What follows belongs to an exercise in optimizing a design on an open flow for small area, a short achievable clock period and few clock cycles per item; a production flow would make more cautious choices. Where RTL was checked, it was by simulation tests only, not by an equivalence proof against the original. The series may have gaps, and a smaller design here may also do less where the tests do not look. For run 2, only the layout was checked, not whether the RTL still works.

File: flow/config.mk
export PLATFORM = sky130hd
export DESIGN_NAME = top_k_priority_queue
export DESIGN_NICKNAME = top_k_priority_queue
export VERILOG_FILES = /design/flow/design.v
export SDC_FILE = /design/flow/constraint.sdc
export NUM_CORES = 4
export LEC_CHECK = 0
export CAP_MARGIN = 40
export CORE_AREA = 5 5 455 455
export DIE_AREA = 0 0 460 460
export PLACE_DENSITY = 0.45
export SLEW_MARGIN = 50
File: flow/constraint.sdc
create_clock -name core_clock -period 7.0 [get_ports {clk}]
set_input_delay 1.4000 -clock core_clock [delete_from_list [all_inputs] [get_ports {clk}]]
set_output_delay 1.4000 -clock core_clock [all_outputs]
set_load 0.01 [all_outputs]
File: flow/design.v
`timescale 1ns / 1ps
module top_k_priority_queue #(
    parameter int K = 8,
    parameter int EMBEDDING_DIM = 2
) (
    input  logic                                    clk,
    input  logic                                    rst_n,
    input  logic                                    push,
    output logic                                    done,
    input  logic [31:0]                             similarity,
    input  logic [31:0]                             doc_index,
    input  logic [EMBEDDING_DIM-1:0][31:0]          vector,
    output logic [K-1:0][31:0]                      topk_similarities,
    output logic [K-1:0][31:0]                      topk_indices,
    output logic [K-1:0][EMBEDDING_DIM-1:0][31:0]   topk_vectors
);
    typedef enum logic [2:0] {
        PQ_IDLE,
        PQ_FIND_POSITION,
        PQ_SHIFT_ELEMENTS,
        PQ_INSERT,
        PQ_FINISHED
    } pq_state_t;
    pq_state_t current_state, next_state;
    logic [$clog2(K):0] position;        
    logic [$clog2(K):0] shift_idx;       
    logic insertion_needed;              
    logic found;                         
    always_ff @(posedge clk or negedge rst_n) begin
        if (!rst_n) begin
            current_state <= PQ_IDLE;
            position <= K;   
            shift_idx <= '0;
            insertion_needed <= 1'b0;
            done <= 1'b0;
            for (int i = 0; i < K; i++) begin
                topk_similarities[i] <= '0;
                topk_indices[i] <= '0;
                topk_vectors[i] <= '0;
            end
        end else begin
            current_state <= next_state;
            case (current_state)
                PQ_IDLE: begin
                    if (push) begin
                        position <= K;   
                        shift_idx <= K - 1;
                        insertion_needed <= 1'b0;
                        done <= 1'b0;
                    end
                end
                PQ_FIND_POSITION: begin
                    insertion_needed <= 1'b0;
                    found = 1'b0;
                    for (int i = 0; i < K; i++) begin
                        if (!found && similarity > topk_similarities[i]) begin
                            position <= i;
                            insertion_needed <= 1'b1;
                            found = 1'b1;
                        end
                    end
                end
                PQ_SHIFT_ELEMENTS: begin
                    if (insertion_needed) begin
                        if (shift_idx > position) begin
                            topk_similarities[shift_idx] <= topk_similarities[shift_idx-1];
                            topk_indices[shift_idx] <= topk_indices[shift_idx-1];
                            topk_vectors[shift_idx] <= topk_vectors[shift_idx-1];
                            shift_idx <= shift_idx - 1;
                        end
                    end
                end
                PQ_INSERT: begin
                    if (insertion_needed) begin
                        topk_similarities[position] <= similarity;
                        topk_indices[position] <= doc_index;
                        topk_vectors[position] <= vector;
                    end
                end
                PQ_FINISHED: begin
                    done <= 1'b1;
                end
            endcase
        end
    end
    always_comb begin
        next_state = current_state;
        case (current_state)
            PQ_IDLE: begin
                if (push) begin
                    next_state = PQ_FIND_POSITION;
                end
            end
            PQ_FIND_POSITION: begin
                next_state = PQ_SHIFT_ELEMENTS;
            end
            PQ_SHIFT_ELEMENTS: begin
                if (!insertion_needed || shift_idx <= position) begin
                    next_state = PQ_INSERT;
                end
            end
            PQ_INSERT: begin
                next_state = PQ_FINISHED;
            end
            PQ_FINISHED: begin
                next_state = PQ_IDLE;
            end
            default: next_state = PQ_IDLE;
        endcase
    end
endmodule
File: flow/run.sh
#!/bin/bash
# synth_recipe.tcl (not shown) runs the flow's synth.tcl, then flattens the netlist and writes it again
# the make line also repeats each setting of config.mk as NAME=value (left out here)
make -C /OpenROAD-flow-scripts/flow DESIGN_CONFIG=/design/flow/config.mk WORK_HOME=/design/flow/orfs CLKGATE_MAP_FILE= SYNTH_SCRIPT=/design/flow/synth_recipe.tcl finish
Fig. 1: run 1, port wiring
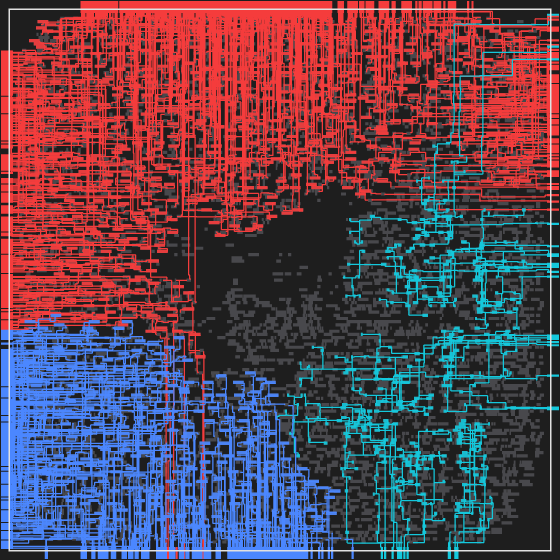
[topk_indices] blue | bits: 256 | direction: output | edge: 137 south, 119 west | end cells: 256 | wire: 28.1 mm
[topk_vectors] red | bits: 512 | direction: output | edge: 283 north, 149 west, 74 east, 6 south | end cells: 512 | wire: 57.9 mm
[similarity] cyan | bits: 32 | direction: input | edge: 20 east, 12 south | end cells: 424 | wire: 8540 µm

Fig. 2: run 1, cell classes on the final placement
Bar = 100 µm. Fill, decap, tap and diode cells in gray.
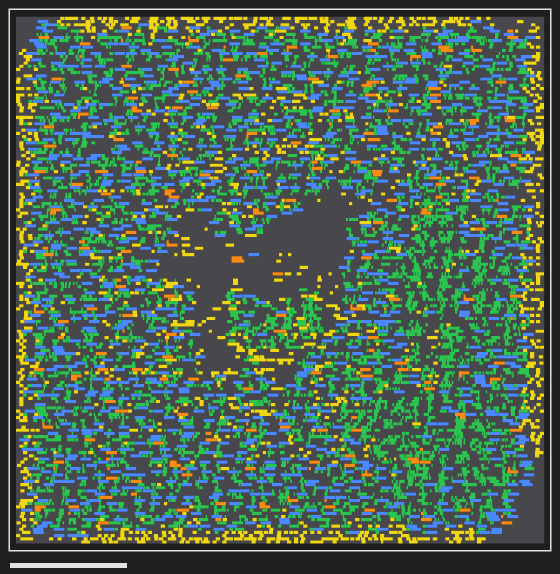
[other buffers and delay cells] yellow | cells: 1345
[all other logic] green | cells: 5476
[flip-flops] blue | cells: 1037
[clock drivers and dummy loads] orange | cells: 241
summed area of non-filler cells in the final layout: 85800 µm²
fraction of standard cell area that is sequential: 30.2%
Final Core Density: 42.5%

Fig. 3: run 1, power grid
Bar = 100 µm. Pins as bars on the die edge. Tap cells in gray.
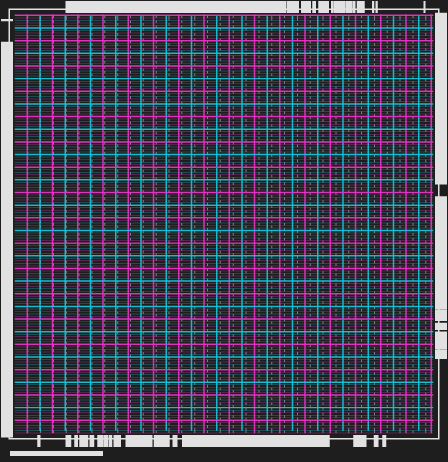
[VDD] cyan
[VSS] magenta
met5 straps: 33
tap cells: 2672
signal pins: 1156
die boundary height: 460 µm
placeable core region: 202000 µm²
horizontal die dimension: 460 µm

==> out/metrics.json, run 1 <==
{
  "status": "timing/DRC/antenna clean",
  "antenna_found_initial": 31,
  "post_synth_inst_count": 7274,
  "startpoint_kind_of_the_worst_setup_timing_path": "register",
  "grt_pass1_vias": 68400,
  "synthesized_area_fraction_occupied_by_and_or_nand_nor_cells_pct": 9.60,
  "final_common_cell": "sky130_fd_sc_hd__clkdlybuf4s50_1",
  "post_route_cells_drive_above_1_share_pct": 10.5,
  "numPortBuffers": 1155,
  "worstMarginPinSlew_ns": 0.809,
  "tritoncts_clock_tree": "done",
  "synth-edff-count": 0,
  "drt_iter0_drc": 9384,
  "cts-resized-gates": 0,
  "worst-path-buf-inv": 5,
  "routed.top_layer": "met5",
  "timing.max_slew.rel_slack_pct": 46.1,
  "globalRouteMet1Util_pct": 48.5,
  "detailedPlace.worstSlack_ns": 1.93,
  "top_fanout_value_on_the_critical_path": 76,
  "cp_data_arrival_time_ns": 5.09,
  "netlist.area_leader.share_pct": 39.2,
  "detailroute.via_count": 70900,
  "largest_family_of_logic_cells_by_synthesized_area": "compound AO/OA/AOI/OAI gates",
  "antenna_violating_nets_post_route": 0,
  "rows": 165,
  "use_met2_pct": 56.0,
  "syn-cell-area_um2": 66200,
  "tritoncts.num_buffers": 138,
  "postSynthRegisterBits": 1037,
  "die-area_um2": 212000,
  "grt_first_pass_wirelength_um": 568000,
  "grt_busiest_layer": "met2",
  "hold_path.class": "input port to async pin",
  "synth_top_area_cell": "sky130_fd_sc_hd__dfrtp_1",
  "final.min_clock_period_ns": 4.43,
  "area_growth_pct": 29.6,
  "post_dr_vias_cell": 6.58,
  "timing.final.hold_violations": 0,
  "synth_mux_area_share_pct": 8.76,
  "async_reset_ff_share_pct": 100,
  "most-common-layout-cells": "1146 x sky130_fd_sc_hd__clkdlybuf4s50_1, 1035 x sky130_fd_sc_hd__dfrtp_1, 880 x sky130_fd_sc_hd__nand2_1",
  "routedLengthMet1_um": 162000,
  "cts_htree_levels": 4,
  "maxCapViolCount": 0,
  "synth_area_per_cell_um2": 9.10,
  "detailedRoute.firstPassIterationCount": 7,
  "cts_root_buffer": "sky130_fd_sc_hd__clkbuf_16",
  "synthMostInstantiatedCell": "sky130_fd_sc_hd__dfrtp_1",
  "ctsLongestPathBuffers": 3,
  "clock_insertion_delay_worst_skew_ns": 0.82,
  "grt_max_degree": 108,
  "synth_fa_ha_area_share_pct": 5.06,
  "grt_util_all_layers_pct": 37.2,
  "setup_viol_count_final": 0,
  "rsz0062_at_grt": "no",
  "cp_slowest_stage_delay_ns": 0.65,
  "totalNegativeSetupSlack_ns": 0,
  "met2_wirelength_um": 179000,
  "worst_ep_required_time_ns": 7.66,
  "number_of_buffers_inserted_for_hold_repair_after_clock_tree_synthesis": 0,
  "crit_path_end_kind": "register",
  "synth_common_cells": "1036 x sky130_fd_sc_hd__dfrtp_1, 890 x sky130_fd_sc_hd__nand2_1, 768 x sky130_fd_sc_hd__a22oi_1",
  "yosys.cell_types.count": 68,
  "post-dp-hpwl_um": 260000,
  "clk_transition_reported_paths_ns": 0.06,
  "ys_warn_count": 1,
  "synth_xor_area_share_pct": 0.0132,
  "drt_drc_violations_left": 0,
  "pin_count": 1156,
  "cp_top_family": "buffers and inverters",
  "fin_nets": 8397,
  "seq_area_frac_synth_pct": 39.2,
  "totalWireLength_um": 409000,
  "gr-usage-met3_pct": 10.6,
  "starting_density_of_the_core_pct": 32.8,
  "timing.final.ws_setup_ns": 2.57,
  "min_period_over_period_pct": 63.3,
  "routed-wl-met3_um": 42900,
  "maxClockFrequency_ghz": 0.226,
  "clock_sinks": 1037,
  "gp_congestion": 0.919,
  "route.detailed.wl_per_inst_um": 37.9,
  "cpMaxStageDelayCell": "sky130_fd_sc_hd__dfrtp_4",
  "worst-setup-path-type": "register to register",
  "synth_area_leaders": "sky130_fd_sc_hd__dfrtp_1 39%, sky130_fd_sc_hd__a22oi_1 8.7%, sky130_fd_sc_hd__mux4_2 8.7%",
  "cp_cell_sequence": "inv_1 > ha_1 > nor2b_1 > o21a_1 > o21a_1 > o21ai_1 > a211o_4 > buf_12 > buf_16 > buf_12 > buf_16 > o21ai_0",
  "finalClockSkew_ns": 0.0278,
  "complex_gate_fraction_of_the_synthesized_area_pct": 31.2,
  "post-cts-setup-buffers": 0,
  "dominantRegCellSynth": "sky130_fd_sc_hd__dfrtp_1",
  "final_max_tran_viols": 0,
  "grt.overflow.total": 0
}
Testbench counts for the RTL of run 1, summed over its fixed seeds: cycles 121,005, items 24,000.
## run 1: flip-flops by register name (all words and copies together) (netlist names)
| register | flops |
|---|---|
| topk_vectors | 512 |
| topk_similarities | 256 |
| position | 4 |
| done | 1 |
| current_state | 3 |
| shift_idx | 4 |
| topk_indices | 256 |
| insertion_needed | 1 |
## run 1: worst paths after layout
| kind | from | to | slack [ns] | depth (start not counted) |
|---|---|---|---|---|
| max | shift_idx[0]$_DFFE_PN0P_ | topk_vectors[330]$_DFFE_PN0P_ | 2.57 | 12 |
| min in group core_clock | topk_indices[144]$_DFFE_PN0P_ | topk_indices[144]$_DFFE_PN0P_ | 0.51 | 2 |
| max in group asynchronous | rst_n | topk_indices[145]$_DFFE_PN0P_ | 4.89 | 4 |
| max reg2reg | shift_idx[0]$_DFFE_PN0P_ | topk_vectors[330]$_DFFE_PN0P_ | 2.57 | 12 |
| min reg2reg | topk_indices[144]$_DFFE_PN0P_ | topk_indices[144]$_DFFE_PN0P_ | 0.51 | 2 |
| min | rst_n | topk_vectors[252]$_DFFE_PN0P_ | 0.51 | 1 |
## run 1: final cells by class
| type | instances | area (µm²) |
|---|---|---|
| Timing Repair Buffer | 1345 | 14200 |
| Clock inverter | 39 | 505 |
| Multi-Input combinational cell | 5205 | 36700 |
| Antenna cell | 18 | 45.0 |
| Inverter | 271 | 1030 |
| Tap cell | 2672 | 3340 |
| Sequential cell | 1037 | 26000 |
| Clock buffer | 202 | 4060 |
| Fill cell | 19700 | 116000 |
## run 1: per-stage QoR
step           cells  hold WS [ns]  util (%)  cell area [µm²]
2_1_floorplan   7274         0.466         -            66200
3_3_place_gp   10500         0.489      39.6            79900
3_5_place_dp   10500         0.496      40.2            81100
4_1_cts        10800         0.460      42.5            85700
5_1_grt        10800         0.488      42.5            85800
6_report       10800         0.505      42.5            85800
==> run 2: changes to the inputs <==
==> flow/design.v (replaced) <==
`timescale 1ns / 1ps
module top_k_priority_queue #(
    parameter int K = 8,
    parameter int EMBEDDING_DIM = 2
) (
    input  logic                                    clk,
    input  logic                                    rst_n,
    input  logic                                    push,
    output logic                                    done,
    input  logic [31:0]                             similarity,
    input  logic [31:0]                             doc_index,
    input  logic [EMBEDDING_DIM-1:0][31:0]          vector,
    output logic [K-1:0][31:0]                      topk_similarities,
    output logic [K-1:0][31:0]                      topk_indices,
    output logic [K-1:0][EMBEDDING_DIM-1:0][31:0]   topk_vectors
);
    localparam int W = 64 + 32 * EMBEDDING_DIM;    
    logic [W-1:0] entry [K];
    logic [W-1:0] item;
    logic [K-1:0] gt;           
    assign item = {vector, doc_index, similarity};
    always_ff @(posedge clk or negedge rst_n) begin
        if (!rst_n) done <= 1'b0;
        else if (push) done <= 1'b1;
    end
    for (genvar i = 0; i < K; i++) begin : g_entry
        logic [W-1:0] prev;
        logic         sel_prev, sel_new, sel_hold;
        assign gt[i] = push && (similarity > entry[i][31:0]);
        if (i == 0) begin : g_first
            assign prev     = '0;
            assign sel_prev = 1'b0;
        end else begin : g_rest
            assign prev     = entry[i-1];
            assign sel_prev = gt[i-1];
        end
        assign sel_new  = gt[i] && !sel_prev;
        assign sel_hold = !gt[i];
        logic [W-1:0] nxt;
        topk_sel3 #(.W(W)) u_sel (
            .sel_a(sel_prev), .a(prev),
            .sel_b(sel_new),  .b(item),
            .sel_c(sel_hold), .c(entry[i]),
            .y(nxt)
        );
        always_ff @(posedge clk or negedge rst_n) begin
            if (!rst_n) entry[i] <= '0;
            else        entry[i] <= nxt;
        end
        assign topk_similarities[i] = entry[i][31:0];
        assign topk_indices[i]      = entry[i][63:32];
        assign topk_vectors[i]      = entry[i][W-1:64];
    end
endmodule
module topk_sel3 #(
    parameter int W = 128
) (
    input  logic         sel_a,
    input  logic [W-1:0] a,
    input  logic         sel_b,
    input  logic [W-1:0] b,
    input  logic         sel_c,
    input  logic [W-1:0] c,
    output logic [W-1:0] y
);
    assign y = ({W{sel_a}} & a) | ({W{sel_b}} & b) | ({W{sel_c}} & c);
endmodule
--- a/flow/config.mk
+++ b/flow/config.mk
@@ -6,7 +6,8 @@
 export NUM_CORES = 4
 export LEC_CHECK = 0
 export CAP_MARGIN = 40
-export CORE_AREA = 5 5 455 455
-export DIE_AREA = 0 0 460 460
-export PLACE_DENSITY = 0.45
+export CORE_AREA = 5 5 325 325
+export DIE_AREA = 0 0 330 330
+export PLACE_DENSITY = 0.6
 export SLEW_MARGIN = 50
+export SYNTH_HIERARCHICAL = 1
Fig. 4: run 2, finished layout with every layer on
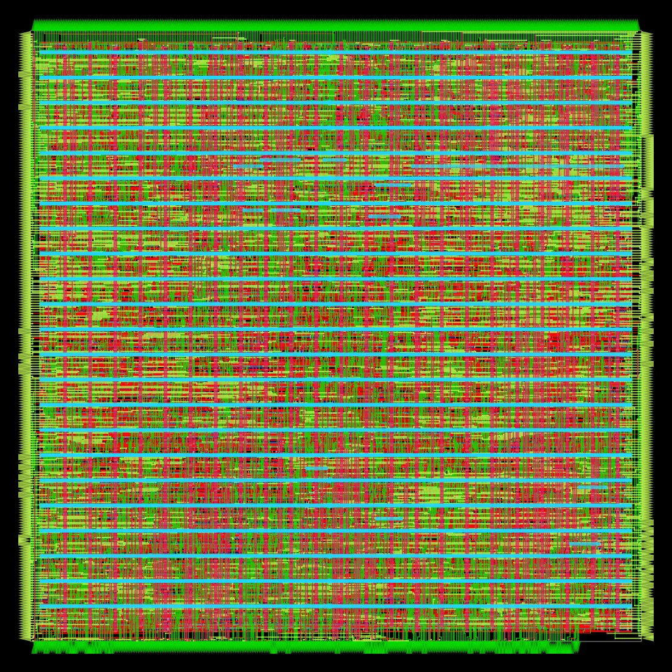
aggregate routed wire length: 248000 µm
Final Core Density: 64.7%
post-route insts no fill: 7015
placement row count: 117
horizontal die dimension: 330 µm

==> out/metrics.json, run 2 <==
{
  "numPortBuffers": {"value": 1155, "change": "unchanged"},
  "antenna_found_initial": {"value": 60, "change": "+94%"},
  "grt_pass1_vias": {"value": 43000, "change": "-37%"},
  "dp_cells": {"value": 6760, "change": "-36%"},
  "timing.final.hold_violations": {"value": 0, "change": "unchanged"},
  "seq_area_frac_synth": {"value": 51.8, "unit": "%", "change": "+13 points"},
  "final.min_clock_period": {"value": 5.02, "unit": "ns", "change": "+0.594 ns"},
  "synth_top_area_cell": "sky130_fd_sc_hd__dfrtp_1",
  "synth_common_cells": "1282 x sky130_fd_sc_hd__inv_1, 1025 x sky130_fd_sc_hd__dfrtp_1, 1024 x sky130_fd_sc_hd__a222oi_1",
  "starting_density_of_the_core": {"value": 48.7, "unit": "%", "change": "+16 points"},
  "startpoint_kind_of_the_worst_setup_timing_path": "input port",
  "cp_data_arrival_time": {"value": 5.67, "unit": "ns", "change": "+0.58 ns"},
  "drt_drc_violations_left": {"value": 0, "change": "unchanged"},
  "worst-setup-path-type": "input port to register",
  "grt_first_pass_wirelength": {"value": 343000, "unit": "µm", "change": "-40%"},
  "clock_insertion_delay_worst_skew": {"value": 0.72, "unit": "ns", "change": "-0.10 ns"},
  "timing.critical_path.from": "similarity[23]",
  "setup_viol_count_final": {"value": 0, "change": "unchanged"},
  "tritoncts.num_buffers": {"value": 112, "change": "-19%"},
  "min_to": "done$_DFFE_PN0P_",
  "grt_max_degree": {"value": 109, "change": "+0.93%"},
  "hold_path.startpoint": "done$_DFFE_PN0P_",
  "worst-r2r-cell-count": {"value": 11, "change": "-1"},
  "cts-resized-gates": {"value": 0, "change": "unchanged"},
  "totalNegativeSetupSlack": {"value": 0, "unit": "ns", "change": "unchanged"},
  "final_max_tran_viols": {"value": 0, "change": "unchanged"},
  "synth_area_per_cell": {"value": 11.4, "unit": "µm²", "change": "+25%"},
  "r2r_slack": {"value": 3.11, "unit": "ns", "change": "+0.54 ns"},
  "post-dp-hpwl": {"value": 179000, "unit": "µm", "change": "-31%"},
  "timing.final.ws_setup": {"value": 1.98, "unit": "ns", "change": "-0.594 ns"},
  "rsz0062_at_grt": "no",
  "cts_root_buffer": "sky130_fd_sc_hd__clkbuf_16",
  "detailroute.via_count": {"value": 46300, "change": "-35%"},
  "post_route_cells_drive_above_1_share": {"value": 5.94, "unit": "%", "change": "-4.6 points"},
  "finalClockSkew": {"value": 0.0270, "unit": "ns", "change": "-0.000809 ns"},
  "maxClockFrequency": {"value": 0.199, "unit": "GHz", "change": "-12%"},
  "gp_congestion": {"value": 0.970, "change": "+5.5%"},
  "synth-edff-count": {"value": 0, "change": "unchanged"},
  "largest-register": "entry",
  "worst_r2r_src": "entry[0][27]$_DFF_PN0_",
  "crit_path_end_kind": "register",
  "syn-cell-area": {"value": 49500, "unit": "µm²", "change": "-25%"},
  "min_period_over_period": {"value": 71.8, "unit": "%", "change": "+8.5 points"},
  "drt_iter0_drc": {"value": 10600, "change": "+13%"},
  "worst_ep_required_time": {"value": 7.65, "unit": "ns", "change": "about the same"},
  "top_fanout_value_on_the_critical_path": {"value": 59, "change": "-22%"},
  "most-common-layout-cells": "1280 x sky130_fd_sc_hd__inv_1, 1146 x sky130_fd_sc_hd__clkdlybuf4s50_1, 1025 x sky130_fd_sc_hd__dfrtp_1",
  "hold_path.class": "register to register",
  "layout_top_registers": "entry: 1024 flops, done: 1 flops",
  "worst_r2r_endpoint": "entry[0][88]$_DFF_PN0_",
  "clk_transition_reported_paths": {"value": 0.06, "unit": "ns", "change": "about the same"},
  "post_dr_vias_cell": {"value": 6.60, "change": "+0.37%"},
  "synth_area_leaders": "sky130_fd_sc_hd__dfrtp_1 52%, sky130_fd_sc_hd__a222oi_1 21%, sky130_fd_sc_hd__inv_1 9.7%",
  "antenna_violating_nets_post_route": {"value": 0, "change": "unchanged"},
  "post_synth_inst_count": {"value": 4343, "change": "-40%"},
  "worstMarginPinSlew": {"value": 0.760, "unit": "ns", "change": "-0.0483 ns"},
  "detailedRoute.firstPassIterationCount": {"value": 14, "change": "+7"},
  "fin_hold_ws": {"value": 0.480, "unit": "ns", "change": "-0.0255 ns"},
  "pin_count": {"value": 1156, "change": "unchanged"},
  "grt_util_all_layers": {"value": 43.5, "unit": "%", "change": "+6.4 points"},
  "post-cts-setup-buffers": {"value": 0, "change": "unchanged"},
  "async_reset_ff_share": {"value": 100, "unit": "%", "change": "unchanged"},
  "fin_nets": {"value": 5894, "change": "-30%"},
  "tritoncts_clock_tree": "done",
  "ctsLongestPathBuffers": {"value": 3, "change": "unchanged"},
  "maxCapViolCount": {"value": 0, "change": "unchanged"},
  "worstHoldPathCells": 1,
  "netlist.area_leader.share": {"value": 51.8, "unit": "%", "change": "+13 points"},
  "detailedPlace.worstSlack": {"value": 1.28, "unit": "ns", "change": "-0.653 ns"},
  "dominantRegCellSynth": "sky130_fd_sc_hd__dfrtp_1",
  "status": "timing/DRC/antenna clean",
  "cts_htree_levels": {"value": 3, "change": "-1"},
  "area_growth_pct": 32.9,
  "ys_warn_count": {"value": 9, "change": "+8"},
  "grt.overflow.total": {"value": 0, "change": "unchanged"},
  "timing.max_slew.rel_slack": {"value": 49.3, "unit": "%", "change": "+3.2 points"},
  "largest_register_ffs": {"value": 1024, "change": "+100%"},
  "number_of_buffers_inserted_for_hold_repair_after_clock_tree_synthesis": {"value": 0, "change": "unchanged"},
  "yosys.cell_types.count": {"value": 56, "change": "-18%"},
  "postSynthRegisterBits": {"value": 1025, "change": "-1.2%"},
  "final_common_cell": "sky130_fd_sc_hd__inv_1",
  "clock_sinks": {"value": 1025, "change": "-1.2%"},
  "synthMostInstantiatedCell": "sky130_fd_sc_hd__inv_1",
  "route.detailed.wl_per_inst": {"value": 35.3, "unit": "µm", "change": "-6.9%"},
  "cp-endpoint": "entry[7][124]$_DFF_PN0_",
  "die-area": {"value": 109000, "unit": "µm²", "change": "-49%"}
}
Fig. 5: run 2, cell classes on the final placement
Bar = 100 µm. Fill, decap, tap and diode cells in gray.
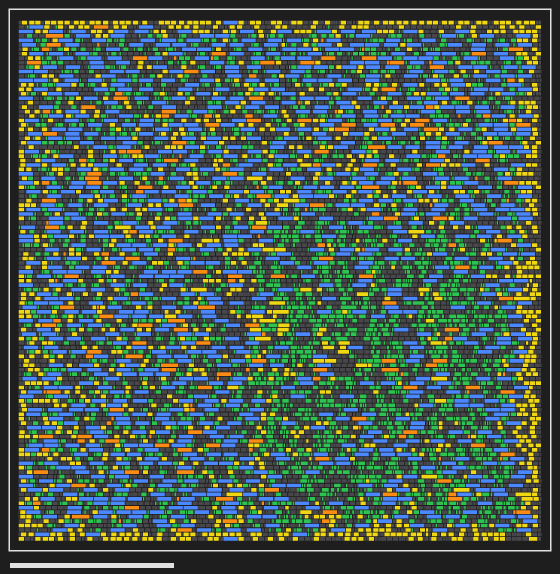
[other buffers and delay cells] yellow | cells: 1258
[all other logic] green | cells: 3110
[flip-flops] blue | cells: 1025
[clock drivers and dummy loads] orange | cells: 210
fraction of standard cell area that is sequential: 39.0%
placeable core region: 102000 µm²
summed area of non-filler cells in the final layout: 65800 µm²

==> run 2: changes by cell type after synthesis, sizes merged, moves of 121 or more <==
| cell | previous run | this run |
|---|---|---|
| a22o | 411 | 0 |
| o22ai | 269 | 0 |
| a22oi | 768 | 1 |
| a222oi | 0 | 1024 |
| mux4 | 256 | 0 |
| o21ai | 739 | 41 |
| nor2 | 502 | 22 |
| buf | 215 | 336 |
| a21oi | 716 | 105 |
| a221o | 124 | 3 |
| nand2 | 890 | 49 |
| clkbuf | 546 | 1 |
| inv | 271 | 1282 |
==> run 2: layer usage <==
metal,up-vias,track usage (%),wire length (µm)
li1,18800,-,-
met1,23000,54.1,84500
met2,3772,61.8,104000
met3,731,18.2,37300
met4,24,29.5,21400
met5,-,0,266
==> run 2: through the flow <==
stage	cell area, µm²
after global placement	61300
after global routing	65800
after detailed placement	61700
after CTS	65700
after floorplan	50000
final	65800
==> run 2: critical path, stage by stage <==
cell,delay [ns]
sky130_fd_sc_hd__clkdlybuf4s50_1,0.80
sky130_fd_sc_hd__ha_1,0.55
sky130_fd_sc_hd__nand4_1,0.26
sky130_fd_sc_hd__nor4_1,0.66
sky130_fd_sc_hd__o41ai_1,0.21
sky130_fd_sc_hd__a41oi_2,0.30
sky130_fd_sc_hd__o21ai_4,0.13
sky130_fd_sc_hd__inv_6,0.48
sky130_fd_sc_hd__buf_4,0.53
sky130_fd_sc_hd__a222oi_1,0.21
sky130_fd_sc_hd__inv_1,0.09
==> run 2: final cells by class <==
type,instances,area (µm²)
well taps,1368,1710
repair buffers,1258,13000
flip-flops and latches,1025,25600
fillers,8083,35900
inverters,1282,4830
diodes,44,110
clock inverters,36,489
multi-input cells,1828,16600
clock buffers,174,3450
==> run 2: cell families (layout without fill, tap and decap cells) <==
family,after synthesis,after routing,share of synthesized area [%]
buf+inv,1619,2750,16.0
other cells,1,174,0.00758
compound gates,1249,1249,23.5
flops,1025,1025,51.8
fa+ha+maj,256,256,6.47
simple gates,193,193,2.21
==> run 3: a larger rewrite; changed files in full <==
removed: flow/run.sh
==> flow/design.v <==
`timescale 1ns / 1ps
module top_k_priority_queue #(
    parameter int K = 8,
    parameter int EMBEDDING_DIM = 2
) (
    input  logic                                    clk,
    input  logic                                    rst_n,
    input  logic                                    push,
    output logic                                    done,
    input  logic [31:0]                             similarity,
    input  logic [31:0]                             doc_index,
    input  logic [EMBEDDING_DIM-1:0][31:0]          vector,
    output logic [K-1:0][31:0]                      topk_similarities,
    output logic [K-1:0][31:0]                      topk_indices,
    output logic [K-1:0][EMBEDDING_DIM-1:0][31:0]   topk_vectors
);
    localparam int W = 64 + 32 * EMBEDDING_DIM;    
    logic [W-1:0] entry [K];
    logic [W-1:0] item;
    logic [K-1:0] above;        
    assign item  = {vector, doc_index, similarity};
    always_ff @(posedge clk or negedge rst_n) begin
        if (!rst_n) done <= 1'b0;
        else if (push) done <= 1'b1;
    end
    for (genvar i = 0; i < K; i++) begin : g_entry
        logic [W-1:0] nxt;
        logic         sel_prev, sel_new, sel_hold;
        topk_gt32 u_cmp (.a(similarity), .b(entry[i][31:0]), .gt(above[i]));
        assign sel_hold = !(push && above[i]);
        if (i == 0) begin : g_first
            assign sel_new = push && above[i];
            topk_sel2 #(.W(W)) u_sel (
                .sel_a(sel_new),  .a(item),
                .sel_b(sel_hold), .b(entry[i]),
                .y(nxt)
            );
        end else begin : g_rest
            assign sel_prev = push && above[i-1];
            assign sel_new  = push && above[i] && !above[i-1];
            topk_sel3 #(.W(W)) u_sel (
                .sel_a(sel_prev), .a(entry[i-1]),
                .sel_b(sel_new),  .b(item),
                .sel_c(sel_hold), .c(entry[i]),
                .y(nxt)
            );
        end
        always_ff @(posedge clk or negedge rst_n) begin
            if (!rst_n) entry[i] <= '0;
            else        entry[i] <= nxt;
        end
        assign topk_similarities[i] = entry[i][31:0];
        assign topk_indices[i]      = entry[i][63:32];
        assign topk_vectors[i]      = entry[i][W-1:64];
    end
endmodule
module topk_sel3 #(
    parameter int W = 128
) (
    input  logic         sel_a,
    input  logic [W-1:0] a,
    input  logic         sel_b,
    input  logic [W-1:0] b,
    input  logic         sel_c,
    input  logic [W-1:0] c,
    output logic [W-1:0] y
);
    logic [W-1:0] ab_n, c_n;
    topk_aoi22 #(.W(W)) u_ab (.s0(sel_a), .d0(a), .s1(sel_b), .d1(b), .y_n(ab_n));
    topk_nand2 #(.W(W)) u_c  (.a({W{sel_c}}), .b(c), .y_n(c_n));
    topk_nand2 #(.W(W)) u_y  (.a(ab_n), .b(c_n), .y_n(y));
endmodule
module topk_aoi22 #(
    parameter int W = 128
) (
    input  logic         s0,
    input  logic [W-1:0] d0,
    input  logic         s1,
    input  logic [W-1:0] d1,
    output logic [W-1:0] y_n
);
    assign y_n = ~(({W{s0}} & d0) | ({W{s1}} & d1));
endmodule
module topk_nand2 #(
    parameter int W = 128
) (
    input  logic [W-1:0] a,
    input  logic [W-1:0] b,
    output logic [W-1:0] y_n
);
    assign y_n = ~(a & b);
endmodule
module topk_sel2 #(
    parameter int W = 128
) (
    input  logic         sel_a,
    input  logic [W-1:0] a,
    input  logic         sel_b,
    input  logic [W-1:0] b,
    output logic [W-1:0] y
);
    assign y = ({W{sel_a}} & a) | ({W{sel_b}} & b);
endmodule
module topk_gt32 (
    input  logic [31:0] a,
    input  logic [31:0] b,
    output logic        gt
);
    logic [31:0] b_n;
    logic [31:0] g0_n, e0_n;
    logic [15:0] g1, e1;
    logic [7:0]  g2_n, e2_n;
    logic [3:0]  g3, e3;
    logic [1:0]  g4_n, e4_n;
    assign b_n = ~b;
    for (genvar j = 0; j < 32; j++) begin : g_l0
        topk_cmp_leaf u (.a(a[j]), .b_n(b_n[j]), .g_n(g0_n[j]), .e_n(e0_n[j]));
    end
    for (genvar j = 0; j < 16; j++) begin : g_l1
        topk_cmp_oai u (.g_hi_n(g0_n[2*j+1]), .e_hi_n(e0_n[2*j+1]),
                        .g_lo_n(g0_n[2*j]), .e_lo_n(e0_n[2*j]), .g(g1[j]), .e(e1[j]));
    end
    for (genvar j = 0; j < 8; j++) begin : g_l2
        topk_cmp_aoi u (.g_hi(g1[2*j+1]), .e_hi(e1[2*j+1]), .g_lo(g1[2*j]), .e_lo(e1[2*j]),
                        .g_n(g2_n[j]), .e_n(e2_n[j]));
    end
    for (genvar j = 0; j < 4; j++) begin : g_l3
        topk_cmp_oai u (.g_hi_n(g2_n[2*j+1]), .e_hi_n(e2_n[2*j+1]),
                        .g_lo_n(g2_n[2*j]), .e_lo_n(e2_n[2*j]), .g(g3[j]), .e(e3[j]));
    end
    for (genvar j = 0; j < 2; j++) begin : g_l4
        topk_cmp_aoi u (.g_hi(g3[2*j+1]), .e_hi(e3[2*j+1]), .g_lo(g3[2*j]), .e_lo(e3[2*j]),
                        .g_n(g4_n[j]), .e_n(e4_n[j]));
    end
    assign gt = !(g4_n[1] && (e4_n[1] || g4_n[0]));
endmodule
module topk_cmp_leaf (
    input  logic a,
    input  logic b_n,
    output logic g_n,
    output logic e_n
);
    assign g_n = !(a && b_n);
    assign e_n = !(a || b_n);
endmodule
module topk_cmp_aoi (
    input  logic g_hi,
    input  logic e_hi,
    input  logic g_lo,
    input  logic e_lo,
    output logic g_n,
    output logic e_n
);
    assign g_n = !(g_hi || (e_hi && g_lo));
    assign e_n = !(g_hi || (e_hi && e_lo));
endmodule
module topk_cmp_oai (
    input  logic g_hi_n,
    input  logic e_hi_n,
    input  logic g_lo_n,
    input  logic e_lo_n,
    output logic g,
    output logic e
);
    assign g = !(g_hi_n && (e_hi_n || g_lo_n));
    assign e = !(g_hi_n && (e_hi_n || e_lo_n));
endmodule
==> flow/flow/run.sh <==
#!/bin/bash
export BUFFER_PORTS_ARGS="-buffer_cell sky130_fd_sc_hd__buf_1"
bash standard.sh > standard.log 2>&1
==> flow/standard.sh <==
#!/bin/bash
# synth_recipe.tcl (not shown) runs the flow's synth.tcl, then flattens the netlist and writes it again
# the make line also repeats each setting of config.mk as NAME=value (left out here)
make -C /OpenROAD-flow-scripts/flow DESIGN_CONFIG=/design/flow/config.mk WORK_HOME=/design/flow/orfs CLKGATE_MAP_FILE= SYNTH_SCRIPT=/design/flow/synth_recipe.tcl "${@:-finish}"
==> flow/config.mk <==
export PLATFORM = sky130hd
export DESIGN_NAME = top_k_priority_queue
export DESIGN_NICKNAME = top_k_priority_queue
export VERILOG_FILES = /design/flow/design.v
export SDC_FILE = /design/flow/constraint.sdc
export NUM_CORES = 4
export LEC_CHECK = 0
export CAP_MARGIN = 40
export CORE_AREA = 5 5 395 395
export DIE_AREA = 0 0 400 400
export PLACE_DENSITY = 0.45
export SETUP_SLACK_MARGIN = 3.9
export SLEW_MARGIN = 50
export SYNTH_HIERARCHICAL = 1
Fig. 6: run 3, layout detail
Region (190, 110) to (210, 130) µm. Cells in gray, sequential cells in the stronger gray; small squares are vias.
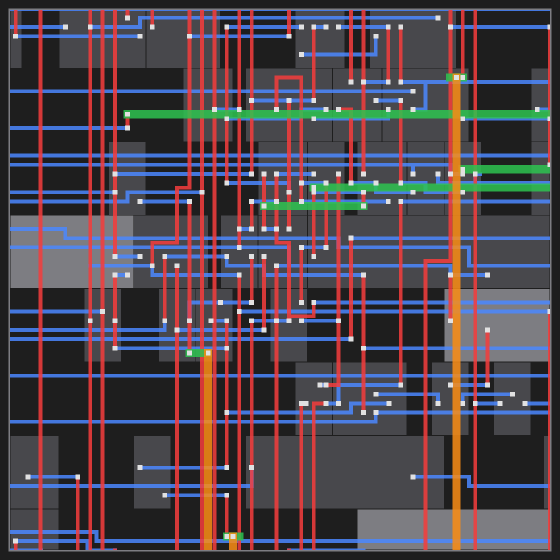
[met1] blue
[met3] green
[met2] red
[met4] orange
sequential cells in the window: 1
most frequent: nand2_1 (6), o21ai_1 (4), nor2_1 (3)
netlist names of flops here include: entry (1)
cells with their middle in the window: 30

==> out/metrics.json, run 3 <==
{
  "crit_path_end_kind": "register",
  "min_period_over_period": {"value": 44.7, "unit": "%", "change": "-27 points"},
  "worstMarginPinSlew": {"value": 0.749, "unit": "ns", "change": "-0.0117 ns"},
  "dpl_cell_area": {"value": 56100, "unit": "µm²", "change": "-9.2%"},
  "worst_r2r_endpoint": "entry[5][104]$_DFF_PN0_",
  "final_common_cell": "sky130_fd_sc_hd__nand2_1",
  "tritoncts_clock_tree": "done",
  "startpoint_kind_of_the_worst_setup_timing_path": "input port",
  "timing.critical_path.from": "similarity[0]",
  "r2r_slack": {"value": 4.15, "unit": "ns", "change": "+1.04 ns"},
  "layout_top_registers": "entry: 1024 flops, done: 1 flops",
  "drt_drc_violations_left": {"value": 0, "change": "unchanged"},
  "cts_htree_levels": {"value": 3, "change": "unchanged"},
  "maxCapViolCount": {"value": 0, "change": "unchanged"},
  "rsz0062_at_grt": "yes",
  "grt_max_degree": {"value": 112, "change": "+2.8%"},
  "numPortBuffers": {"value": 1155, "change": "unchanged"},
  "gp_congestion": {"value": 0.849, "change": "-12%"},
  "antenna_violating_nets_post_route": {"value": 0, "change": "unchanged"},
  "worst-r2r-cell-count": {"value": 13, "change": "+2"},
  "cp-endpoint": "entry[0][57]$_DFF_PN0_",
  "finalClockSkew": {"value": 0.0530, "unit": "ns", "change": "+0.0260 ns"},
  "synth_area_per_cell": {"value": 9.28, "unit": "µm²", "change": "-19%"},
  "worst-setup-path-type": "input port to register",
  "fin_hold_ws": {"value": 0.463, "unit": "ns", "change": "-0.0166 ns"},
  "post_dr_vias_cell": {"value": 5.41, "change": "-18%"},
  "antenna_found_initial": {"value": 8, "change": "-87%"},
  "timing.final.hold_violations": {"value": 0, "change": "unchanged"},
  "most-common-layout-cells": "2047 x sky130_fd_sc_hd__nand2_1, 1110 x sky130_fd_sc_hd__buf_1, 1023 x sky130_fd_sc_hd__dfrtp_1",
  "final_cell_count_no_fill": {"value": 8754, "change": "+25%"},
  "worst_r2r_src": "entry[4][25]$_DFF_PN0_",
  "cts_root_buffer": "sky130_fd_sc_hd__clkbuf_16",
  "totalNegativeSetupSlack": {"value": 0, "unit": "ns", "change": "unchanged"},
  "grt_first_pass_wirelength": {"value": 352000, "unit": "µm", "change": "+2.7%"},
  "syn-cell-area": {"value": 49200, "unit": "µm²", "change": "-0.51%"},
  "num-fill-cells": {"value": 15300, "change": "+89%"},
  "final.min_clock_period": {"value": 3.13, "unit": "ns", "change": "-1.90 ns"},
  "detailroute.via_count": {"value": 47400, "change": "+2.3%"},
  "area_growth_pct": 28.7,
  "grt_pass1_vias": {"value": 44600, "change": "+3.7%"},
  "die-area": {"value": 160000, "unit": "µm²", "change": "+47%"},
  "number_of_buffers_inserted_for_hold_repair_after_clock_tree_synthesis": {"value": 0, "change": "unchanged"},
  "rows": {"value": 143, "change": "+22%"},
  "grt.overflow.total": {"value": 0, "change": "unchanged"},
  "cts-resized-gates": {"value": 159, "change": "+159"},
  "ys_warn_count": {"value": 9, "change": "unchanged"},
  "fin_nets": {"value": 6748, "change": "+14%"},
  "largest-register": "entry",
  "clk_transition_reported_paths": {"value": 0.06, "unit": "ns", "change": "about the same"},
  "detailedRoute.firstPassIterationCount": {"value": 6, "change": "-8"},
  "die_h_um": 400,
  "grt_util_all_layers": {"value": 30.3, "unit": "%", "change": "-13 points"},
  "route.detailed.wl_per_inst": {"value": 30.2, "unit": "µm", "change": "-14%"},
  "dp_cells": {"value": 8393, "change": "+24%"},
  "post_synth_inst_count": {"value": 5306, "change": "+22%"},
  "totalWireLength": {"value": 264000, "unit": "µm", "change": "+6.8%"},
  "clock_insertion_delay_worst_skew": {"value": 0.76, "unit": "ns", "change": "+0.04 ns"},
  "timing.max_slew.rel_slack": {"value": 50.1, "unit": "%", "change": "+0.78 points"},
  "maxClockFrequency": {"value": 0.320, "unit": "GHz", "change": "+61%"},
  "timing.final.ws_setup": {"value": 3.87, "unit": "ns", "change": "+1.90 ns"},
  "final_area": {"value": 63400, "unit": "µm²", "change": "-3.7%"},
  "top_fanout_value_on_the_critical_path": {"value": 23, "change": "-61%"},
  "die_width": {"value": 400, "unit": "µm", "change": "+21%"},
  "final_max_tran_viols": {"value": 0, "change": "unchanged"},
  "drt_iter0_drc": {"value": 4203, "change": "-60%"},
  "post-cts-setup-buffers": {"value": 58, "change": "+58"},
  "hold_path.class": "register to register",
  "detailedPlace.worstSlack": {"value": 1.91, "unit": "ns", "change": "+0.626 ns"},
  "post-dp-hpwl": {"value": 171000, "unit": "µm", "change": "-4.3%"},
  "tritoncts.num_buffers": {"value": 120, "change": "+7.1%"},
  "status": "timing/DRC/antenna clean",
  "clock_sinks": {"value": 1025, "change": "unchanged"},
  "starting_density_of_the_core": {"value": 32.5, "unit": "%", "change": "-16 points"},
  "largest_register_ffs": {"value": 1024, "change": "unchanged"},
  "ctsLongestPathBuffers": {"value": 3, "change": "unchanged"},
  "setup_viol_count_final": {"value": 0, "change": "unchanged"},
  "worst_ep_required_time": {"value": 7.61, "unit": "ns", "change": "-0.04 ns"},
  "cp_data_arrival_time": {"value": 3.73, "unit": "ns", "change": "-1.94 ns"},
  "pin_count": {"value": 1156, "change": "unchanged"},
  "post_route_cells_drive_above_1_share": {"value": 15.3, "unit": "%", "change": "+9.3 points"}
}
Testbench counts for the RTL of run 3, summed over its fixed seeds: cycles 24,008, items 24,000.
Fig. 7: run 3, cell classes on the final placement
Bar = 100 µm. Fill, decap, tap and diode cells in gray.
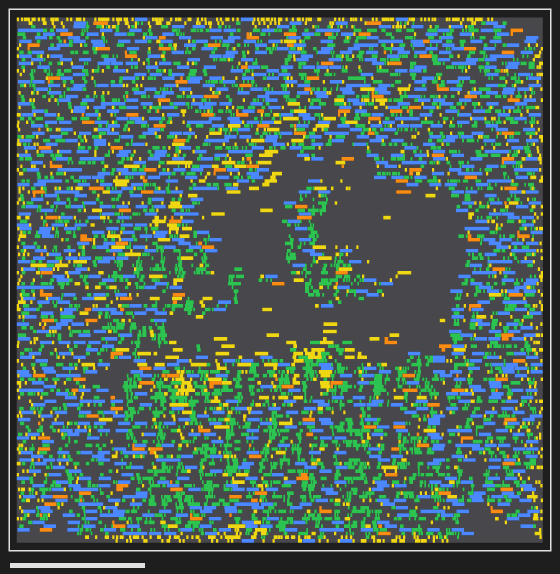
[flip-flops] blue | cells: 1025
[clock drivers and dummy loads] orange | cells: 225
[all other logic] green | cells: 4064
[other buffers and delay cells] yellow | cells: 1406
placeable core region: 152000 µm²
Final Core Density: 41.8%

-- run 3: cell count changes in the layout (fill, tap and decap cells not counted), moves of 256 or more --
| cell | change |
|---|---|
| sky130_fd_sc_hd__nand2_1 | +2001 |
| sky130_fd_sc_hd__clkdlybuf4s50_1 | -1146 |
| sky130_fd_sc_hd__buf_1 | +1110 |
| sky130_fd_sc_hd__a222oi_1 | -1024 |
| sky130_fd_sc_hd__inv_1 | -1024 |
| sky130_fd_sc_hd__a22oi_1 | +582 |
| sky130_fd_sc_hd__a22oi_2 | +313 |
| sky130_fd_sc_hd__ha_1 | -256 |
-- run 3: layout make-up --
class / instances / area (µm²) / area share [%]
flip-flops and latches: 1025 / 25700 / 40.5
clock buffers: 165 / 3330 / 5.26
well taps: 2030 / 2540 / 4.01
repair buffers: 1406 / 8730 / 13.8
multi-input cells: 3808 / 21600 / 34.1
diodes: 4 / 10.0 / 0.0158
inverters: 256 / 961 / 1.52
clock inverters: 60 / 564 / 0.890
-- run 3: how the worst min path moves through the flow --
stage / end / depth (start not counted) / from
floorplan: entry[7][100]$_DFF_PN0_ / 2 / entry[7][100]$_DFF_PN0_
global placement: entry[7][108]$_DFF_PN0_ / 2 / entry[7][108]$_DFF_PN0_
detailed placement: entry[7][124]$_DFF_PN0_ / 2 / entry[7][124]$_DFF_PN0_
CTS: entry[7][124]$_DFF_PN0_ / 2 / entry[7][124]$_DFF_PN0_
global route: entry[7][87]$_DFF_PN0_ / 2 / entry[7][87]$_DFF_PN0_
finish: entry[7][124]$_DFF_PN0_ / 2 / entry[7][124]$_DFF_PN0_
-- run 3: critical path, cell delays in order --
cell	delay, ns
sky130_fd_sc_hd__buf_6	0.16
sky130_fd_sc_hd__nand2_1	0.08
sky130_fd_sc_hd__o21ai_2	0.17
sky130_fd_sc_hd__a21oi_1	0.17
sky130_fd_sc_hd__o21ai_4	0.34
sky130_fd_sc_hd__a21oi_4	0.14
sky130_fd_sc_hd__o21ai_4	0.21
sky130_fd_sc_hd__buf_4	0.17
sky130_fd_sc_hd__nand2_8	0.24
sky130_fd_sc_hd__clkbuf_16	0.37
sky130_fd_sc_hd__a22o_1	0.23
-- run 3: per-layer routing --
layer / part of all wire (%) / global-route usage (%)
met5: 0.0034 / 0
met4: 4.7 / 11.6
met3: 8.3 / 7.42
met2: 47 / 49.6
met1: 40 / 38.8
==> run 4: changes to the inputs <==
--- a/flow/config.mk
+++ b/flow/config.mk
@@ -9,6 +9,6 @@
 export CORE_AREA = 5 5 395 395
 export DIE_AREA = 0 0 400 400
 export PLACE_DENSITY = 0.45
-export SETUP_SLACK_MARGIN = 3.9
+export SETUP_SLACK_MARGIN = 3.8
 export SLEW_MARGIN = 50
 export SYNTH_HIERARCHICAL = 1
Fig. 8: run 4, finished layout with every layer on
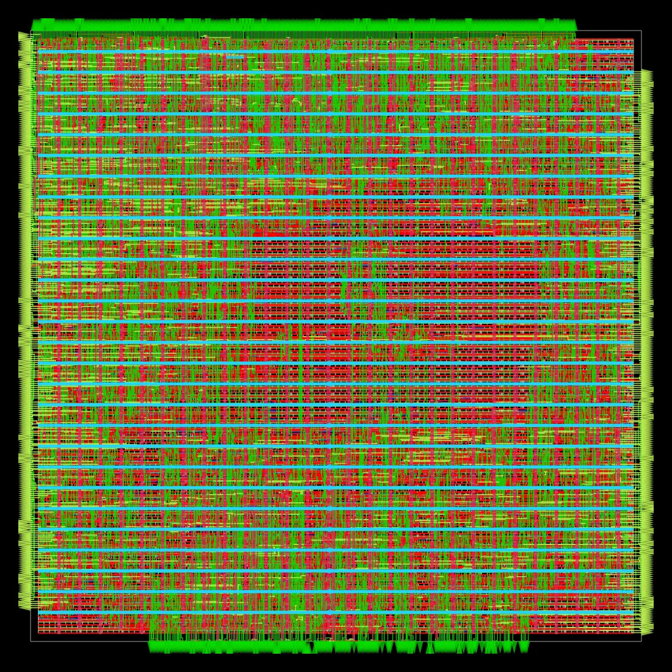
post-route insts no fill: 8736
summed area of non-filler cells in the final layout: 62600 µm²
die boundary height: 400 µm

==> out/metrics.json, run 4 <==
{
  "status": "timing/DRC/antenna clean",
  "worst-setup-path-type": "input port to register",
  "routedLengthMet1": {"value": 106000, "unit": "µm", "change": "-1.2%"},
  "final.min_clock_period": {"value": 3.18, "unit": "ns", "change": "+0.0582 ns"},
  "post_dr_vias_cell": {"value": 5.39, "change": "-0.43%"},
  "tritoncts.num_buffers": {"value": 120, "change": "unchanged"},
  "met2_wirelength": {"value": 121000, "unit": "µm", "change": "-1.3%"},
  "placeable_core_region": {"value": 152000, "unit": "µm²", "change": "unchanged"},
  "maxCapViolCount": {"value": 0, "change": "unchanged"},
  "detailedPlace.worstSlack": {"value": 1.91, "unit": "ns", "change": "unchanged"},
  "routed.top_layer": "met5",
  "hold_path.startpoint": "entry[7][124]$_DFF_PN0_",
  "setup_viol_count_final": {"value": 0, "change": "unchanged"},
  "gr-usage-met3": {"value": 7.10, "unit": "%", "change": "-0.32 points"},
  "cp_data_arrival_time": {"value": 3.86, "unit": "ns", "change": "+0.13 ns"},
  "finalClockSkew": {"value": 0.0600, "unit": "ns", "change": "+0.00695 ns"},
  "crit_path_end_kind": "register",
  "area_growth_pct": 27.2,
  "worst_r2r_src": "entry[0][7]$_DFF_PN0_",
  "tritoncts_clock_tree": "done",
  "rows": {"value": 143, "change": "unchanged"},
  "totalWireLength": {"value": 258000, "unit": "µm", "change": "-2.3%"},
  "die_width": {"value": 400, "unit": "µm", "change": "unchanged"},
  "timing.critical_path.from": "similarity[1]",
  "globalRouteMet1Util": {"value": 38.0, "unit": "%", "change": "-0.77 points"},
  "clock_insertion_delay_worst_skew": {"value": 0.76, "unit": "ns", "change": "about the same"},
  "min_to": "entry[7][124]$_DFF_PN0_",
  "cp_slowest_stage_delay": {"value": 0.42, "unit": "ns", "change": "+0.05 ns"},
  "rsz0062_at_grt": "yes",
  "detailedRoute.firstPassIterationCount": {"value": 6, "change": "unchanged"},
  "timing.final.ws_setup": {"value": 3.82, "unit": "ns", "change": "-0.0582 ns"},
  "cts_htree_levels": {"value": 3, "change": "unchanged"},
  "clk_transition_reported_paths": {"value": 0.06, "unit": "ns", "change": "about the same"},
  "cpMaxStageDelayCell": "sky130_fd_sc_hd__and3b_4",
  "dpl_cell_area": {"value": 56100, "unit": "µm²", "change": "unchanged"},
  "fin_nets": {"value": 6727, "change": "-0.31%"},
  "detailroute.via_count": {"value": 47100, "change": "-0.64%"},
  "post-route-util": {"value": 41.3, "unit": "%", "change": "-0.50 points"},
  "worst-r2r-cell-count": {"value": 12, "change": "-1"},
  "antenna_found_initial": {"value": 12, "change": "+4"},
  "drt_iter0_drc": {"value": 4229, "change": "+0.62%"},
  "grt.overflow.total": {"value": 0, "change": "unchanged"},
  "worstHoldPathCells": {"value": 2, "change": "unchanged"},
  "route.detailed.wl_per_inst": {"value": 29.6, "unit": "µm", "change": "-2.1%"},
  "hold_path.class": "register to register",
  "grt_busiest_layer": "met2",
  "r2r_slack": {"value": 4.08, "unit": "ns", "change": "-0.07 ns"},
  "totalNegativeSetupSlack": {"value": 0, "unit": "ns", "change": "unchanged"},
  "layout_top_registers": "entry: 1024 flops, done: 1 flops",
  "synth_area_per_cell": {"value": 9.28, "unit": "µm²", "change": "unchanged"},
  "final_max_tran_viols": {"value": 0, "change": "unchanged"},
  "grt_util_all_layers": {"value": 29.6, "unit": "%", "change": "-0.69 points"},
  "maxClockFrequency": {"value": 0.314, "unit": "GHz", "change": "-1.8%"},
  "largest_register_ffs": {"value": 1024, "change": "unchanged"},
  "fin_hold_ws": {"value": 0.463, "unit": "ns", "change": "-0.000270 ns"},
  "timing.max_slew.rel_slack": {"value": 46.2, "unit": "%", "change": "-3.9 points"},
  "worstMarginPinSlew": {"value": 0.807, "unit": "ns", "change": "+0.0578 ns"},
  "worst_ep_required_time": {"value": 7.67, "unit": "ns", "change": "+0.06 ns"},
  "cts_root_buffer": "sky130_fd_sc_hd__clkbuf_16",
  "min_period_over_period": {"value": 45.5, "unit": "%", "change": "+0.83 points"},
  "use_met2": {"value": 48.5, "unit": "%", "change": "-1.0 points"}
}
Fig. 9: run 4, port wiring
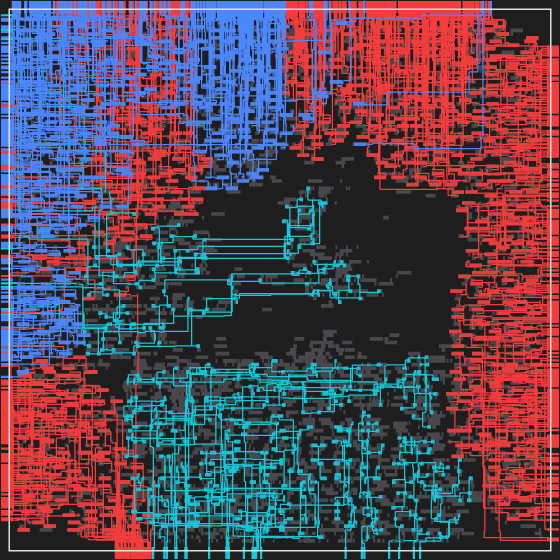
[topk_vectors] red | bits: 512 | direction: output | edge: 200 east, 191 north, 93 west, 28 south | end cells: 512 | wire: 40.9 mm
[similarity] cyan | bits: 32 | direction: input | edge: 24 south, 8 west | end cells: 760 | wire: 11900 µm
[topk_indices] blue | bits: 256 | direction: output | edge: 147 north, 109 west | end cells: 256 | wire: 21.1 mm
Top Ports: 1156
# port buffers: 1155

run 4: changes by cell type in the layout (fill, tap and decap cells not counted), moves of 5 or more:
cell and change:
sky130_fd_sc_hd__o21ai_2 -15, sky130_fd_sc_hd__nor2_2 -9, sky130_fd_sc_hd__clkbuf_16 -5, sky130_fd_sc_hd__buf_2 -6, sky130_fd_sc_hd__a22oi_2 -18, sky130_fd_sc_hd__a21oi_1 +6, sky130_fd_sc_hd__buf_6 -6, sky130_fd_sc_hd__nor2_1 +13
sky130_fd_sc_hd__a22oi_1 +18, sky130_fd_sc_hd__buf_12 -6, sky130_fd_sc_hd__buf_1 +8, sky130_fd_sc_hd__o21ai_1 +17
run 4: critical path, delay by kind of cell:
| family | cells | cell delay, ns |
|---|---|---|
| simple gates | 3 | 0.65 |
| buf+inv | 3 | 0.59 |
| compound gates | 6 | 1.15 |
run 4: timing repair:
| item | CTS | global route |
|---|---|---|
| endpoints found under the setup margin | 1027 | 960 |
| pin swaps | 7 | 15 |
| setup buffers | 50 | 15 |
| hold buffers | 0 | 0 |
| resized for setup | 96 | 156 |
| cloned | 18 | 26 |
run 4: layout make-up:
cell class / instances / area [µm²]
inverters: 256 / 961
flip-flops and latches: 1025 / 25600
fillers: 15400 / 88900
multi-input cells: 3808 / 21300
repair buffers: 1385 / 8220
diodes: 7 / 17.5
well taps: 2030 / 2540
clock inverters: 60 / 564
clock buffers: 165 / 3330
run 4: how the worst max path moves through the flow:
| stage | end | cells past startpoint | slack (ns) |
|---|---|---|---|
| 6_report | entry[1][73]$_DFF_PN0_ | 12 | 3.82 |
| 5_1_grt | entry[7][62]$_DFF_PN0_ | 13 | 3.75 |
| 3_3_place_gp | entry[4][2]$_DFF_PN0_ | 11 | 1.47 |
| 2_1_floorplan | entry[1][0]$_DFF_PN0_ | 9 | 3.53 |
| 4_1_cts | entry[2][123]$_DFF_PN0_ | 13 | 3.74 |
| 3_5_place_dp | entry[3][125]$_DFF_PN0_ | 12 | 1.91 |
==> run 5: changes to the inputs <==
--- a/flow/design.v
+++ b/flow/design.v
@@ -26,18 +26,18 @@
     for (genvar i = 0; i < K; i++) begin : g_entry
         logic [W-1:0] nxt;
         logic         sel_prev, sel_new, sel_hold;
-        topk_gt32 u_cmp (.a(similarity), .b(entry[i][31:0]), .gt(above[i]));
-        assign sel_hold = !(push && above[i]);
+        topk_gt32 u_cmp (.en(push), .a(similarity), .b(entry[i][31:0]), .gt(above[i]));
+        assign sel_hold = !above[i];
         if (i == 0) begin : g_first
-            assign sel_new = push && above[i];
+            assign sel_new = above[i];
             topk_sel2 #(.W(W)) u_sel (
                 .sel_a(sel_new),  .a(item),
                 .sel_b(sel_hold), .b(entry[i]),
                 .y(nxt)
             );
         end else begin : g_rest
-            assign sel_prev = push && above[i-1];
-            assign sel_new  = push && above[i] && !above[i-1];
+            assign sel_prev = above[i-1];
+            assign sel_new  = above[i] && !above[i-1];
             topk_sel3 #(.W(W)) u_sel (
                 .sel_a(sel_prev), .a(entry[i-1]),
                 .sel_b(sel_new),  .b(item),
@@ -102,6 +102,7 @@
     assign y = ({W{sel_a}} & a) | ({W{sel_b}} & b);
 endmodule
 module topk_gt32 (
+    input  logic        en,
     input  logic [31:0] a,
     input  logic [31:0] b,
     output logic        gt
@@ -113,9 +114,10 @@
     logic [3:0]  g3, e3;
     logic [1:0]  g4_n, e4_n;
     assign b_n = ~b;
-    for (genvar j = 0; j < 32; j++) begin : g_l0
+    for (genvar j = 0; j < 31; j++) begin : g_l0
         topk_cmp_leaf u (.a(a[j]), .b_n(b_n[j]), .g_n(g0_n[j]), .e_n(e0_n[j]));
     end
+    topk_cmp_leaf_en u_l0_msb (.en(en), .a(a[31]), .b_n(b_n[31]), .g_n(g0_n[31]), .e_n(e0_n[31]));
     for (genvar j = 0; j < 16; j++) begin : g_l1
         topk_cmp_oai u (.g_hi_n(g0_n[2*j+1]), .e_hi_n(e0_n[2*j+1]),
                         .g_lo_n(g0_n[2*j]), .e_lo_n(e0_n[2*j]), .g(g1[j]), .e(e1[j]));
@@ -143,6 +145,16 @@
     assign g_n = !(a && b_n);
     assign e_n = !(a || b_n);
 endmodule
+module topk_cmp_leaf_en (
+    input  logic en,
+    input  logic a,
+    input  logic b_n,
+    output logic g_n,
+    output logic e_n
+);
+    assign g_n = !(en && a && b_n);
+    assign e_n = !(en && (a || b_n));
+endmodule
 module topk_cmp_aoi (
     input  logic g_hi,
     input  logic e_hi,
--- a/flow/config.mk
+++ b/flow/config.mk
@@ -7,8 +7,10 @@
 export LEC_CHECK = 0
 export CAP_MARGIN = 40
 export CORE_AREA = 5 5 395 395
+export CTS_CLUSTER_DIAMETER = 80
+export CTS_CLUSTER_SIZE = 50
 export DIE_AREA = 0 0 400 400
 export PLACE_DENSITY = 0.45
-export SETUP_SLACK_MARGIN = 3.8
+export SETUP_SLACK_MARGIN = 3.9
 export SLEW_MARGIN = 50
 export SYNTH_HIERARCHICAL = 1
Fig. 10: run 5, cell classes on the final placement
Bar = 100 µm. Fill, decap, tap and diode cells in gray.
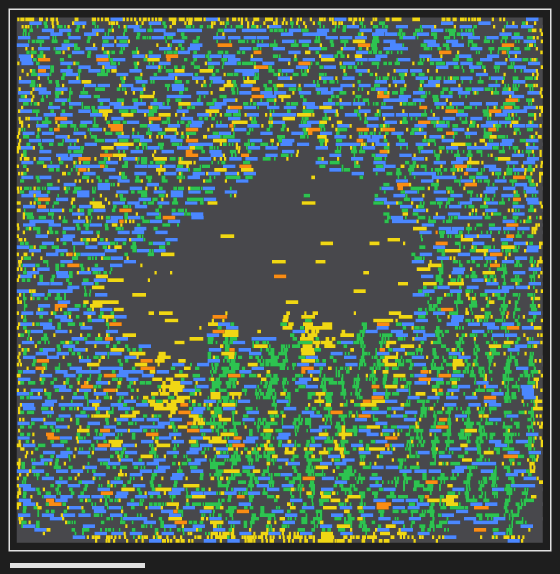
[other buffers and delay cells] yellow | cells: 1499
[flip-flops] blue | cells: 1025
[all other logic] green | cells: 4050
[clock drivers and dummy loads] orange | cells: 137
placement row count: 143
fraction of standard cell area that is sequential: 39.7%

==> out/metrics.json, run 5 <==
{
  "status": "timing/DRC/antenna clean",
  "final_common_cell": "sky130_fd_sc_hd__nand2_1",
  "route.detailed.wl_per_inst": {"value": 30.8, "unit": "µm", "change": "+4.1%"},
  "rsz0062_at_grt": "yes",
  "die_width": {"value": 400, "unit": "µm", "change": "unchanged"},
  "maxClockFrequency": {"value": 0.314, "unit": "GHz", "change": "+0.13%"},
  "grt_util_all_layers": {"value": 29.6, "unit": "%", "change": "-0.058 points"},
  "cts_root_buffer": "sky130_fd_sc_hd__clkbuf_16",
  "crit_path_end_kind": "register",
  "worst_r2r_src": "entry[5][31]$_DFF_PN0_",
  "worstHoldPathCells": {"value": 2, "change": "unchanged"},
  "num-fill-cells": {"value": 15400, "change": "-0.0065%"},
  "placeable_core_region": {"value": 152000, "unit": "µm²", "change": "unchanged"},
  "die-area_um2": 160000,
  "final.min_clock_period": {"value": 3.18, "unit": "ns", "change": "-0.00426 ns"},
  "tritoncts_clock_tree": "done",
  "final_max_tran_viols": {"value": 0, "change": "unchanged"},
  "die_h": {"value": 400, "unit": "µm", "change": "unchanged"},
  "post_route_cells_drive_above_1_share_pct": 17.1,
  "clk_transition_reported_paths": {"value": 0.09, "unit": "ns", "change": "+0.03 ns"},
  "drt_iter0_drc": {"value": 4287, "change": "+1.4%"},
  "gr-usage-met3": {"value": 8.00, "unit": "%", "change": "+0.89 points"},
  "timing.max_slew.rel_slack": {"value": 49.2, "unit": "%", "change": "+3.0 points"},
  "gp_congestion": 0.864,
  "tritoncts.num_buffers": {"value": 74, "change": "-38%"},
  "top_fanout_value_on_the_critical_path": 8,
  "drt_drc_violations_left": 0,
  "cp-endpoint": "entry[6][5]$_DFF_PN0_",
  "detailedRoute.firstPassIterationCount": {"value": 7, "change": "+1"},
  "cp_cell_sequence": "buf_16 > buf_12 > o21ai_4 > o21ai_4 > a21oi_2 > o21ai_2 > buf_4 > a21oi_4 > o21ai_4 > buf_6 > and2b_4 > buf_12 > buf_4 > clkbuf_16 > a22oi_1 > nand2_1",
  "timing.final.hold_violations": 0,
  "largest_register_ffs": {"value": 1024, "change": "unchanged"},
  "cp_slowest_stage_delay": {"value": 0.34, "unit": "ns", "change": "-0.08 ns"},
  "synth_area_per_cell": {"value": 9.29, "unit": "µm²", "change": "about the same"},
  "timing.critical_path.from": "similarity[31]",
  "antenna_found_initial": {"value": 13, "change": "+1"},
  "grt_max_degree": 114,
  "maxCapViolCount": {"value": 0, "change": "unchanged"},
  "path_common_cell": "sky130_fd_sc_hd__o21ai_4",
  "totalNegativeSetupSlack": {"value": 0, "unit": "ns", "change": "unchanged"},
  "syn-cell-area_um2": 49200,
  "grt_first_pass_wirelength_um": 346000,
  "setup_viol_count_final": {"value": 0, "change": "unchanged"},
  "startpoint_kind_of_the_worst_setup_timing_path": "input port",
  "hold_path.class": "register to register",
  "totalWireLength": {"value": 269000, "unit": "µm", "change": "+4.2%"},
  "min_period_over_period": {"value": 45.4, "unit": "%", "change": "-0.061 points"},
  "most-common-layout-cells": "2038 x sky130_fd_sc_hd__nand2_1, 1112 x sky130_fd_sc_hd__buf_1, 1025 x sky130_fd_sc_hd__dfrtp_1",
  "post_synth_inst_count": 5297,
  "cpMaxStageDelayCell": "sky130_fd_sc_hd__and2b_4",
  "starting_density_of_the_core_pct": 32.5,
  "grt_pass1_vias": 44600,
  "r2r_slack": {"value": 4.23, "unit": "ns", "change": "+0.15 ns"},
  "worst-r2r-cell-count": {"value": 15, "change": "+3"},
  "worst_r2r_endpoint": "entry[6][5]$_DFF_PN0_",
  "grt_busiest_layer": "met2",
  "area_growth_pct": 31.3,
  "use_met2": {"value": 49.1, "unit": "%", "change": "+0.50 points"},
  "post-dp-hpwl_um": 166000,
  "post_dr_vias_cell": {"value": 5.51, "change": "+2.3%"},
  "worstMarginPinSlew": {"value": 0.762, "unit": "ns", "change": "-0.0450 ns"},
  "pin_count": {"value": 1156, "change": "unchanged"},
  "finalClockSkew": {"value": 0.0644, "unit": "ns", "change": "+0.00448 ns"},
  "largest-register": "entry",
  "numPortBuffers": {"value": 1155, "change": "unchanged"},
  "clock_sinks": 1025,
  "worst_ep_required_time": {"value": 7.64, "unit": "ns", "change": "-0.03 ns"},
  "cp_data_arrival_time": {"value": 3.82, "unit": "ns", "change": "-0.04 ns"},
  "detailroute.via_count": {"value": 48200, "change": "+2.4%"},
  "fin_nets": {"value": 6781, "change": "+0.80%"},
  "globalRouteMet1Util": {"value": 37.1, "unit": "%", "change": "-0.91 points"},
  "ys_warn_count": 9,
  "antenna_violating_nets_post_route": 0,
  "worst-setup-path-type": "input port to register",
  "layout_top_registers": "entry: 1024 flops, done: 1 flops",
  "cts_htree_levels": {"value": 3, "change": "unchanged"},
  "clock_insertion_delay_worst_skew": {"value": 0.74, "unit": "ns", "change": "-0.02 ns"},
  "ctsLongestPathBuffers": 3,
  "grt.overflow.total": {"value": 0, "change": "unchanged"}
}
Testbench counts for the RTL of run 5, summed over its fixed seeds: cycles 24,008, items 24,000.
Fig. 11: run 5, layout detail
Region (190, 110) to (210, 130) µm. Cells in gray, sequential cells in the stronger gray; small squares are vias.
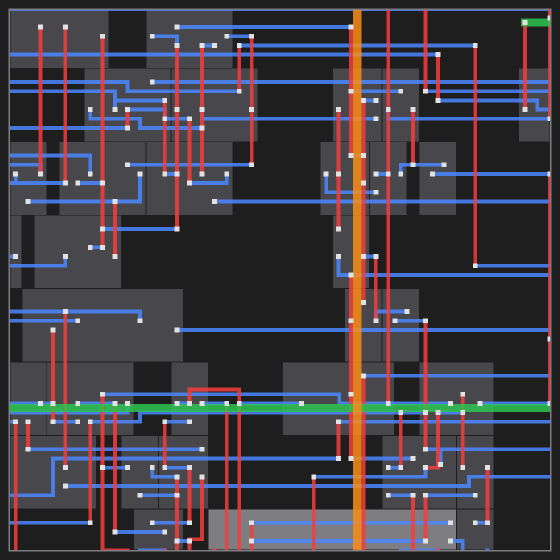
[met3] green
[met4] orange
[met2] red
[met1] blue
most frequent: nand2_1 (6), o21ai_1 (4), o21ai_2 (4)
netlist names of flops here include: entry (1)
cells with their middle in the window: 30
sequential cells in the window: 1

-- run 5: critical path, delay by kind of cell --
family | cells | cell delay (ns)
buf+inv | 7 | 1.03
compound gates | 7 | 0.91
simple gates | 2 | 0.44
-- run 5: worst min path at each step --
stage | start | endpoint | slack (ns)
after global routing | entry[7][87]$_DFF_PN0_ | entry[7][87]$_DFF_PN0_ | 0.49
after CTS | entry[7][87]$_DFF_PN0_ | entry[7][87]$_DFF_PN0_ | 0.48
final | entry[7][87]$_DFF_PN0_ | entry[7][87]$_DFF_PN0_ | 0.47
after floorplan | done$_DFFE_PN0P_ | done$_DFFE_PN0P_ | 0.50
after detailed placement | entry[7][87]$_DFF_PN0_ | entry[7][87]$_DFF_PN0_ | 0.46
after global placement | entry[7][110]$_DFF_PN0_ | entry[7][110]$_DFF_PN0_ | 0.45
-- run 5: stage by stage --
step | area (µm²) | hold slack (ns) | cells | util, % | worst slack [ns]
2_1_floorplan | 49500 | 0.504 | 5297 | - | 3.25
3_3_place_gp | 55700 | 0.451 | 8380 | 36.8 | 1.56
3_5_place_dp | 56400 | 0.457 | 8402 | 37.2 | 1.87
4_1_cts | 61200 | 0.478 | 8622 | 40.4 | 3.86
5_1_grt | 64600 | 0.494 | 8748 | 42.6 | 3.79
6_report | 64600 | 0.472 | 8748 | 42.6 | 3.82
-- run 5: timing repair --
action / in CTS / in global routing
gates resized for setup: 181 / 333
setup buffers: 52 / 43
gates cloned: 31 / 74
setup endpoints to repair: 1024 / 936
pin swaps: 19 / 155
endpoints found under the hold margin: 0 / 0
hold buffers: 0 / 0
-- run 5: area by class of cell --
cell class	instances	area [µm²]	share of cell area (%)
diodes	7	17.5	0.0271
clock buffers	82	1940	3.01
clock inverters	55	787	1.22
inverters	264	1040	1.62
multi-input cells	3784	22000	34.0
flip-flops and latches	1025	25600	39.7
well taps	2030	2540	3.93
repair buffers	1499	10600	16.5
repair inverters	2	20.0	0.0310
-- run 5: layer usage --
layer  up-vias  wire length [µm]
li1      21000                 -
met1     24700            105000
met2      2097            129000
met3       440             22800
met4         2             12400
met5         -                13
==> run 6: changes to the inputs <==
--- a/flow/design.v
+++ b/flow/design.v
@@ -25,25 +25,28 @@
     end
     for (genvar i = 0; i < K; i++) begin : g_entry
         logic [W-1:0] nxt;
-        logic         sel_prev, sel_new, sel_hold;
         topk_gt32 u_cmp (.en(push), .a(similarity), .b(entry[i][31:0]), .gt(above[i]));
-        assign sel_hold = !above[i];
-        if (i == 0) begin : g_first
-            assign sel_new = above[i];
-            topk_sel2 #(.W(W)) u_sel (
-                .sel_a(sel_new),  .a(item),
-                .sel_b(sel_hold), .b(entry[i]),
-                .y(nxt)
-            );
-        end else begin : g_rest
-            assign sel_prev = above[i-1];
-            assign sel_new  = above[i] && !above[i-1];
-            topk_sel3 #(.W(W)) u_sel (
-                .sel_a(sel_prev), .a(entry[i-1]),
-                .sel_b(sel_new),  .b(item),
-                .sel_c(sel_hold), .c(entry[i]),
-                .y(nxt)
-            );
+        for (genvar h = 0; h < 2; h++) begin : g_half
+            localparam int L = h * (W / 2);
+            logic sel_prev, sel_new, sel_hold;
+            if (i == 0) begin : g_first
+                topk_selgen u_gen (.above(above[i]), .above_prev(1'b0),
+                                   .sel_prev(sel_prev), .sel_new(sel_new), .sel_hold(sel_hold));
+                topk_sel2 #(.W(W/2)) u_sel (
+                    .sel_a(sel_new),  .a(item[L +: W/2]),
+                    .sel_b(sel_hold), .b(entry[i][L +: W/2]),
+                    .y(nxt[L +: W/2])
+                );
+            end else begin : g_rest
+                topk_selgen u_gen (.above(above[i]), .above_prev(above[i-1]),
+                                   .sel_prev(sel_prev), .sel_new(sel_new), .sel_hold(sel_hold));
+                topk_sel3 #(.W(W/2)) u_sel (
+                    .sel_a(sel_prev), .a(entry[i-1][L +: W/2]),
+                    .sel_b(sel_new),  .b(item[L +: W/2]),
+                    .sel_c(sel_hold), .c(entry[i][L +: W/2]),
+                    .y(nxt[L +: W/2])
+                );
+            end
         end
         always_ff @(posedge clk or negedge rst_n) begin
             if (!rst_n) entry[i] <= '0;
@@ -53,6 +56,17 @@
         assign topk_indices[i]      = entry[i][63:32];
         assign topk_vectors[i]      = entry[i][W-1:64];
     end
+endmodule
+module topk_selgen (
+    input  logic above,
+    input  logic above_prev,
+    output logic sel_prev,
+    output logic sel_new,
+    output logic sel_hold
+);
+    assign sel_prev = above_prev;
+    assign sel_new  = above && !above_prev;
+    assign sel_hold = !above;
 endmodule
 module topk_sel3 #(
     parameter int W = 128
==> flow/config.mk (replaced) <==
export PLATFORM = sky130hd
export DESIGN_NAME = top_k_priority_queue
export DESIGN_NICKNAME = top_k_priority_queue
export VERILOG_FILES = /design/flow/design.v
export SDC_FILE = /design/flow/constraint.sdc
export NUM_CORES = 4
export LEC_CHECK = 0
export CAP_MARGIN = 40
export CORE_AREA = 5 5 355 355
export CTS_CLUSTER_DIAMETER = 70
export CTS_CLUSTER_SIZE = 40
export DIE_AREA = 0 0 360 360
export PLACE_DENSITY = 0.55
export SETUP_SLACK_MARGIN = 3.9
export SLEW_MARGIN = 50
export SYNTH_HIERARCHICAL = 1
Fig. 12: run 6, cell classes on the final placement
Bar = 100 µm. Fill, decap, tap and diode cells in gray.
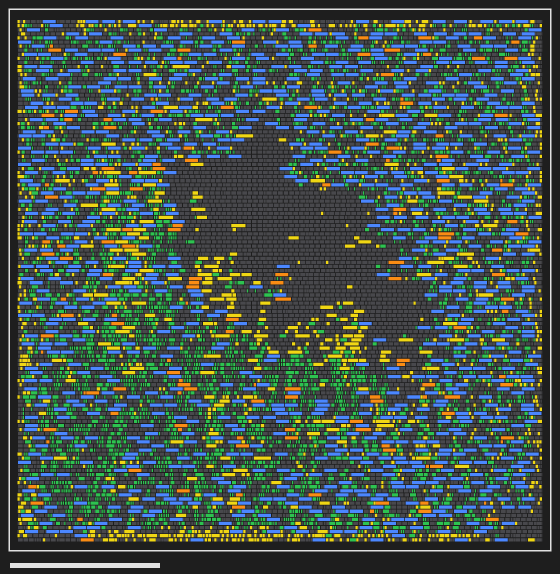
[other buffers and delay cells] yellow | cells: 1473
[flip-flops] blue | cells: 1025
[clock drivers and dummy loads] orange | cells: 147
[all other logic] green | cells: 4070
placeable core region: 122000 µm²
Final Core Density: 51.8%
placement row count: 128
summed area of non-filler cells in the final layout: 63000 µm²

==> out/metrics.json, run 6 <==
{
  "status": "timing/DRC/antenna clean",
  "totalWireLength": {"value": 252000, "unit": "µm", "change": "-6.3%"},
  "setup_viol_count_final": {"value": 0, "change": "unchanged"},
  "multi_input_area": {"value": 21300, "unit": "µm²", "change": "-2.9%"},
  "die-area": {"value": 130000, "unit": "µm²", "change": "-19%"},
  "final_common_cell": "sky130_fd_sc_hd__nand2_1",
  "use_met2": {"value": 58.2, "unit": "%", "change": "+9.1 points"},
  "clock_tree_buffer_count_of_the_final_layout": {"value": 86, "change": "+4.9%"},
  "pin_count": {"value": 1156, "change": "unchanged"},
  "maxClockFrequency": {"value": 0.319, "unit": "GHz", "change": "+1.6%"},
  "post-dp-hpwl": {"value": 163000, "unit": "µm", "change": "-1.9%"},
  "post-cts-setup-buffers": {"value": 82, "change": "+58%"},
  "gr-usage-met3": {"value": 9.60, "unit": "%", "change": "+1.6 points"},
  "grt_util_all_layers": {"value": 36.0, "unit": "%", "change": "+6.4 points"},
  "globalRouteMet1Util": {"value": 43.6, "unit": "%", "change": "+6.5 points"},
  "met2_wirelength": {"value": 118000, "unit": "µm", "change": "-8.8%"},
  "ys_warn_count": {"value": 9, "change": "unchanged"},
  "final_cell_count_no_fill": {"value": 8355, "change": "-4.5%"},
  "number_of_buffers_inserted_for_hold_repair_after_clock_tree_synthesis": {"value": 0, "change": "unchanged"},
  "maxCapViolCount": {"value": 0, "change": "unchanged"},
  "crit_path_end_kind": "register",
  "dp_cells": {"value": 8013, "change": "-4.6%"},
  "n_antenna_cell": {"value": 15, "change": "+8"},
  "ctsLongestPathBuffers": {"value": 3, "change": "unchanged"},
  "detailedRoute.firstPassIterationCount": {"value": 6, "change": "-1"},
  "clock_sinks": {"value": 1025, "change": "unchanged"},
  "antenna_violating_nets_post_route": {"value": 0, "change": "unchanged"},
  "grt_max_degree": {"value": 101, "change": "-11%"},
  "numPortBuffers": {"value": 1155, "change": "unchanged"},
  "final.signal_inverter_count": {"value": 275, "change": "+3.4%"},
  "tritoncts.num_buffers": {"value": 79, "change": "+6.8%"},
  "starting_density_of_the_core": {"value": 40.6, "unit": "%", "change": "+8.1 points"},
  "post_synth_inst_count": {"value": 5329, "change": "+0.60%"},
  "non_clock_buffer_area_share": {"value": 15.7, "unit": "%", "change": "-0.78 points"},
  "cts-resized-gates": {"value": 274, "change": "+51%"},
  "layout.clock.cell_area_share": {"value": 4.71, "unit": "%", "change": "+0.48 points"},
  "detailroute.via_count": {"value": 48500, "change": "+0.69%"},
  "clk_transition_reported_paths": {"value": 0.10, "unit": "ns", "change": "about the same"},
  "layout_top_registers": "entry: 1024 flops, done: 1 flops",
  "multi_input_gate_share_of_the_layout_cell_area": {"value": 33.9, "unit": "%", "change": "-0.14 points"},
  "gp_congestion": {"value": 0.919, "change": "+6.4%"},
  "tritoncts_clock_tree": "done",
  "dominant_class_by_area": "sequential cells",
  "num-multi-input-gates": {"value": 3795, "change": "+0.29%"},
  "die_width": {"value": 360, "unit": "µm", "change": "-10%"},
  "post_route_cells_drive_above_1_share": {"value": 15.4, "unit": "%", "change": "-1.8 points"},
  "drt_iter0_drc": {"value": 5816, "change": "+36%"},
  "drt_drc_violations_left": {"value": 0, "change": "unchanged"},
  "cts_root_buffer": "sky130_fd_sc_hd__clkbuf_16",
  "grt_busiest_layer": "met2",
  "worst-setup-path-type": "input port to register",
  "routed.top_layer": "met5",
  "die_h": {"value": 360, "unit": "µm", "change": "-10%"},
  "syn-cell-area": {"value": 49400, "unit": "µm²", "change": "+0.38%"},
  "timing.max_slew.rel_slack": {"value": 50.2, "unit": "%", "change": "+0.99 points"},
  "route.detailed.wl_per_inst": {"value": 30.2, "unit": "µm", "change": "-1.9%"},
  "final_max_tran_viols": {"value": 0, "change": "unchanged"},
  "nFlopsAndLatches": {"value": 1025, "change": "unchanged"},
  "top_fanout_value_on_the_critical_path": {"value": 7, "change": "-1"},
  "largest_register_ffs": {"value": 1024, "change": "unchanged"},
  "hold_path.class": "register to register",
  "final.min_clock_period": {"value": 3.13, "unit": "ns", "change": "-0.0494 ns"},
  "clock_insertion_delay_worst_skew": {"value": 0.71, "unit": "ns", "change": "-0.03 ns"},
  "finalClockSkew": {"value": 0.0563, "unit": "ns", "change": "-0.00818 ns"},
  "timing.final.hold_violations": {"value": 0, "change": "unchanged"},
  "synth_area_per_cell": {"value": 9.27, "unit": "µm²", "change": "-0.23%"},
  "rsz0062_at_grt": "yes",
  "min_period_over_period": {"value": 44.7, "unit": "%", "change": "-0.71 points"},
  "taps": {"value": 1625, "change": "-20%"},
  "final-seq-area": {"value": 25600, "unit": "µm²", "change": "unchanged"},
  "fin_nets": {"value": 6780, "change": "-0.015%"},
  "num-nonclk-buffers": {"value": 1473, "change": "-1.7%"},
  "grt.overflow.total": {"value": 0, "change": "unchanged"},
  "grt_pass1_vias": {"value": 45600, "change": "+2.2%"},
  "most-common-layout-cells": "2039 x sky130_fd_sc_hd__nand2_1, 1121 x sky130_fd_sc_hd__buf_1, 1025 x sky130_fd_sc_hd__dfrtp_1",
  "routedLengthMet1": {"value": 92900, "unit": "µm", "change": "-12%"}
}
Testbench counts for the RTL of run 6, summed over its fixed seeds: cycles 24,008, items 24,000.
Fig. 13: run 6, layout detail
Region (170, 98) to (190, 118) µm. Cells in gray, sequential cells in the stronger gray; small squares are vias.
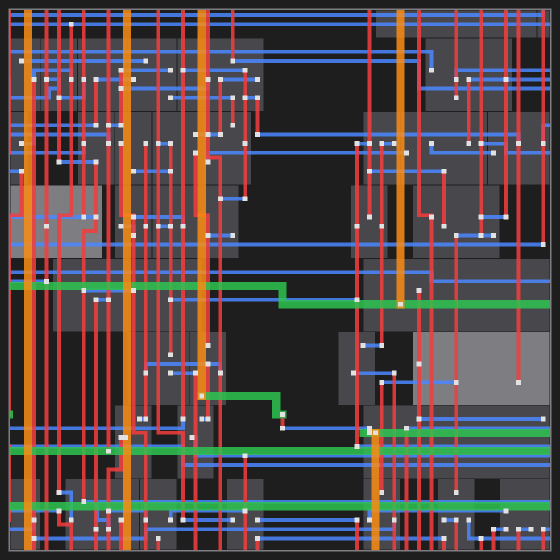
[met2] red
[met1] blue
[met4] orange
[met3] green
cells with their middle in the window: 33
netlist names of flops here include: entry (1)
sequential cells in the window: 1
most frequent: nand2_1 (10), o21ai_2 (4)

run 6: changes by cell type in the layout (fill, tap and decap cells not counted), sizes merged, moves of 6 or more:
cell      previous run  this run
clkbuf             146       124
clkinvlp             8        20
nor2b                6        16
diode                7        15
inv                283       291
clkinv              28        22
run 6: worst max-delay path, cell delays in order:
cell                        delay (ns)
sky130_fd_sc_hd__buf_6            0.13
sky130_fd_sc_hd__buf_12           0.14
sky130_fd_sc_hd__nor2_1           0.08
sky130_fd_sc_hd__o21ai_1          0.09
sky130_fd_sc_hd__a21oi_2          0.29
sky130_fd_sc_hd__o21ai_4          0.12
sky130_fd_sc_hd__a21oi_4          0.25
sky130_fd_sc_hd__o21ai_4          0.09
sky130_fd_sc_hd__buf_12           0.15
sky130_fd_sc_hd__buf_16           0.13
sky130_fd_sc_hd__buf_8            0.12
sky130_fd_sc_hd__nor2b_4          0.14
sky130_fd_sc_hd__buf_12           0.20
sky130_fd_sc_hd__clkbuf_16        0.20
sky130_fd_sc_hd__a22oi_1          0.07
sky130_fd_sc_hd__nand2_1          0.09
run 6: final timing paths:
| path | depth (start not counted) | from | slack, ns | endpoint |
|---|---|---|---|---|
| min in group asynchronous | 1 | rst_n | 0.67 | entry[7][127]$_DFF_PN0_ |
| max in group asynchronous | 4 | rst_n | 4.83 | entry[4][62]$_DFF_PN0_ |
| worst max-delay path | 16 | similarity[2] | 3.87 | entry[4][45]$_DFF_PN0_ |
| worst min register to register | 2 | entry[7][100]$_DFF_PN0_ | 0.47 | entry[7][100]$_DFF_PN0_ |
| worst max register to register | 15 | entry[3][5]$_DFF_PN0_ | 4.20 | entry[4][45]$_DFF_PN0_ |
| worst min-delay path | 2 | entry[7][100]$_DFF_PN0_ | 0.47 | entry[7][100]$_DFF_PN0_ |
run 6: through the flow:
| step | setup WS (ns) | cell area (µm²) | hold slack (ns) |
|---|---|---|---|
| after detailed placement | 1.79 | 55100 | 0.450 |
| after CTS | 3.86 | 60900 | 0.474 |
| final | 3.87 | 63000 | 0.471 |
| after global routing | 3.81 | 63000 | 0.489 |
| after floorplan | 3.67 | 49700 | 0.504 |
| after global placement | 1.54 | 54600 | 0.447 |
==> run 7: changes to the inputs <==
--- a/flow/design.v
+++ b/flow/design.v
@@ -25,12 +25,12 @@
     end
     for (genvar i = 0; i < K; i++) begin : g_entry
         logic [W-1:0] nxt;
-        topk_gt32 u_cmp (.en(push), .a(similarity), .b(entry[i][31:0]), .gt(above[i]));
+        topk_gt32 u_cmp (.a(similarity), .b(entry[i][31:0]), .gt(above[i]));
         for (genvar h = 0; h < 2; h++) begin : g_half
             localparam int L = h * (W / 2);
             logic sel_prev, sel_new, sel_hold;
             if (i == 0) begin : g_first
-                topk_selgen u_gen (.above(above[i]), .above_prev(1'b0),
+                topk_selgen u_gen (.push(push), .above(above[i]), .above_prev(1'b0),
                                    .sel_prev(sel_prev), .sel_new(sel_new), .sel_hold(sel_hold));
                 topk_sel2 #(.W(W/2)) u_sel (
                     .sel_a(sel_new),  .a(item[L +: W/2]),
@@ -38,7 +38,7 @@
                     .y(nxt[L +: W/2])
                 );
             end else begin : g_rest
-                topk_selgen u_gen (.above(above[i]), .above_prev(above[i-1]),
+                topk_selgen u_gen (.push(push), .above(above[i]), .above_prev(above[i-1]),
                                    .sel_prev(sel_prev), .sel_new(sel_new), .sel_hold(sel_hold));
                 topk_sel3 #(.W(W/2)) u_sel (
                     .sel_a(sel_prev), .a(entry[i-1][L +: W/2]),
@@ -58,15 +58,16 @@
     end
 endmodule
 module topk_selgen (
+    input  logic push,
     input  logic above,
     input  logic above_prev,
     output logic sel_prev,
     output logic sel_new,
     output logic sel_hold
 );
-    assign sel_prev = above_prev;
-    assign sel_new  = above && !above_prev;
-    assign sel_hold = !above;
+    assign sel_prev = push && above_prev;
+    assign sel_new  = push && above && !above_prev;
+    assign sel_hold = !(push && above);
 endmodule
 module topk_sel3 #(
     parameter int W = 128
@@ -116,7 +117,6 @@
     assign y = ({W{sel_a}} & a) | ({W{sel_b}} & b);
 endmodule
 module topk_gt32 (
-    input  logic        en,
     input  logic [31:0] a,
     input  logic [31:0] b,
     output logic        gt
@@ -128,26 +128,33 @@
     logic [3:0]  g3, e3;
     logic [1:0]  g4_n, e4_n;
     assign b_n = ~b;
-    for (genvar j = 0; j < 31; j++) begin : g_l0
+    topk_cmp_leaf_g u_l0_lsb (.a(a[0]), .b_n(b_n[0]), .g_n(g0_n[0]));
+    assign e0_n[0] = 1'b0;
+    for (genvar j = 1; j < 32; j++) begin : g_l0
         topk_cmp_leaf u (.a(a[j]), .b_n(b_n[j]), .g_n(g0_n[j]), .e_n(e0_n[j]));
     end
-    topk_cmp_leaf_en u_l0_msb (.en(en), .a(a[31]), .b_n(b_n[31]), .g_n(g0_n[31]), .e_n(e0_n[31]));
-    for (genvar j = 0; j < 16; j++) begin : g_l1
+    topk_cmp_oai_g u_l1_lsb (.g_hi_n(g0_n[1]), .e_hi_n(e0_n[1]), .g_lo_n(g0_n[0]), .g(g1[0]));
+    assign e1[0] = 1'b0;
+    for (genvar j = 1; j < 16; j++) begin : g_l1
         topk_cmp_oai u (.g_hi_n(g0_n[2*j+1]), .e_hi_n(e0_n[2*j+1]),
                         .g_lo_n(g0_n[2*j]), .e_lo_n(e0_n[2*j]), .g(g1[j]), .e(e1[j]));
     end
-    for (genvar j = 0; j < 8; j++) begin : g_l2
+    topk_cmp_aoi_g u_l2_lsb (.g_hi(g1[1]), .e_hi(e1[1]), .g_lo(g1[0]), .g_n(g2_n[0]));
+    assign e2_n[0] = 1'b0;
+    for (genvar j = 1; j < 8; j++) begin : g_l2
         topk_cmp_aoi u (.g_hi(g1[2*j+1]), .e_hi(e1[2*j+1]), .g_lo(g1[2*j]), .e_lo(e1[2*j]),
                         .g_n(g2_n[j]), .e_n(e2_n[j]));
     end
-    for (genvar j = 0; j < 4; j++) begin : g_l3
+    topk_cmp_oai_g u_l3_lsb (.g_hi_n(g2_n[1]), .e_hi_n(e2_n[1]), .g_lo_n(g2_n[0]), .g(g3[0]));
+    assign e3[0] = 1'b0;
+    for (genvar j = 1; j < 4; j++) begin : g_l3
         topk_cmp_oai u (.g_hi_n(g2_n[2*j+1]), .e_hi_n(e2_n[2*j+1]),
                         .g_lo_n(g2_n[2*j]), .e_lo_n(e2_n[2*j]), .g(g3[j]), .e(e3[j]));
     end
-    for (genvar j = 0; j < 2; j++) begin : g_l4
-        topk_cmp_aoi u (.g_hi(g3[2*j+1]), .e_hi(e3[2*j+1]), .g_lo(g3[2*j]), .e_lo(e3[2*j]),
-                        .g_n(g4_n[j]), .e_n(e4_n[j]));
-    end
+    topk_cmp_aoi_g u_l4_lsb (.g_hi(g3[1]), .e_hi(e3[1]), .g_lo(g3[0]), .g_n(g4_n[0]));
+    assign e4_n[0] = 1'b0;
+    topk_cmp_aoi u_l4_msb (.g_hi(g3[3]), .e_hi(e3[3]), .g_lo(g3[2]), .e_lo(e3[2]),
+                           .g_n(g4_n[1]), .e_n(e4_n[1]));
     assign gt = !(g4_n[1] && (e4_n[1] || g4_n[0]));
 endmodule
 module topk_cmp_leaf (
@@ -159,15 +166,28 @@
     assign g_n = !(a && b_n);
     assign e_n = !(a || b_n);
 endmodule
-module topk_cmp_leaf_en (
-    input  logic en,
+module topk_cmp_leaf_g (
     input  logic a,
     input  logic b_n,
-    output logic g_n,
-    output logic e_n
-);
-    assign g_n = !(en && a && b_n);
-    assign e_n = !(en && (a || b_n));
+    output logic g_n
+);
+    assign g_n = !(a && b_n);
+endmodule
+module topk_cmp_aoi_g (
+    input  logic g_hi,
+    input  logic e_hi,
+    input  logic g_lo,
+    output logic g_n
+);
+    assign g_n = !(g_hi || (e_hi && g_lo));
+endmodule
+module topk_cmp_oai_g (
+    input  logic g_hi_n,
+    input  logic e_hi_n,
+    input  logic g_lo_n,
+    output logic g
+);
+    assign g = !(g_hi_n && (e_hi_n || g_lo_n));
 endmodule
 module topk_cmp_aoi (
     input  logic g_hi,
Fig. 14: run 7, port wiring
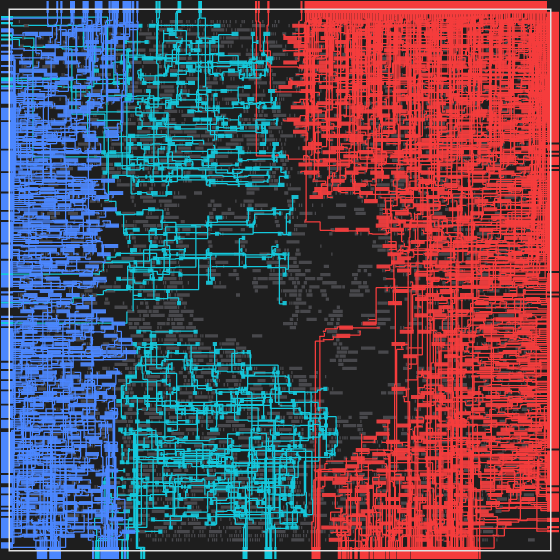
[topk_vectors] red | bits: 512 | direction: output | edge: 238 east, 179 north, 95 south | end cells: 512 | wire: 44.9 mm
[similarity] cyan | bits: 32 | direction: input | edge: 16 south, 10 west, 6 north | end cells: 760 | wire: 13600 µm
[topk_indices] blue | bits: 256 | direction: output | edge: 197 west, 30 south, 29 north | end cells: 256 | wire: 16800 µm

==> out/metrics.json, run 7 <==
{
  "worstHoldPathCells": {"value": 2, "change": "unchanged"},
  "post-route-util": {"value": 51.4, "unit": "%", "change": "-0.35 points"},
  "placeable_core_region": {"value": 122000, "unit": "µm²", "change": "unchanged"},
  "detailedRoute.firstPassIterationCount": {"value": 7, "change": "+1"},
  "worst-setup-path-type": "input port to register",
  "totalNegativeSetupSlack_ns": 0,
  "hold_path.startpoint": "entry[7][79]$_DFF_PN0_",
  "setup_viol_count_final": {"value": 0, "change": "unchanged"},
  "final_max_tran_viols": {"value": 0, "change": "unchanged"},
  "antenna_found_initial": 21,
  "largest-register": "entry",
  "worstMarginPinSlew_ns": 0.825,
  "post_synth_inst_count": {"value": 5329, "change": "unchanged"},
  "numPortBuffers": {"value": 1155, "change": "unchanged"},
  "area_growth_pct": 26.8,
  "grt_pass1_vias": {"value": 44300, "change": "-2.8%"},
  "pin_count": {"value": 1156, "change": "unchanged"},
  "clock_insertion_delay_worst_skew": {"value": 0.72, "unit": "ns", "change": "about the same"},
  "largest_register_ffs": {"value": 1024, "change": "unchanged"},
  "post_route_cells_drive_above_1_share": {"value": 15.2, "unit": "%", "change": "-0.15 points"},
  "min_to": "entry[7][79]$_DFF_PN0_",
  "tritoncts_clock_tree": "done",
  "cpMaxStageDelayCell": "sky130_fd_sc_hd__and3b_4",
  "die-area": {"value": 130000, "unit": "µm²", "change": "unchanged"},
  "timing.final.hold_violations": {"value": 0, "change": "unchanged"},
  "starting_density_of_the_core": {"value": 40.5, "unit": "%", "change": "about the same"},
  "fin_nets": {"value": 6769, "change": "-0.16%"},
  "die_h": {"value": 360, "unit": "µm", "change": "unchanged"},
  "maxClockFrequency": {"value": 0.322, "unit": "GHz", "change": "+0.91%"},
  "drt_iter0_drc": {"value": 5185, "change": "-11%"},
  "worst_r2r_src": "entry[6][15]$_DFF_PN0_",
  "maxCapViolCount": {"value": 0, "change": "unchanged"},
  "rows": {"value": 128, "change": "unchanged"},
  "drt_drc_violations_left": {"value": 0, "change": "unchanged"},
  "startpoint_kind_of_the_worst_setup_timing_path": "input port",
  "final.min_clock_period": {"value": 3.10, "unit": "ns", "change": "-0.0283 ns"},
  "layout_top_registers": "entry: 1024 flops, done: 1 flops",
  "grt.overflow.total": {"value": 0, "change": "unchanged"},
  "number_of_buffers_inserted_for_hold_repair_after_clock_tree_synthesis": {"value": 0, "change": "unchanged"},
  "r2r_slack": {"value": 4.16, "unit": "ns", "change": "-0.04 ns"},
  "worst-path-buf-inv": {"value": 6, "change": "-1"},
  "cp_top_family": "compound AO/OA/AOI/OAI gates",
  "grt_max_degree": {"value": 112, "change": "+11%"},
  "crit_path_end_kind": "register",
  "hold_path.class": "register to register",
  "worst_ep_required_time_ns": 7.59,
  "cts_htree_levels": 3,
  "num-fill-cells": 11800,
  "antenna_violating_nets_post_route": {"value": 0, "change": "unchanged"},
  "cts_root_buffer": "sky130_fd_sc_hd__clkbuf_16",
  "grt_first_pass_wirelength_um": 335000,
  "gp_congestion": {"value": 0.915, "change": "-0.50%"},
  "ys_warn_count": {"value": 9, "change": "unchanged"},
  "min_period_over_period": {"value": 44.3, "unit": "%", "change": "-0.40 points"},
  "post_dr_vias_cell": 5.76,
  "clk_transition_reported_paths": {"value": 0.09, "unit": "ns", "change": "about the same"},
  "die_width": {"value": 360, "unit": "µm", "change": "unchanged"},
  "ctsLongestPathBuffers": {"value": 3, "change": "unchanged"},
  "syn-cell-area": {"value": 49300, "unit": "µm²", "change": "about the same"},
  "worst_r2r_endpoint": "entry[6][66]$_DFF_PN0_",
  "tritoncts.num_buffers": {"value": 83, "change": "+5.1%"},
  "cp_data_arrival_time_ns": 3.69,
  "post-dp-hpwl": {"value": 165000, "unit": "µm", "change": "+1.2%"},
  "timing.max_slew.rel_slack": {"value": 45.0, "unit": "%", "change": "-5.2 points"},
  "route.detailed.wl_per_inst": {"value": 29.9, "unit": "µm", "change": "-1.1%"},
  "top_fanout_value_on_the_critical_path": {"value": 20, "change": "+13"},
  "grt_util_all_layers": {"value": 34.8, "unit": "%", "change": "-1.2 points"},
  "status": "timing/DRC/antenna clean",
  "final_common_cell": "sky130_fd_sc_hd__nand2_1",
  "path_common_cell": "sky130_fd_sc_hd__buf_6",
  "totalWireLength": {"value": 249000, "unit": "µm", "change": "-1.2%"},
  "rsz0062_at_grt": "yes",
  "synth_area_per_cell": {"value": 9.26, "unit": "µm²", "change": "about the same"},
  "finalClockSkew": {"value": 0.0608, "unit": "ns", "change": "+0.00459 ns"},
  "worst-r2r-cell-count": {"value": 14, "change": "-1"},
  "detailroute.via_count": {"value": 48100, "change": "-0.97%"},
  "cp_cell_sequence": "buf_12 > buf_6 > nor2_4 > o21ai_2 > a21oi_4 > o21ai_4 > a21oi_4 > o21ai_4 > buf_6 > buf_6 > and3b_4 > buf_12 > clkbuf_16 > a22oi_2 > nand2_1",
  "most-common-layout-cells": "2047 x sky130_fd_sc_hd__nand2_1, 1118 x sky130_fd_sc_hd__buf_1, 1025 x sky130_fd_sc_hd__dfrtp_1",
  "clock_sinks": {"value": 1025, "change": "unchanged"},
  "cp_slowest_stage_delay": {"value": 0.24, "unit": "ns", "change": "-0.05 ns"}
}
Testbench counts for the RTL of run 7, summed over its fixed seeds: cycles 24,008, items 24,000.
Fig. 15: run 7, power grid
Bar = 100 µm. Pins as bars on the die edge. Tap cells in gray.
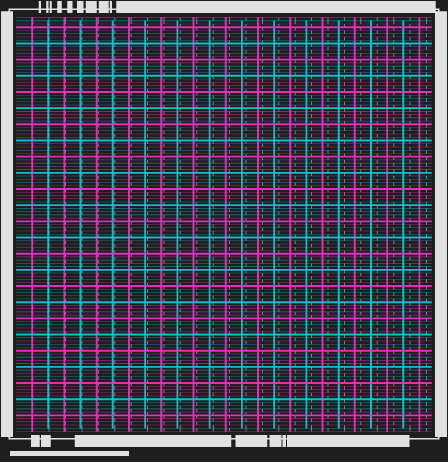
[VSS] magenta
[VDD] cyan
signal pins: 1156
met5 straps: 25

==> run 7: layer usage <==
metal	global-route usage [%]	wire length [µm]	part of all wire, %	vias to the layer above
met5	0	0	0	-
met4	21.7	20800	8.3	0
met3	8.69	21400	8.6	621
met2	58.2	119000	48	2387
met1	40.1	87800	35	24100
li1	-	-	-	21000
==> run 7: how the worst max path moves through the flow <==
stage                        start                      end  slack [ns]  depth (start not counted)
floorplan           similarity[26]    entry[7][0]$_DFF_PN0_        3.63                          9
global placement     similarity[6]   entry[4][57]$_DFF_PN0_        1.68                         12
detailed placement  similarity[11]   entry[5][37]$_DFF_PN0_        2.00                         14
CTS                 similarity[10]   entry[3][63]$_DFF_PN0_        3.85                         15
global route        similarity[29]  entry[6][124]$_DFF_PN0_        3.85                         15
finish              similarity[29]   entry[6][66]$_DFF_PN0_        3.90                         15
==> run 7: timing repair <==
action                                  4_1_cts  5_1_grt
buffers inserted                             64       39
gates cloned                                 21       51
endpoints found under the setup margin     1025      831
pin swaps                                    31       68
resized for setup                           186      318
==> run 7: per-stage QoR <==
step / hold WS (ns) / instance area (µm²) / std cells / setup WS [ns]
after global routing: 0.490 / 62600 / 8348 / 3.85
after floorplan: 0.504 / 49400 / 5330 / 3.63
after global placement: 0.448 / 54200 / 7972 / 1.68
after CTS: 0.474 / 59700 / 8239 / 3.85
after detailed placement: 0.454 / 55000 / 7998 / 2.00
final: 0.469 / 62600 / 8353 / 3.90
==> run 7: cell type report <==
| type | instances | area, µm² | share of cell area (%) |
|---|---|---|---|
| well taps | 1625 | 2030 | 3.25 |
| repair buffers | 1427 | 8830 | 14.1 |
| inverters | 256 | 961 | 1.54 |
| diodes | 19 | 47.5 | 0.0760 |
| multi-input cells | 3845 | 21900 | 35.1 |
| flip-flops and latches | 1025 | 25600 | 41.0 |
| clock buffers | 88 | 2110 | 3.36 |
| clock inverters | 68 | 1010 | 1.61 |
==> run 8: changes to the inputs <==
--- a/flow/design.v
+++ b/flow/design.v
@@ -26,25 +26,25 @@
     for (genvar i = 0; i < K; i++) begin : g_entry
         logic [W-1:0] nxt;
         topk_gt32 u_cmp (.a(similarity), .b(entry[i][31:0]), .gt(above[i]));
-        for (genvar h = 0; h < 2; h++) begin : g_half
-            localparam int L = h * (W / 2);
+        for (genvar h = 0; h < 4; h++) begin : g_part
+            localparam int L = h * (W / 4);
             logic sel_prev, sel_new, sel_hold;
             if (i == 0) begin : g_first
                 topk_selgen u_gen (.push(push), .above(above[i]), .above_prev(1'b0),
                                    .sel_prev(sel_prev), .sel_new(sel_new), .sel_hold(sel_hold));
-                topk_sel2 #(.W(W/2)) u_sel (
-                    .sel_a(sel_new),  .a(item[L +: W/2]),
-                    .sel_b(sel_hold), .b(entry[i][L +: W/2]),
-                    .y(nxt[L +: W/2])
+                topk_sel2 #(.W(W/4)) u_sel (
+                    .sel_a(sel_new),  .a(item[L +: W/4]),
+                    .sel_b(sel_hold), .b(entry[i][L +: W/4]),
+                    .y(nxt[L +: W/4])
                 );
             end else begin : g_rest
                 topk_selgen u_gen (.push(push), .above(above[i]), .above_prev(above[i-1]),
                                    .sel_prev(sel_prev), .sel_new(sel_new), .sel_hold(sel_hold));
-                topk_sel3 #(.W(W/2)) u_sel (
-                    .sel_a(sel_prev), .a(entry[i-1][L +: W/2]),
-                    .sel_b(sel_new),  .b(item[L +: W/2]),
-                    .sel_c(sel_hold), .c(entry[i][L +: W/2]),
-                    .y(nxt[L +: W/2])
+                topk_sel3 #(.W(W/4)) u_sel (
+                    .sel_a(sel_prev), .a(entry[i-1][L +: W/4]),
+                    .sel_b(sel_new),  .b(item[L +: W/4]),
+                    .sel_c(sel_hold), .c(entry[i][L +: W/4]),
+                    .y(nxt[L +: W/4])
                 );
             end
         end
Fig. 16: run 8, port wiring
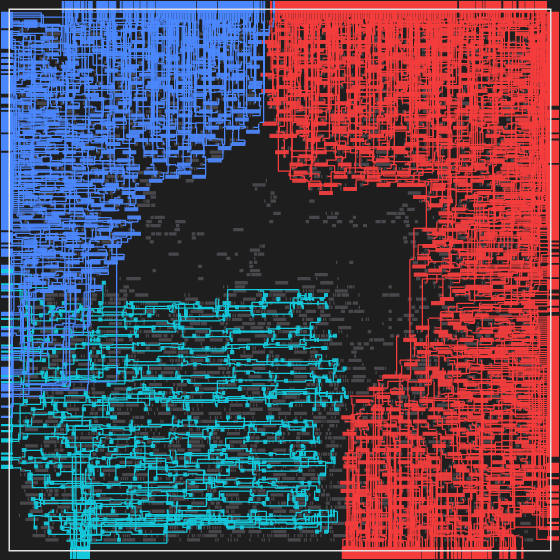
[topk_indices] blue | bits: 256 | direction: output | edge: 130 west, 126 north | end cells: 256 | wire: 20.3 mm
[topk_vectors] red | bits: 512 | direction: output | edge: 222 east, 186 north, 104 south | end cells: 512 | wire: 41.2 mm
[similarity] cyan | bits: 32 | direction: input | edge: 20 west, 12 south | end cells: 760 | wire: 11400 µm

==> out/metrics.json, run 8 <==
{
  "status": "timing/DRC/antenna clean",
  "die_width": {"value": 360, "unit": "µm", "change": "unchanged"},
  "grt_first_pass_wirelength": {"value": 316000, "unit": "µm", "change": "-5.6%"},
  "antenna_found_initial": {"value": 19, "change": "-9.5%"},
  "setup_viol_count_final": {"value": 0, "change": "unchanged"},
  "placeable_core_region": {"value": 122000, "unit": "µm²", "change": "unchanged"},
  "post_dr_vias_cell": {"value": 5.65, "change": "-1.8%"},
  "tritoncts.num_buffers": {"value": 81, "change": "-2.4%"},
  "final.min_clock_period": {"value": 3.15, "unit": "ns", "change": "+0.0450 ns"},
  "antenna_violating_nets_post_route": {"value": 0, "change": "unchanged"},
  "gp_congestion": {"value": 0.939, "change": "+2.7%"},
  "worstMarginPinSlew": {"value": 0.883, "unit": "ns", "change": "+0.0584 ns"},
  "routedLengthMet1": {"value": 87900, "unit": "µm", "change": "+0.22%"},
  "pin_count": {"value": 1156, "change": "unchanged"},
  "die_h": {"value": 360, "unit": "µm", "change": "unchanged"},
  "layout_top_registers": "entry: 1024 flops, done: 1 flops",
  "timing.final.hold_violations": {"value": 0, "change": "unchanged"},
  "dp_cells": {"value": 8027, "change": "+0.36%"},
  "grt_max_degree": {"value": 121, "change": "+8.0%"},
  "fin_nets": {"value": 6701, "change": "-1.0%"},
  "grt.overflow.total": {"value": 0, "change": "unchanged"},
  "hold_path.startpoint": "entry[7][34]$_DFF_PN0_",
  "hold_path.class": "register to register",
  "post-route-util": {"value": 49.0, "unit": "%", "change": "-2.4 points"},
  "post-dp-hpwl": {"value": 158000, "unit": "µm", "change": "-4.4%"},
  "timing.max_slew.rel_slack": {"value": 41.1, "unit": "%", "change": "-3.9 points"},
  "cp_data_arrival_time": {"value": 3.76, "unit": "ns", "change": "+0.07 ns"},
  "syn-cell-area": {"value": 47900, "unit": "µm²", "change": "-2.9%"},
  "min_to": "entry[7][34]$_DFF_PN0_",
  "clock_sinks": {"value": 1025, "change": "unchanged"},
  "starting_density_of_the_core": {"value": 39.4, "unit": "%", "change": "-1.2 points"},
  "largest_register_ffs": {"value": 1024, "change": "unchanged"},
  "grt_util_all_layers": {"value": 32.3, "unit": "%", "change": "-2.4 points"},
  "maxClockFrequency": {"value": 0.318, "unit": "GHz", "change": "-1.4%"},
  "rows": {"value": 128, "change": "unchanged"},
  "startpoint_kind_of_the_worst_setup_timing_path": "input port",
  "largest-register": "entry",
  "final_cell_count_no_fill": {"value": 8282, "change": "-0.85%"},
  "clock_insertion_delay_worst_skew": {"value": 0.70, "unit": "ns", "change": "-0.02 ns"},
  "cp_slowest_stage_delay": {"value": 0.43, "unit": "ns", "change": "+0.19 ns"},
  "rsz0062_at_grt": "yes",
  "worst_r2r_endpoint": "entry[1][84]$_DFF_PN0_",
  "detailedRoute.firstPassIterationCount": {"value": 6, "change": "-1"},
  "drt_drc_violations_left": {"value": 0, "change": "unchanged"},
  "maxCapViolCount": {"value": 0, "change": "unchanged"},
  "synth_area_per_cell": {"value": 8.97, "unit": "µm²", "change": "-3.1%"},
  "cts_root_buffer": "sky130_fd_sc_hd__clkbuf_16",
  "cp_cell_sequence": "buf_4 > buf_12 > nor2_2 > o21ai_1 > a21oi_4 > o21ai_4 > a21oi_4 > o21ai_4 > buf_8 > and3b_4 > buf_6 > a22oi_1 > nand2_1",
  "drt_iter0_drc": {"value": 5215, "change": "+0.58%"},
  "final_max_tran_viols": {"value": 0, "change": "unchanged"},
  "crit_path_end_kind": "register",
  "ys_warn_count": {"value": 9, "change": "unchanged"},
  "totalNegativeSetupSlack": {"value": 0, "unit": "ns", "change": "unchanged"},
  "met2_wirelength": {"value": 107000, "unit": "µm", "change": "-11%"},
  "worst-setup-path-type": "input port to register",
  "cts_htree_levels": {"value": 3, "change": "unchanged"},
  "route.detailed.wl_per_inst": {"value": 27.7, "unit": "µm", "change": "-7.4%"},
  "grt_pass1_vias": {"value": 43000, "change": "-3.0%"},
  "final_common_cell": "sky130_fd_sc_hd__nand2_1",
  "most-common-layout-cells": "2049 x sky130_fd_sc_hd__nand2_1, 1117 x sky130_fd_sc_hd__buf_1, 1025 x sky130_fd_sc_hd__dfrtp_1",
  "detailroute.via_count": {"value": 46800, "change": "-2.7%"},
  "area_growth_pct": 24.4,
  "num-fill-cells": {"value": 12000, "change": "+1.5%"},
  "die-area": {"value": 130000, "unit": "µm²", "change": "unchanged"},
  "worst-r2r-cell-count": {"value": 14, "change": "unchanged"},
  "min_period_over_period": {"value": 45.0, "unit": "%", "change": "+0.64 points"},
  "worst_ep_required_time": {"value": 7.61, "unit": "ns", "change": "+0.02 ns"},
  "top_fanout_value_on_the_critical_path": {"value": 14, "change": "-30%"},
  "fin_hold_ws": {"value": 0.468, "unit": "ns", "change": "-0.00109 ns"},
  "post_route_cells_drive_above_1_share": {"value": 10.6, "unit": "%", "change": "-4.6 points"},
  "routed-wl-met3": {"value": 19100, "unit": "µm", "change": "-11%"},
  "worst_r2r_src": "entry[1][29]$_DFF_PN0_",
  "cpMaxStageDelayCell": "sky130_fd_sc_hd__and3b_4",
  "finalClockSkew": {"value": 0.0408, "unit": "ns", "change": "-0.0200 ns"},
  "clk_transition_reported_paths": {"value": 0.08, "unit": "ns", "change": "about the same"},
  "timing.critical_path.from": "similarity[29]",
  "post_synth_inst_count": {"value": 5343, "change": "+0.26%"},
  "numPortBuffers": {"value": 1155, "change": "unchanged"},
  "tritoncts_clock_tree": "done",
  "r2r_slack": {"value": 4.25, "unit": "ns", "change": "+0.09 ns"},
  "worstHoldPathCells": {"value": 2, "change": "unchanged"},
  "ctsLongestPathBuffers": {"value": 3, "change": "unchanged"},
  "totalWireLength": {"value": 229000, "unit": "µm", "change": "-8.1%"},
  "routed.top_layer": "met4"
}
Testbench counts for the RTL of run 8, summed over its fixed seeds: cycles 24,008, items 24,000.
Fig. 17: run 8, layout detail
Region (170, 98) to (190, 118) µm. Cells in gray, sequential cells in the stronger gray; small squares are vias.
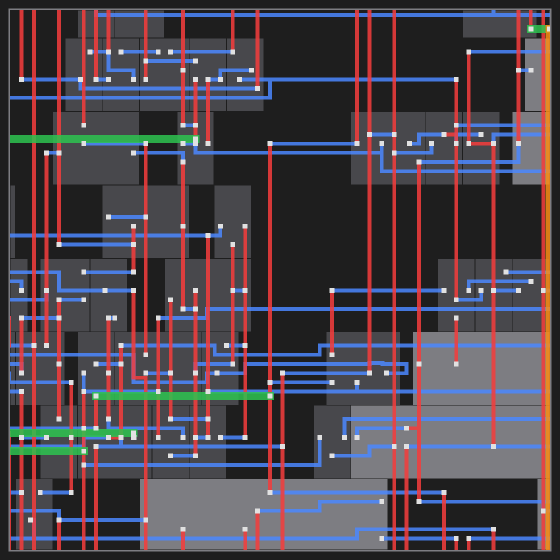
[met1] blue
[met3] green
[met2] red
[met4] orange
sequential cells in the window: 3
netlist names of flops here include: entry (3)
cells with their middle in the window: 32
most frequent: nand2_1 (10), inv_1 (5)

run 8: per-stage QoR:
step                worst slack, ns  cell area, µm²
CTS                            3.85           57500
floorplan                      3.93           48000
global placement               1.81           53500
detailed placement             2.33           53800
global route                   3.84           59600
finish                         3.85           59600
run 8: worst max-delay path by stage:
stage               slack (ns)  depth (start not counted)                endpoint
floorplan                 3.93                          9   entry[7][0]$_DFF_PN0_
global route              3.84                         14  entry[1][87]$_DFF_PN0_
detailed placement        2.33                         11  entry[7][31]$_DFF_PN0_
finish                    3.85                         13  entry[7][44]$_DFF_PN0_
CTS                       3.85                         13  entry[5][27]$_DFF_PN0_
global placement          1.81                         10  entry[4][18]$_DFF_PN0_
run 8: cell type report:
type                       instances  area [µm²]  share of cell area [%]
timing repair buffer            1314        6850                    11.5
clock inverter                    66         896                    1.50
antenna                           19        47.5                  0.0797
clock buffer                      85        2070                    3.47
multi-input combinational       3892       21100                    35.4
tap                             1625        2030                    3.41
inverter                         256         961                    1.61
sequential                      1025       25600                    43.0
run 8: critical path: cells and delay by family:
family	cells	cell delay, ns
simple gates	3	0.64
compound gates	6	0.94
buf+inv	4	0.73
run 8: layer usage:
metal / vias up / track usage [%]
li1: 20900 / -
met1: 23200 / 40.3
met2: 2163 / 51.6
met3: 477 / 7.50
met4: 0 / 19.1
met5: - / 0
run 8: repair_timing:
item | 4_1_cts | 5_1_grt
buffers inserted | 16 | 27
pin swaps | 8 | 64
cloned | 7 | 34
resized for setup | 130 | 335
endpoints found under the setup margin | 1026 | 1013
hold buffers | 0 | 0
==> run 9: changes to the inputs <==
--- a/flow/config.mk
+++ b/flow/config.mk
@@ -11,6 +11,6 @@
 export CTS_CLUSTER_SIZE = 40
 export DIE_AREA = 0 0 360 360
 export PLACE_DENSITY = 0.55
-export SETUP_SLACK_MARGIN = 3.9
+export SETUP_SLACK_MARGIN = 3.95
 export SLEW_MARGIN = 50
 export SYNTH_HIERARCHICAL = 1
Fig. 18: run 9, layout detail
Region (170, 98) to (190, 118) µm. Cells in gray, sequential cells in the stronger gray; small squares are vias.
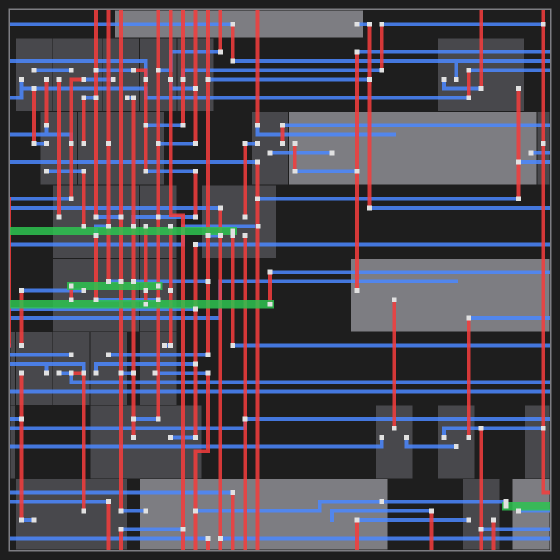
[met2] red
[met1] blue
[met3] green
netlist names of flops here include: entry (3)
cells with their middle in the window: 26
most frequent: nand2_1 (10), nor2_1 (3), dfrtp_1 (3)
sequential cells in the window: 3

==> out/metrics.json, run 9 <==
{
  "grt_util_all_layers": {"value": 32.0, "unit": "%", "change": "-0.33 points"},
  "antenna_violating_nets_post_route": {"value": 0, "change": "unchanged"},
  "largest-register": "entry",
  "maxCapViolCount": {"value": 0, "change": "unchanged"},
  "status": "timing/DRC/antenna clean",
  "timing.final.hold_violations": {"value": 0, "change": "unchanged"},
  "numPortBuffers": {"value": 1155, "change": "unchanged"},
  "worst-setup-path-type": "input port to register",
  "area_growth_pct": 27.0,
  "cp_data_arrival_time": {"value": 3.74, "unit": "ns", "change": "-0.02 ns"},
  "clock_sinks": {"value": 1025, "change": "unchanged"},
  "starting_density_of_the_core": {"value": 39.4, "unit": "%", "change": "unchanged"},
  "pin_count": {"value": 1156, "change": "unchanged"},
  "grt_max_degree": {"value": 110, "change": "-9.1%"},
  "drt_iter0_drc": {"value": 4975, "change": "-4.6%"},
  "min_to": "entry[7][80]$_DFF_PN0_",
  "syn-cell-area": {"value": 47900, "unit": "µm²", "change": "unchanged"},
  "ys_warn_count": {"value": 9, "change": "unchanged"},
  "clock_insertion_delay_worst_skew": {"value": 0.69, "unit": "ns", "change": "about the same"},
  "num-fill-cells": {"value": 11900, "change": "-0.73%"},
  "fin_nets": {"value": 6721, "change": "+0.30%"},
  "finalClockSkew": {"value": 0.0400, "unit": "ns", "change": "-0.000808 ns"},
  "drt_drc_violations_left": {"value": 0, "change": "unchanged"},
  "ctsLongestPathBuffers": {"value": 3, "change": "unchanged"},
  "antenna_found_initial": {"value": 27, "change": "+8"},
  "route.detailed.wl_per_inst": {"value": 28.2, "unit": "µm", "change": "+1.9%"},
  "rsz0062_at_grt": "yes",
  "totalWireLength": {"value": 234000, "unit": "µm", "change": "+2.2%"},
  "worstHoldPathCells": {"value": 2, "change": "unchanged"},
  "maxClockFrequency": {"value": 0.314, "unit": "GHz", "change": "-1.3%"},
  "grt_busiest_layer": "met2",
  "gp_congestion": {"value": 0.966, "change": "+2.9%"},
  "timing.max_slew.rel_slack": {"value": 46.4, "unit": "%", "change": "+5.3 points"},
  "synth_area_per_cell": {"value": 8.97, "unit": "µm²", "change": "unchanged"},
  "die_width": {"value": 360, "unit": "µm", "change": "unchanged"},
  "post_route_cells_drive_above_1_share": {"value": 12.5, "unit": "%", "change": "+1.9 points"},
  "rows": {"value": 128, "change": "unchanged"},
  "hold_path.class": "register to register",
  "cts_root_buffer": "sky130_fd_sc_hd__clkbuf_16",
  "number_of_buffers_inserted_for_hold_repair_after_clock_tree_synthesis": {"value": 0, "change": "unchanged"},
  "cp-endpoint": "entry[5][13]$_DFF_PN0_",
  "largest_register_ffs": {"value": 1024, "change": "unchanged"},
  "top_fanout_value_on_the_critical_path": {"value": 8, "change": "-6"},
  "post-dp-hpwl": {"value": 158000, "unit": "µm", "change": "+0.18%"},
  "final_max_tran_viols": {"value": 0, "change": "unchanged"},
  "worst-r2r-cell-count": {"value": 14, "change": "unchanged"},
  "setup_viol_count_final": {"value": 0, "change": "unchanged"},
  "most-common-layout-cells": "2051 x sky130_fd_sc_hd__nand2_1, 1118 x sky130_fd_sc_hd__buf_1, 1025 x sky130_fd_sc_hd__dfrtp_1",
  "worst_ep_required_time": {"value": 7.55, "unit": "ns", "change": "-0.06 ns"},
  "layout_top_registers": "entry: 1024 flops, done: 1 flops",
  "use_met2": {"value": 50.5, "unit": "%", "change": "-1.1 points"},
  "gr-usage-met3": {"value": 7.90, "unit": "%", "change": "+0.41 points"},
  "post_synth_inst_count": {"value": 5343, "change": "unchanged"},
  "final.min_clock_period": {"value": 3.19, "unit": "ns", "change": "+0.0413 ns"},
  "tritoncts_clock_tree": "done",
  "worst_r2r_src": "entry[5][31]$_DFF_PN0_",
  "tritoncts.num_buffers": {"value": 81, "change": "unchanged"},
  "globalRouteMet1Util": {"value": 39.8, "unit": "%", "change": "-0.50 points"},
  "hold_path.startpoint": "entry[7][80]$_DFF_PN0_",
  "worstMarginPinSlew": {"value": 0.804, "unit": "ns", "change": "-0.0797 ns"},
  "crit_path_end_kind": "register",
  "die-area": {"value": 130000, "unit": "µm²", "change": "unchanged"},
  "min_period_over_period": {"value": 45.6, "unit": "%", "change": "+0.59 points"},
  "startpoint_kind_of_the_worst_setup_timing_path": "input port",
  "placeable_core_region": {"value": 122000, "unit": "µm²", "change": "unchanged"},
  "detailedRoute.firstPassIterationCount": {"value": 6, "change": "unchanged"},
  "r2r_slack": {"value": 4.16, "unit": "ns", "change": "-0.09 ns"},
  "grt_first_pass_wirelength": {"value": 313000, "unit": "µm", "change": "-0.81%"}
}
Fig. 19: run 9, port wiring
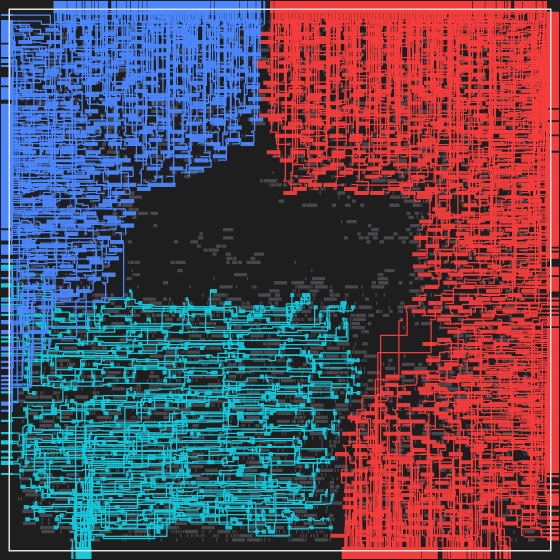
[topk_indices] blue | bits: 256 | direction: output | edge: 130 north, 126 west | end cells: 256 | wire: 19300 µm
[similarity] cyan | bits: 32 | direction: input | edge: 20 west, 12 south | end cells: 760 | wire: 16000 µm
[topk_vectors] red | bits: 512 | direction: output | edge: 225 east, 188 north, 99 south | end cells: 512 | wire: 41.0 mm

[run 9: cell count changes in the layout (fill, tap and decap cells not counted), moves of 10 or more]
| cell | delta |
|---|---|
| sky130_fd_sc_hd__a22oi_1 | -114 |
| sky130_fd_sc_hd__a22oi_2 | +114 |
| sky130_fd_sc_hd__clkbuf_16 | +24 |
| sky130_fd_sc_hd__buf_12 | +20 |
| sky130_fd_sc_hd__clkbuf_4 | -12 |
| sky130_fd_sc_hd__o21ai_2 | +10 |
[run 9: area by class of cell]
type	instances	share of cell area (%)
Sequential cell	1025	42.1
Multi-Input combinational cell	3893	35.5
Timing Repair Buffer	1333	12.5
Clock buffer	89	3.50
Tap cell	1625	3.34
Inverter	256	1.58
Clock inverter	63	1.36
Antenna cell	22	0.0905
[run 9: metrics by stage]
step / util [%] / hold WS [ns] / cell area [µm²] / std cells / setup WS [ns]
4_1_cts: 47.1 / 0.472 / 57400 / 8200 / 3.92
3_3_place_gp: 44.0 / 0.449 / 53600 / 8022 / 2.03
5_1_grt: 50.0 / 0.489 / 60800 / 8300 / 3.79
3_5_place_dp: 44.2 / 0.454 / 53800 / 8028 / 2.26
2_1_floorplan: - / 0.504 / 48100 / 5346 / 3.93
6_report: 50.0 / 0.465 / 60900 / 8306 / 3.81
[run 9: timing repair]
action                     4_1_cts  5_1_grt
setup endpoints to repair     1028     1021
setup buffers                   16       21
pin swaps                        6      171
gates cloned                     4       62
resized for setup              106      519
[run 9: worst max-delay path: stages]
cell,delay (ns)
sky130_fd_sc_hd__buf_12,0.12
sky130_fd_sc_hd__buf_12,0.14
sky130_fd_sc_hd__nor2_4,0.15
sky130_fd_sc_hd__o21ai_4,0.09
sky130_fd_sc_hd__buf_6,0.13
sky130_fd_sc_hd__a21oi_4,0.18
sky130_fd_sc_hd__o21ai_4,0.11
sky130_fd_sc_hd__a21oi_4,0.24
sky130_fd_sc_hd__o21ai_4,0.08
sky130_fd_sc_hd__buf_4,0.16
sky130_fd_sc_hd__buf_4,0.14
sky130_fd_sc_hd__and3b_2,0.30
sky130_fd_sc_hd__buf_12,0.19
sky130_fd_sc_hd__a22oi_2,0.22
sky130_fd_sc_hd__nand2_1,0.08
[run 9: layer usage]
layer	wire length (µm)	part of all wire [%]	up-vias
met5	0	0	-
met4	16800	7.2	0
met3	20200	8.6	529
met1	90000	38	23600
met2	107000	46	2238
li1	-	-	21000

==> gallery <==
Cell classes on the final placement.
Bar = 100 µm. Fill, decap, tap and diode cells in gray.
shot_01.png
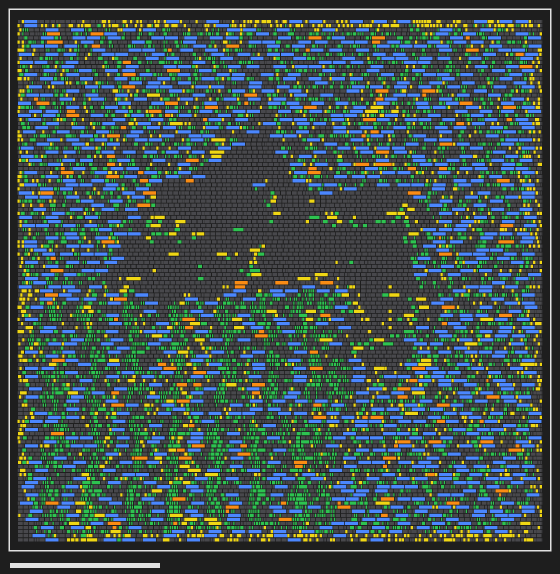
shot_02.png
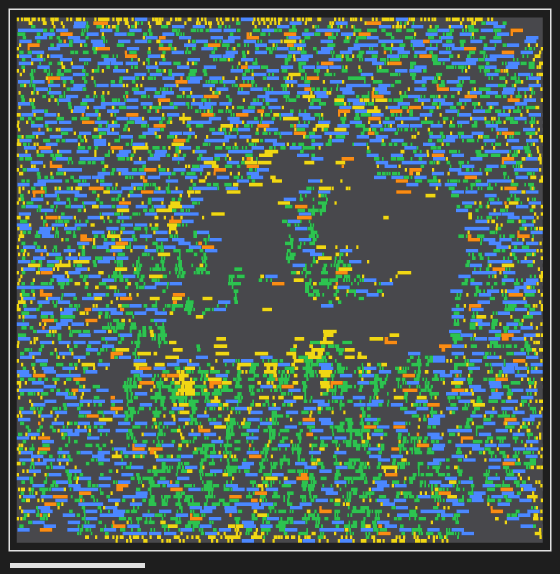
shot_03.png
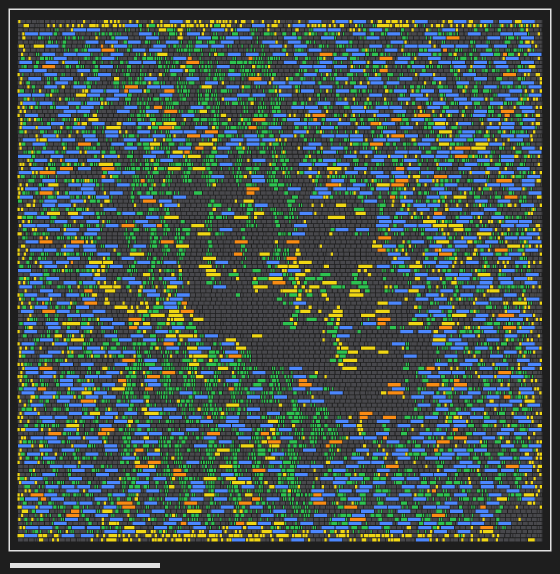
The one with the lowest utilization is shot_02.png.
The one with the largest die is shot_02.png.
Run 7 is shot_03.png.
Run 4 is shot_02.png.
Run 8 is shot_01.png.

Key to shot_02.png:
[other buffers and delay cells] yellow | cells: 1385
[clock drivers and dummy loads] orange | cells: 225
[flip-flops] blue | cells: 1025
[all other logic] green | cells: 4064


==> screenshots <==
Power grid.
Bar = 100 µm. Pins as bars on the die edge. Tap cells in gray.
picture 1
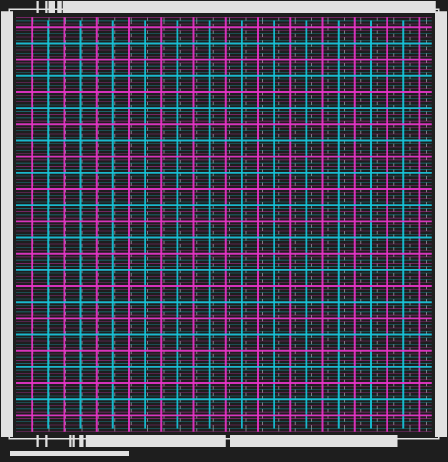
picture 2
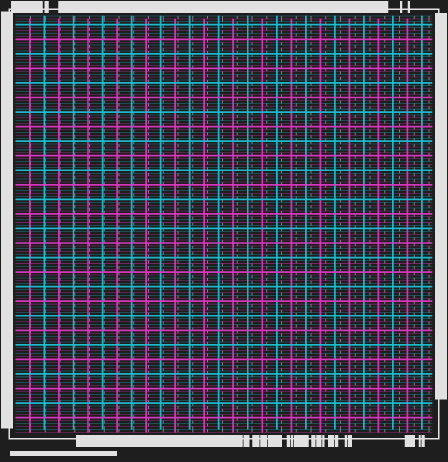
- picture 2 = run 5
- picture 1 = run 6

-- re-timing with driven ports --
The flow's constraints put no driver on any port. The routed layouts listed below were extracted and timed again, unchanged, in two steps.
Step 1 sets driving cells, clkbuf_16 on the clock port and buf_2 on the other inputs (assumed; they add their load-dependent delay and slew).
Step 2 times the ports against the registers' clock, not the clock port: input delays grow and output delays shrink by t, the midpoint of the rising clock arrivals with the driver on.
Slacks: ideal ports / drivers / drivers and shift; pairs: ideal ports / drivers.
| run | t (ns) | setup slack, ns | worst setup path at the end | clock arrival spread, ns | cell pins on the clock port's net |
|---|---|---|---|---|---|
| run 1 | 0.896 | 2.571 / 2.571 / 1.847 | input to register | 0.033 / 0.034 | 1 |
| run 2 | 0.794 | 1.977 / 2.034 / 1.240 | input to register | 0.031 / 0.032 | 1 |
| run 3 | 0.824 | 3.874 / 3.863 / 3.066 | input to register | 0.055 / 0.055 | 1 |
| run 4 | 0.822 | 3.816 / 3.776 / 2.954 | input to register | 0.062 / 0.062 | 1 |
| run 5 | 0.796 | 3.820 / 3.804 / 3.008 | input to register | 0.065 / 0.064 | 1 |
| run 6 | 0.752 | 3.869 / 3.871 / 3.119 | input to register | 0.057 / 0.058 | 1 |
| run 7 | 0.766 | 3.898 / 3.888 / 3.123 | input to register | 0.061 / 0.061 | 1 |
| run 8 | 0.748 | 3.853 / 3.876 / 3.145 | input to register | 0.043 / 0.043 | 1 |
| run 9 | 0.750 | 3.811 / 3.825 / 3.075 | input to register | 0.046 / 0.046 | 1 |
After both steps setup and hold are still met in every run listed. The setup slack of run 4, which loses most, moves by -0.040 ns with the drivers and by -0.862 ns with both steps.
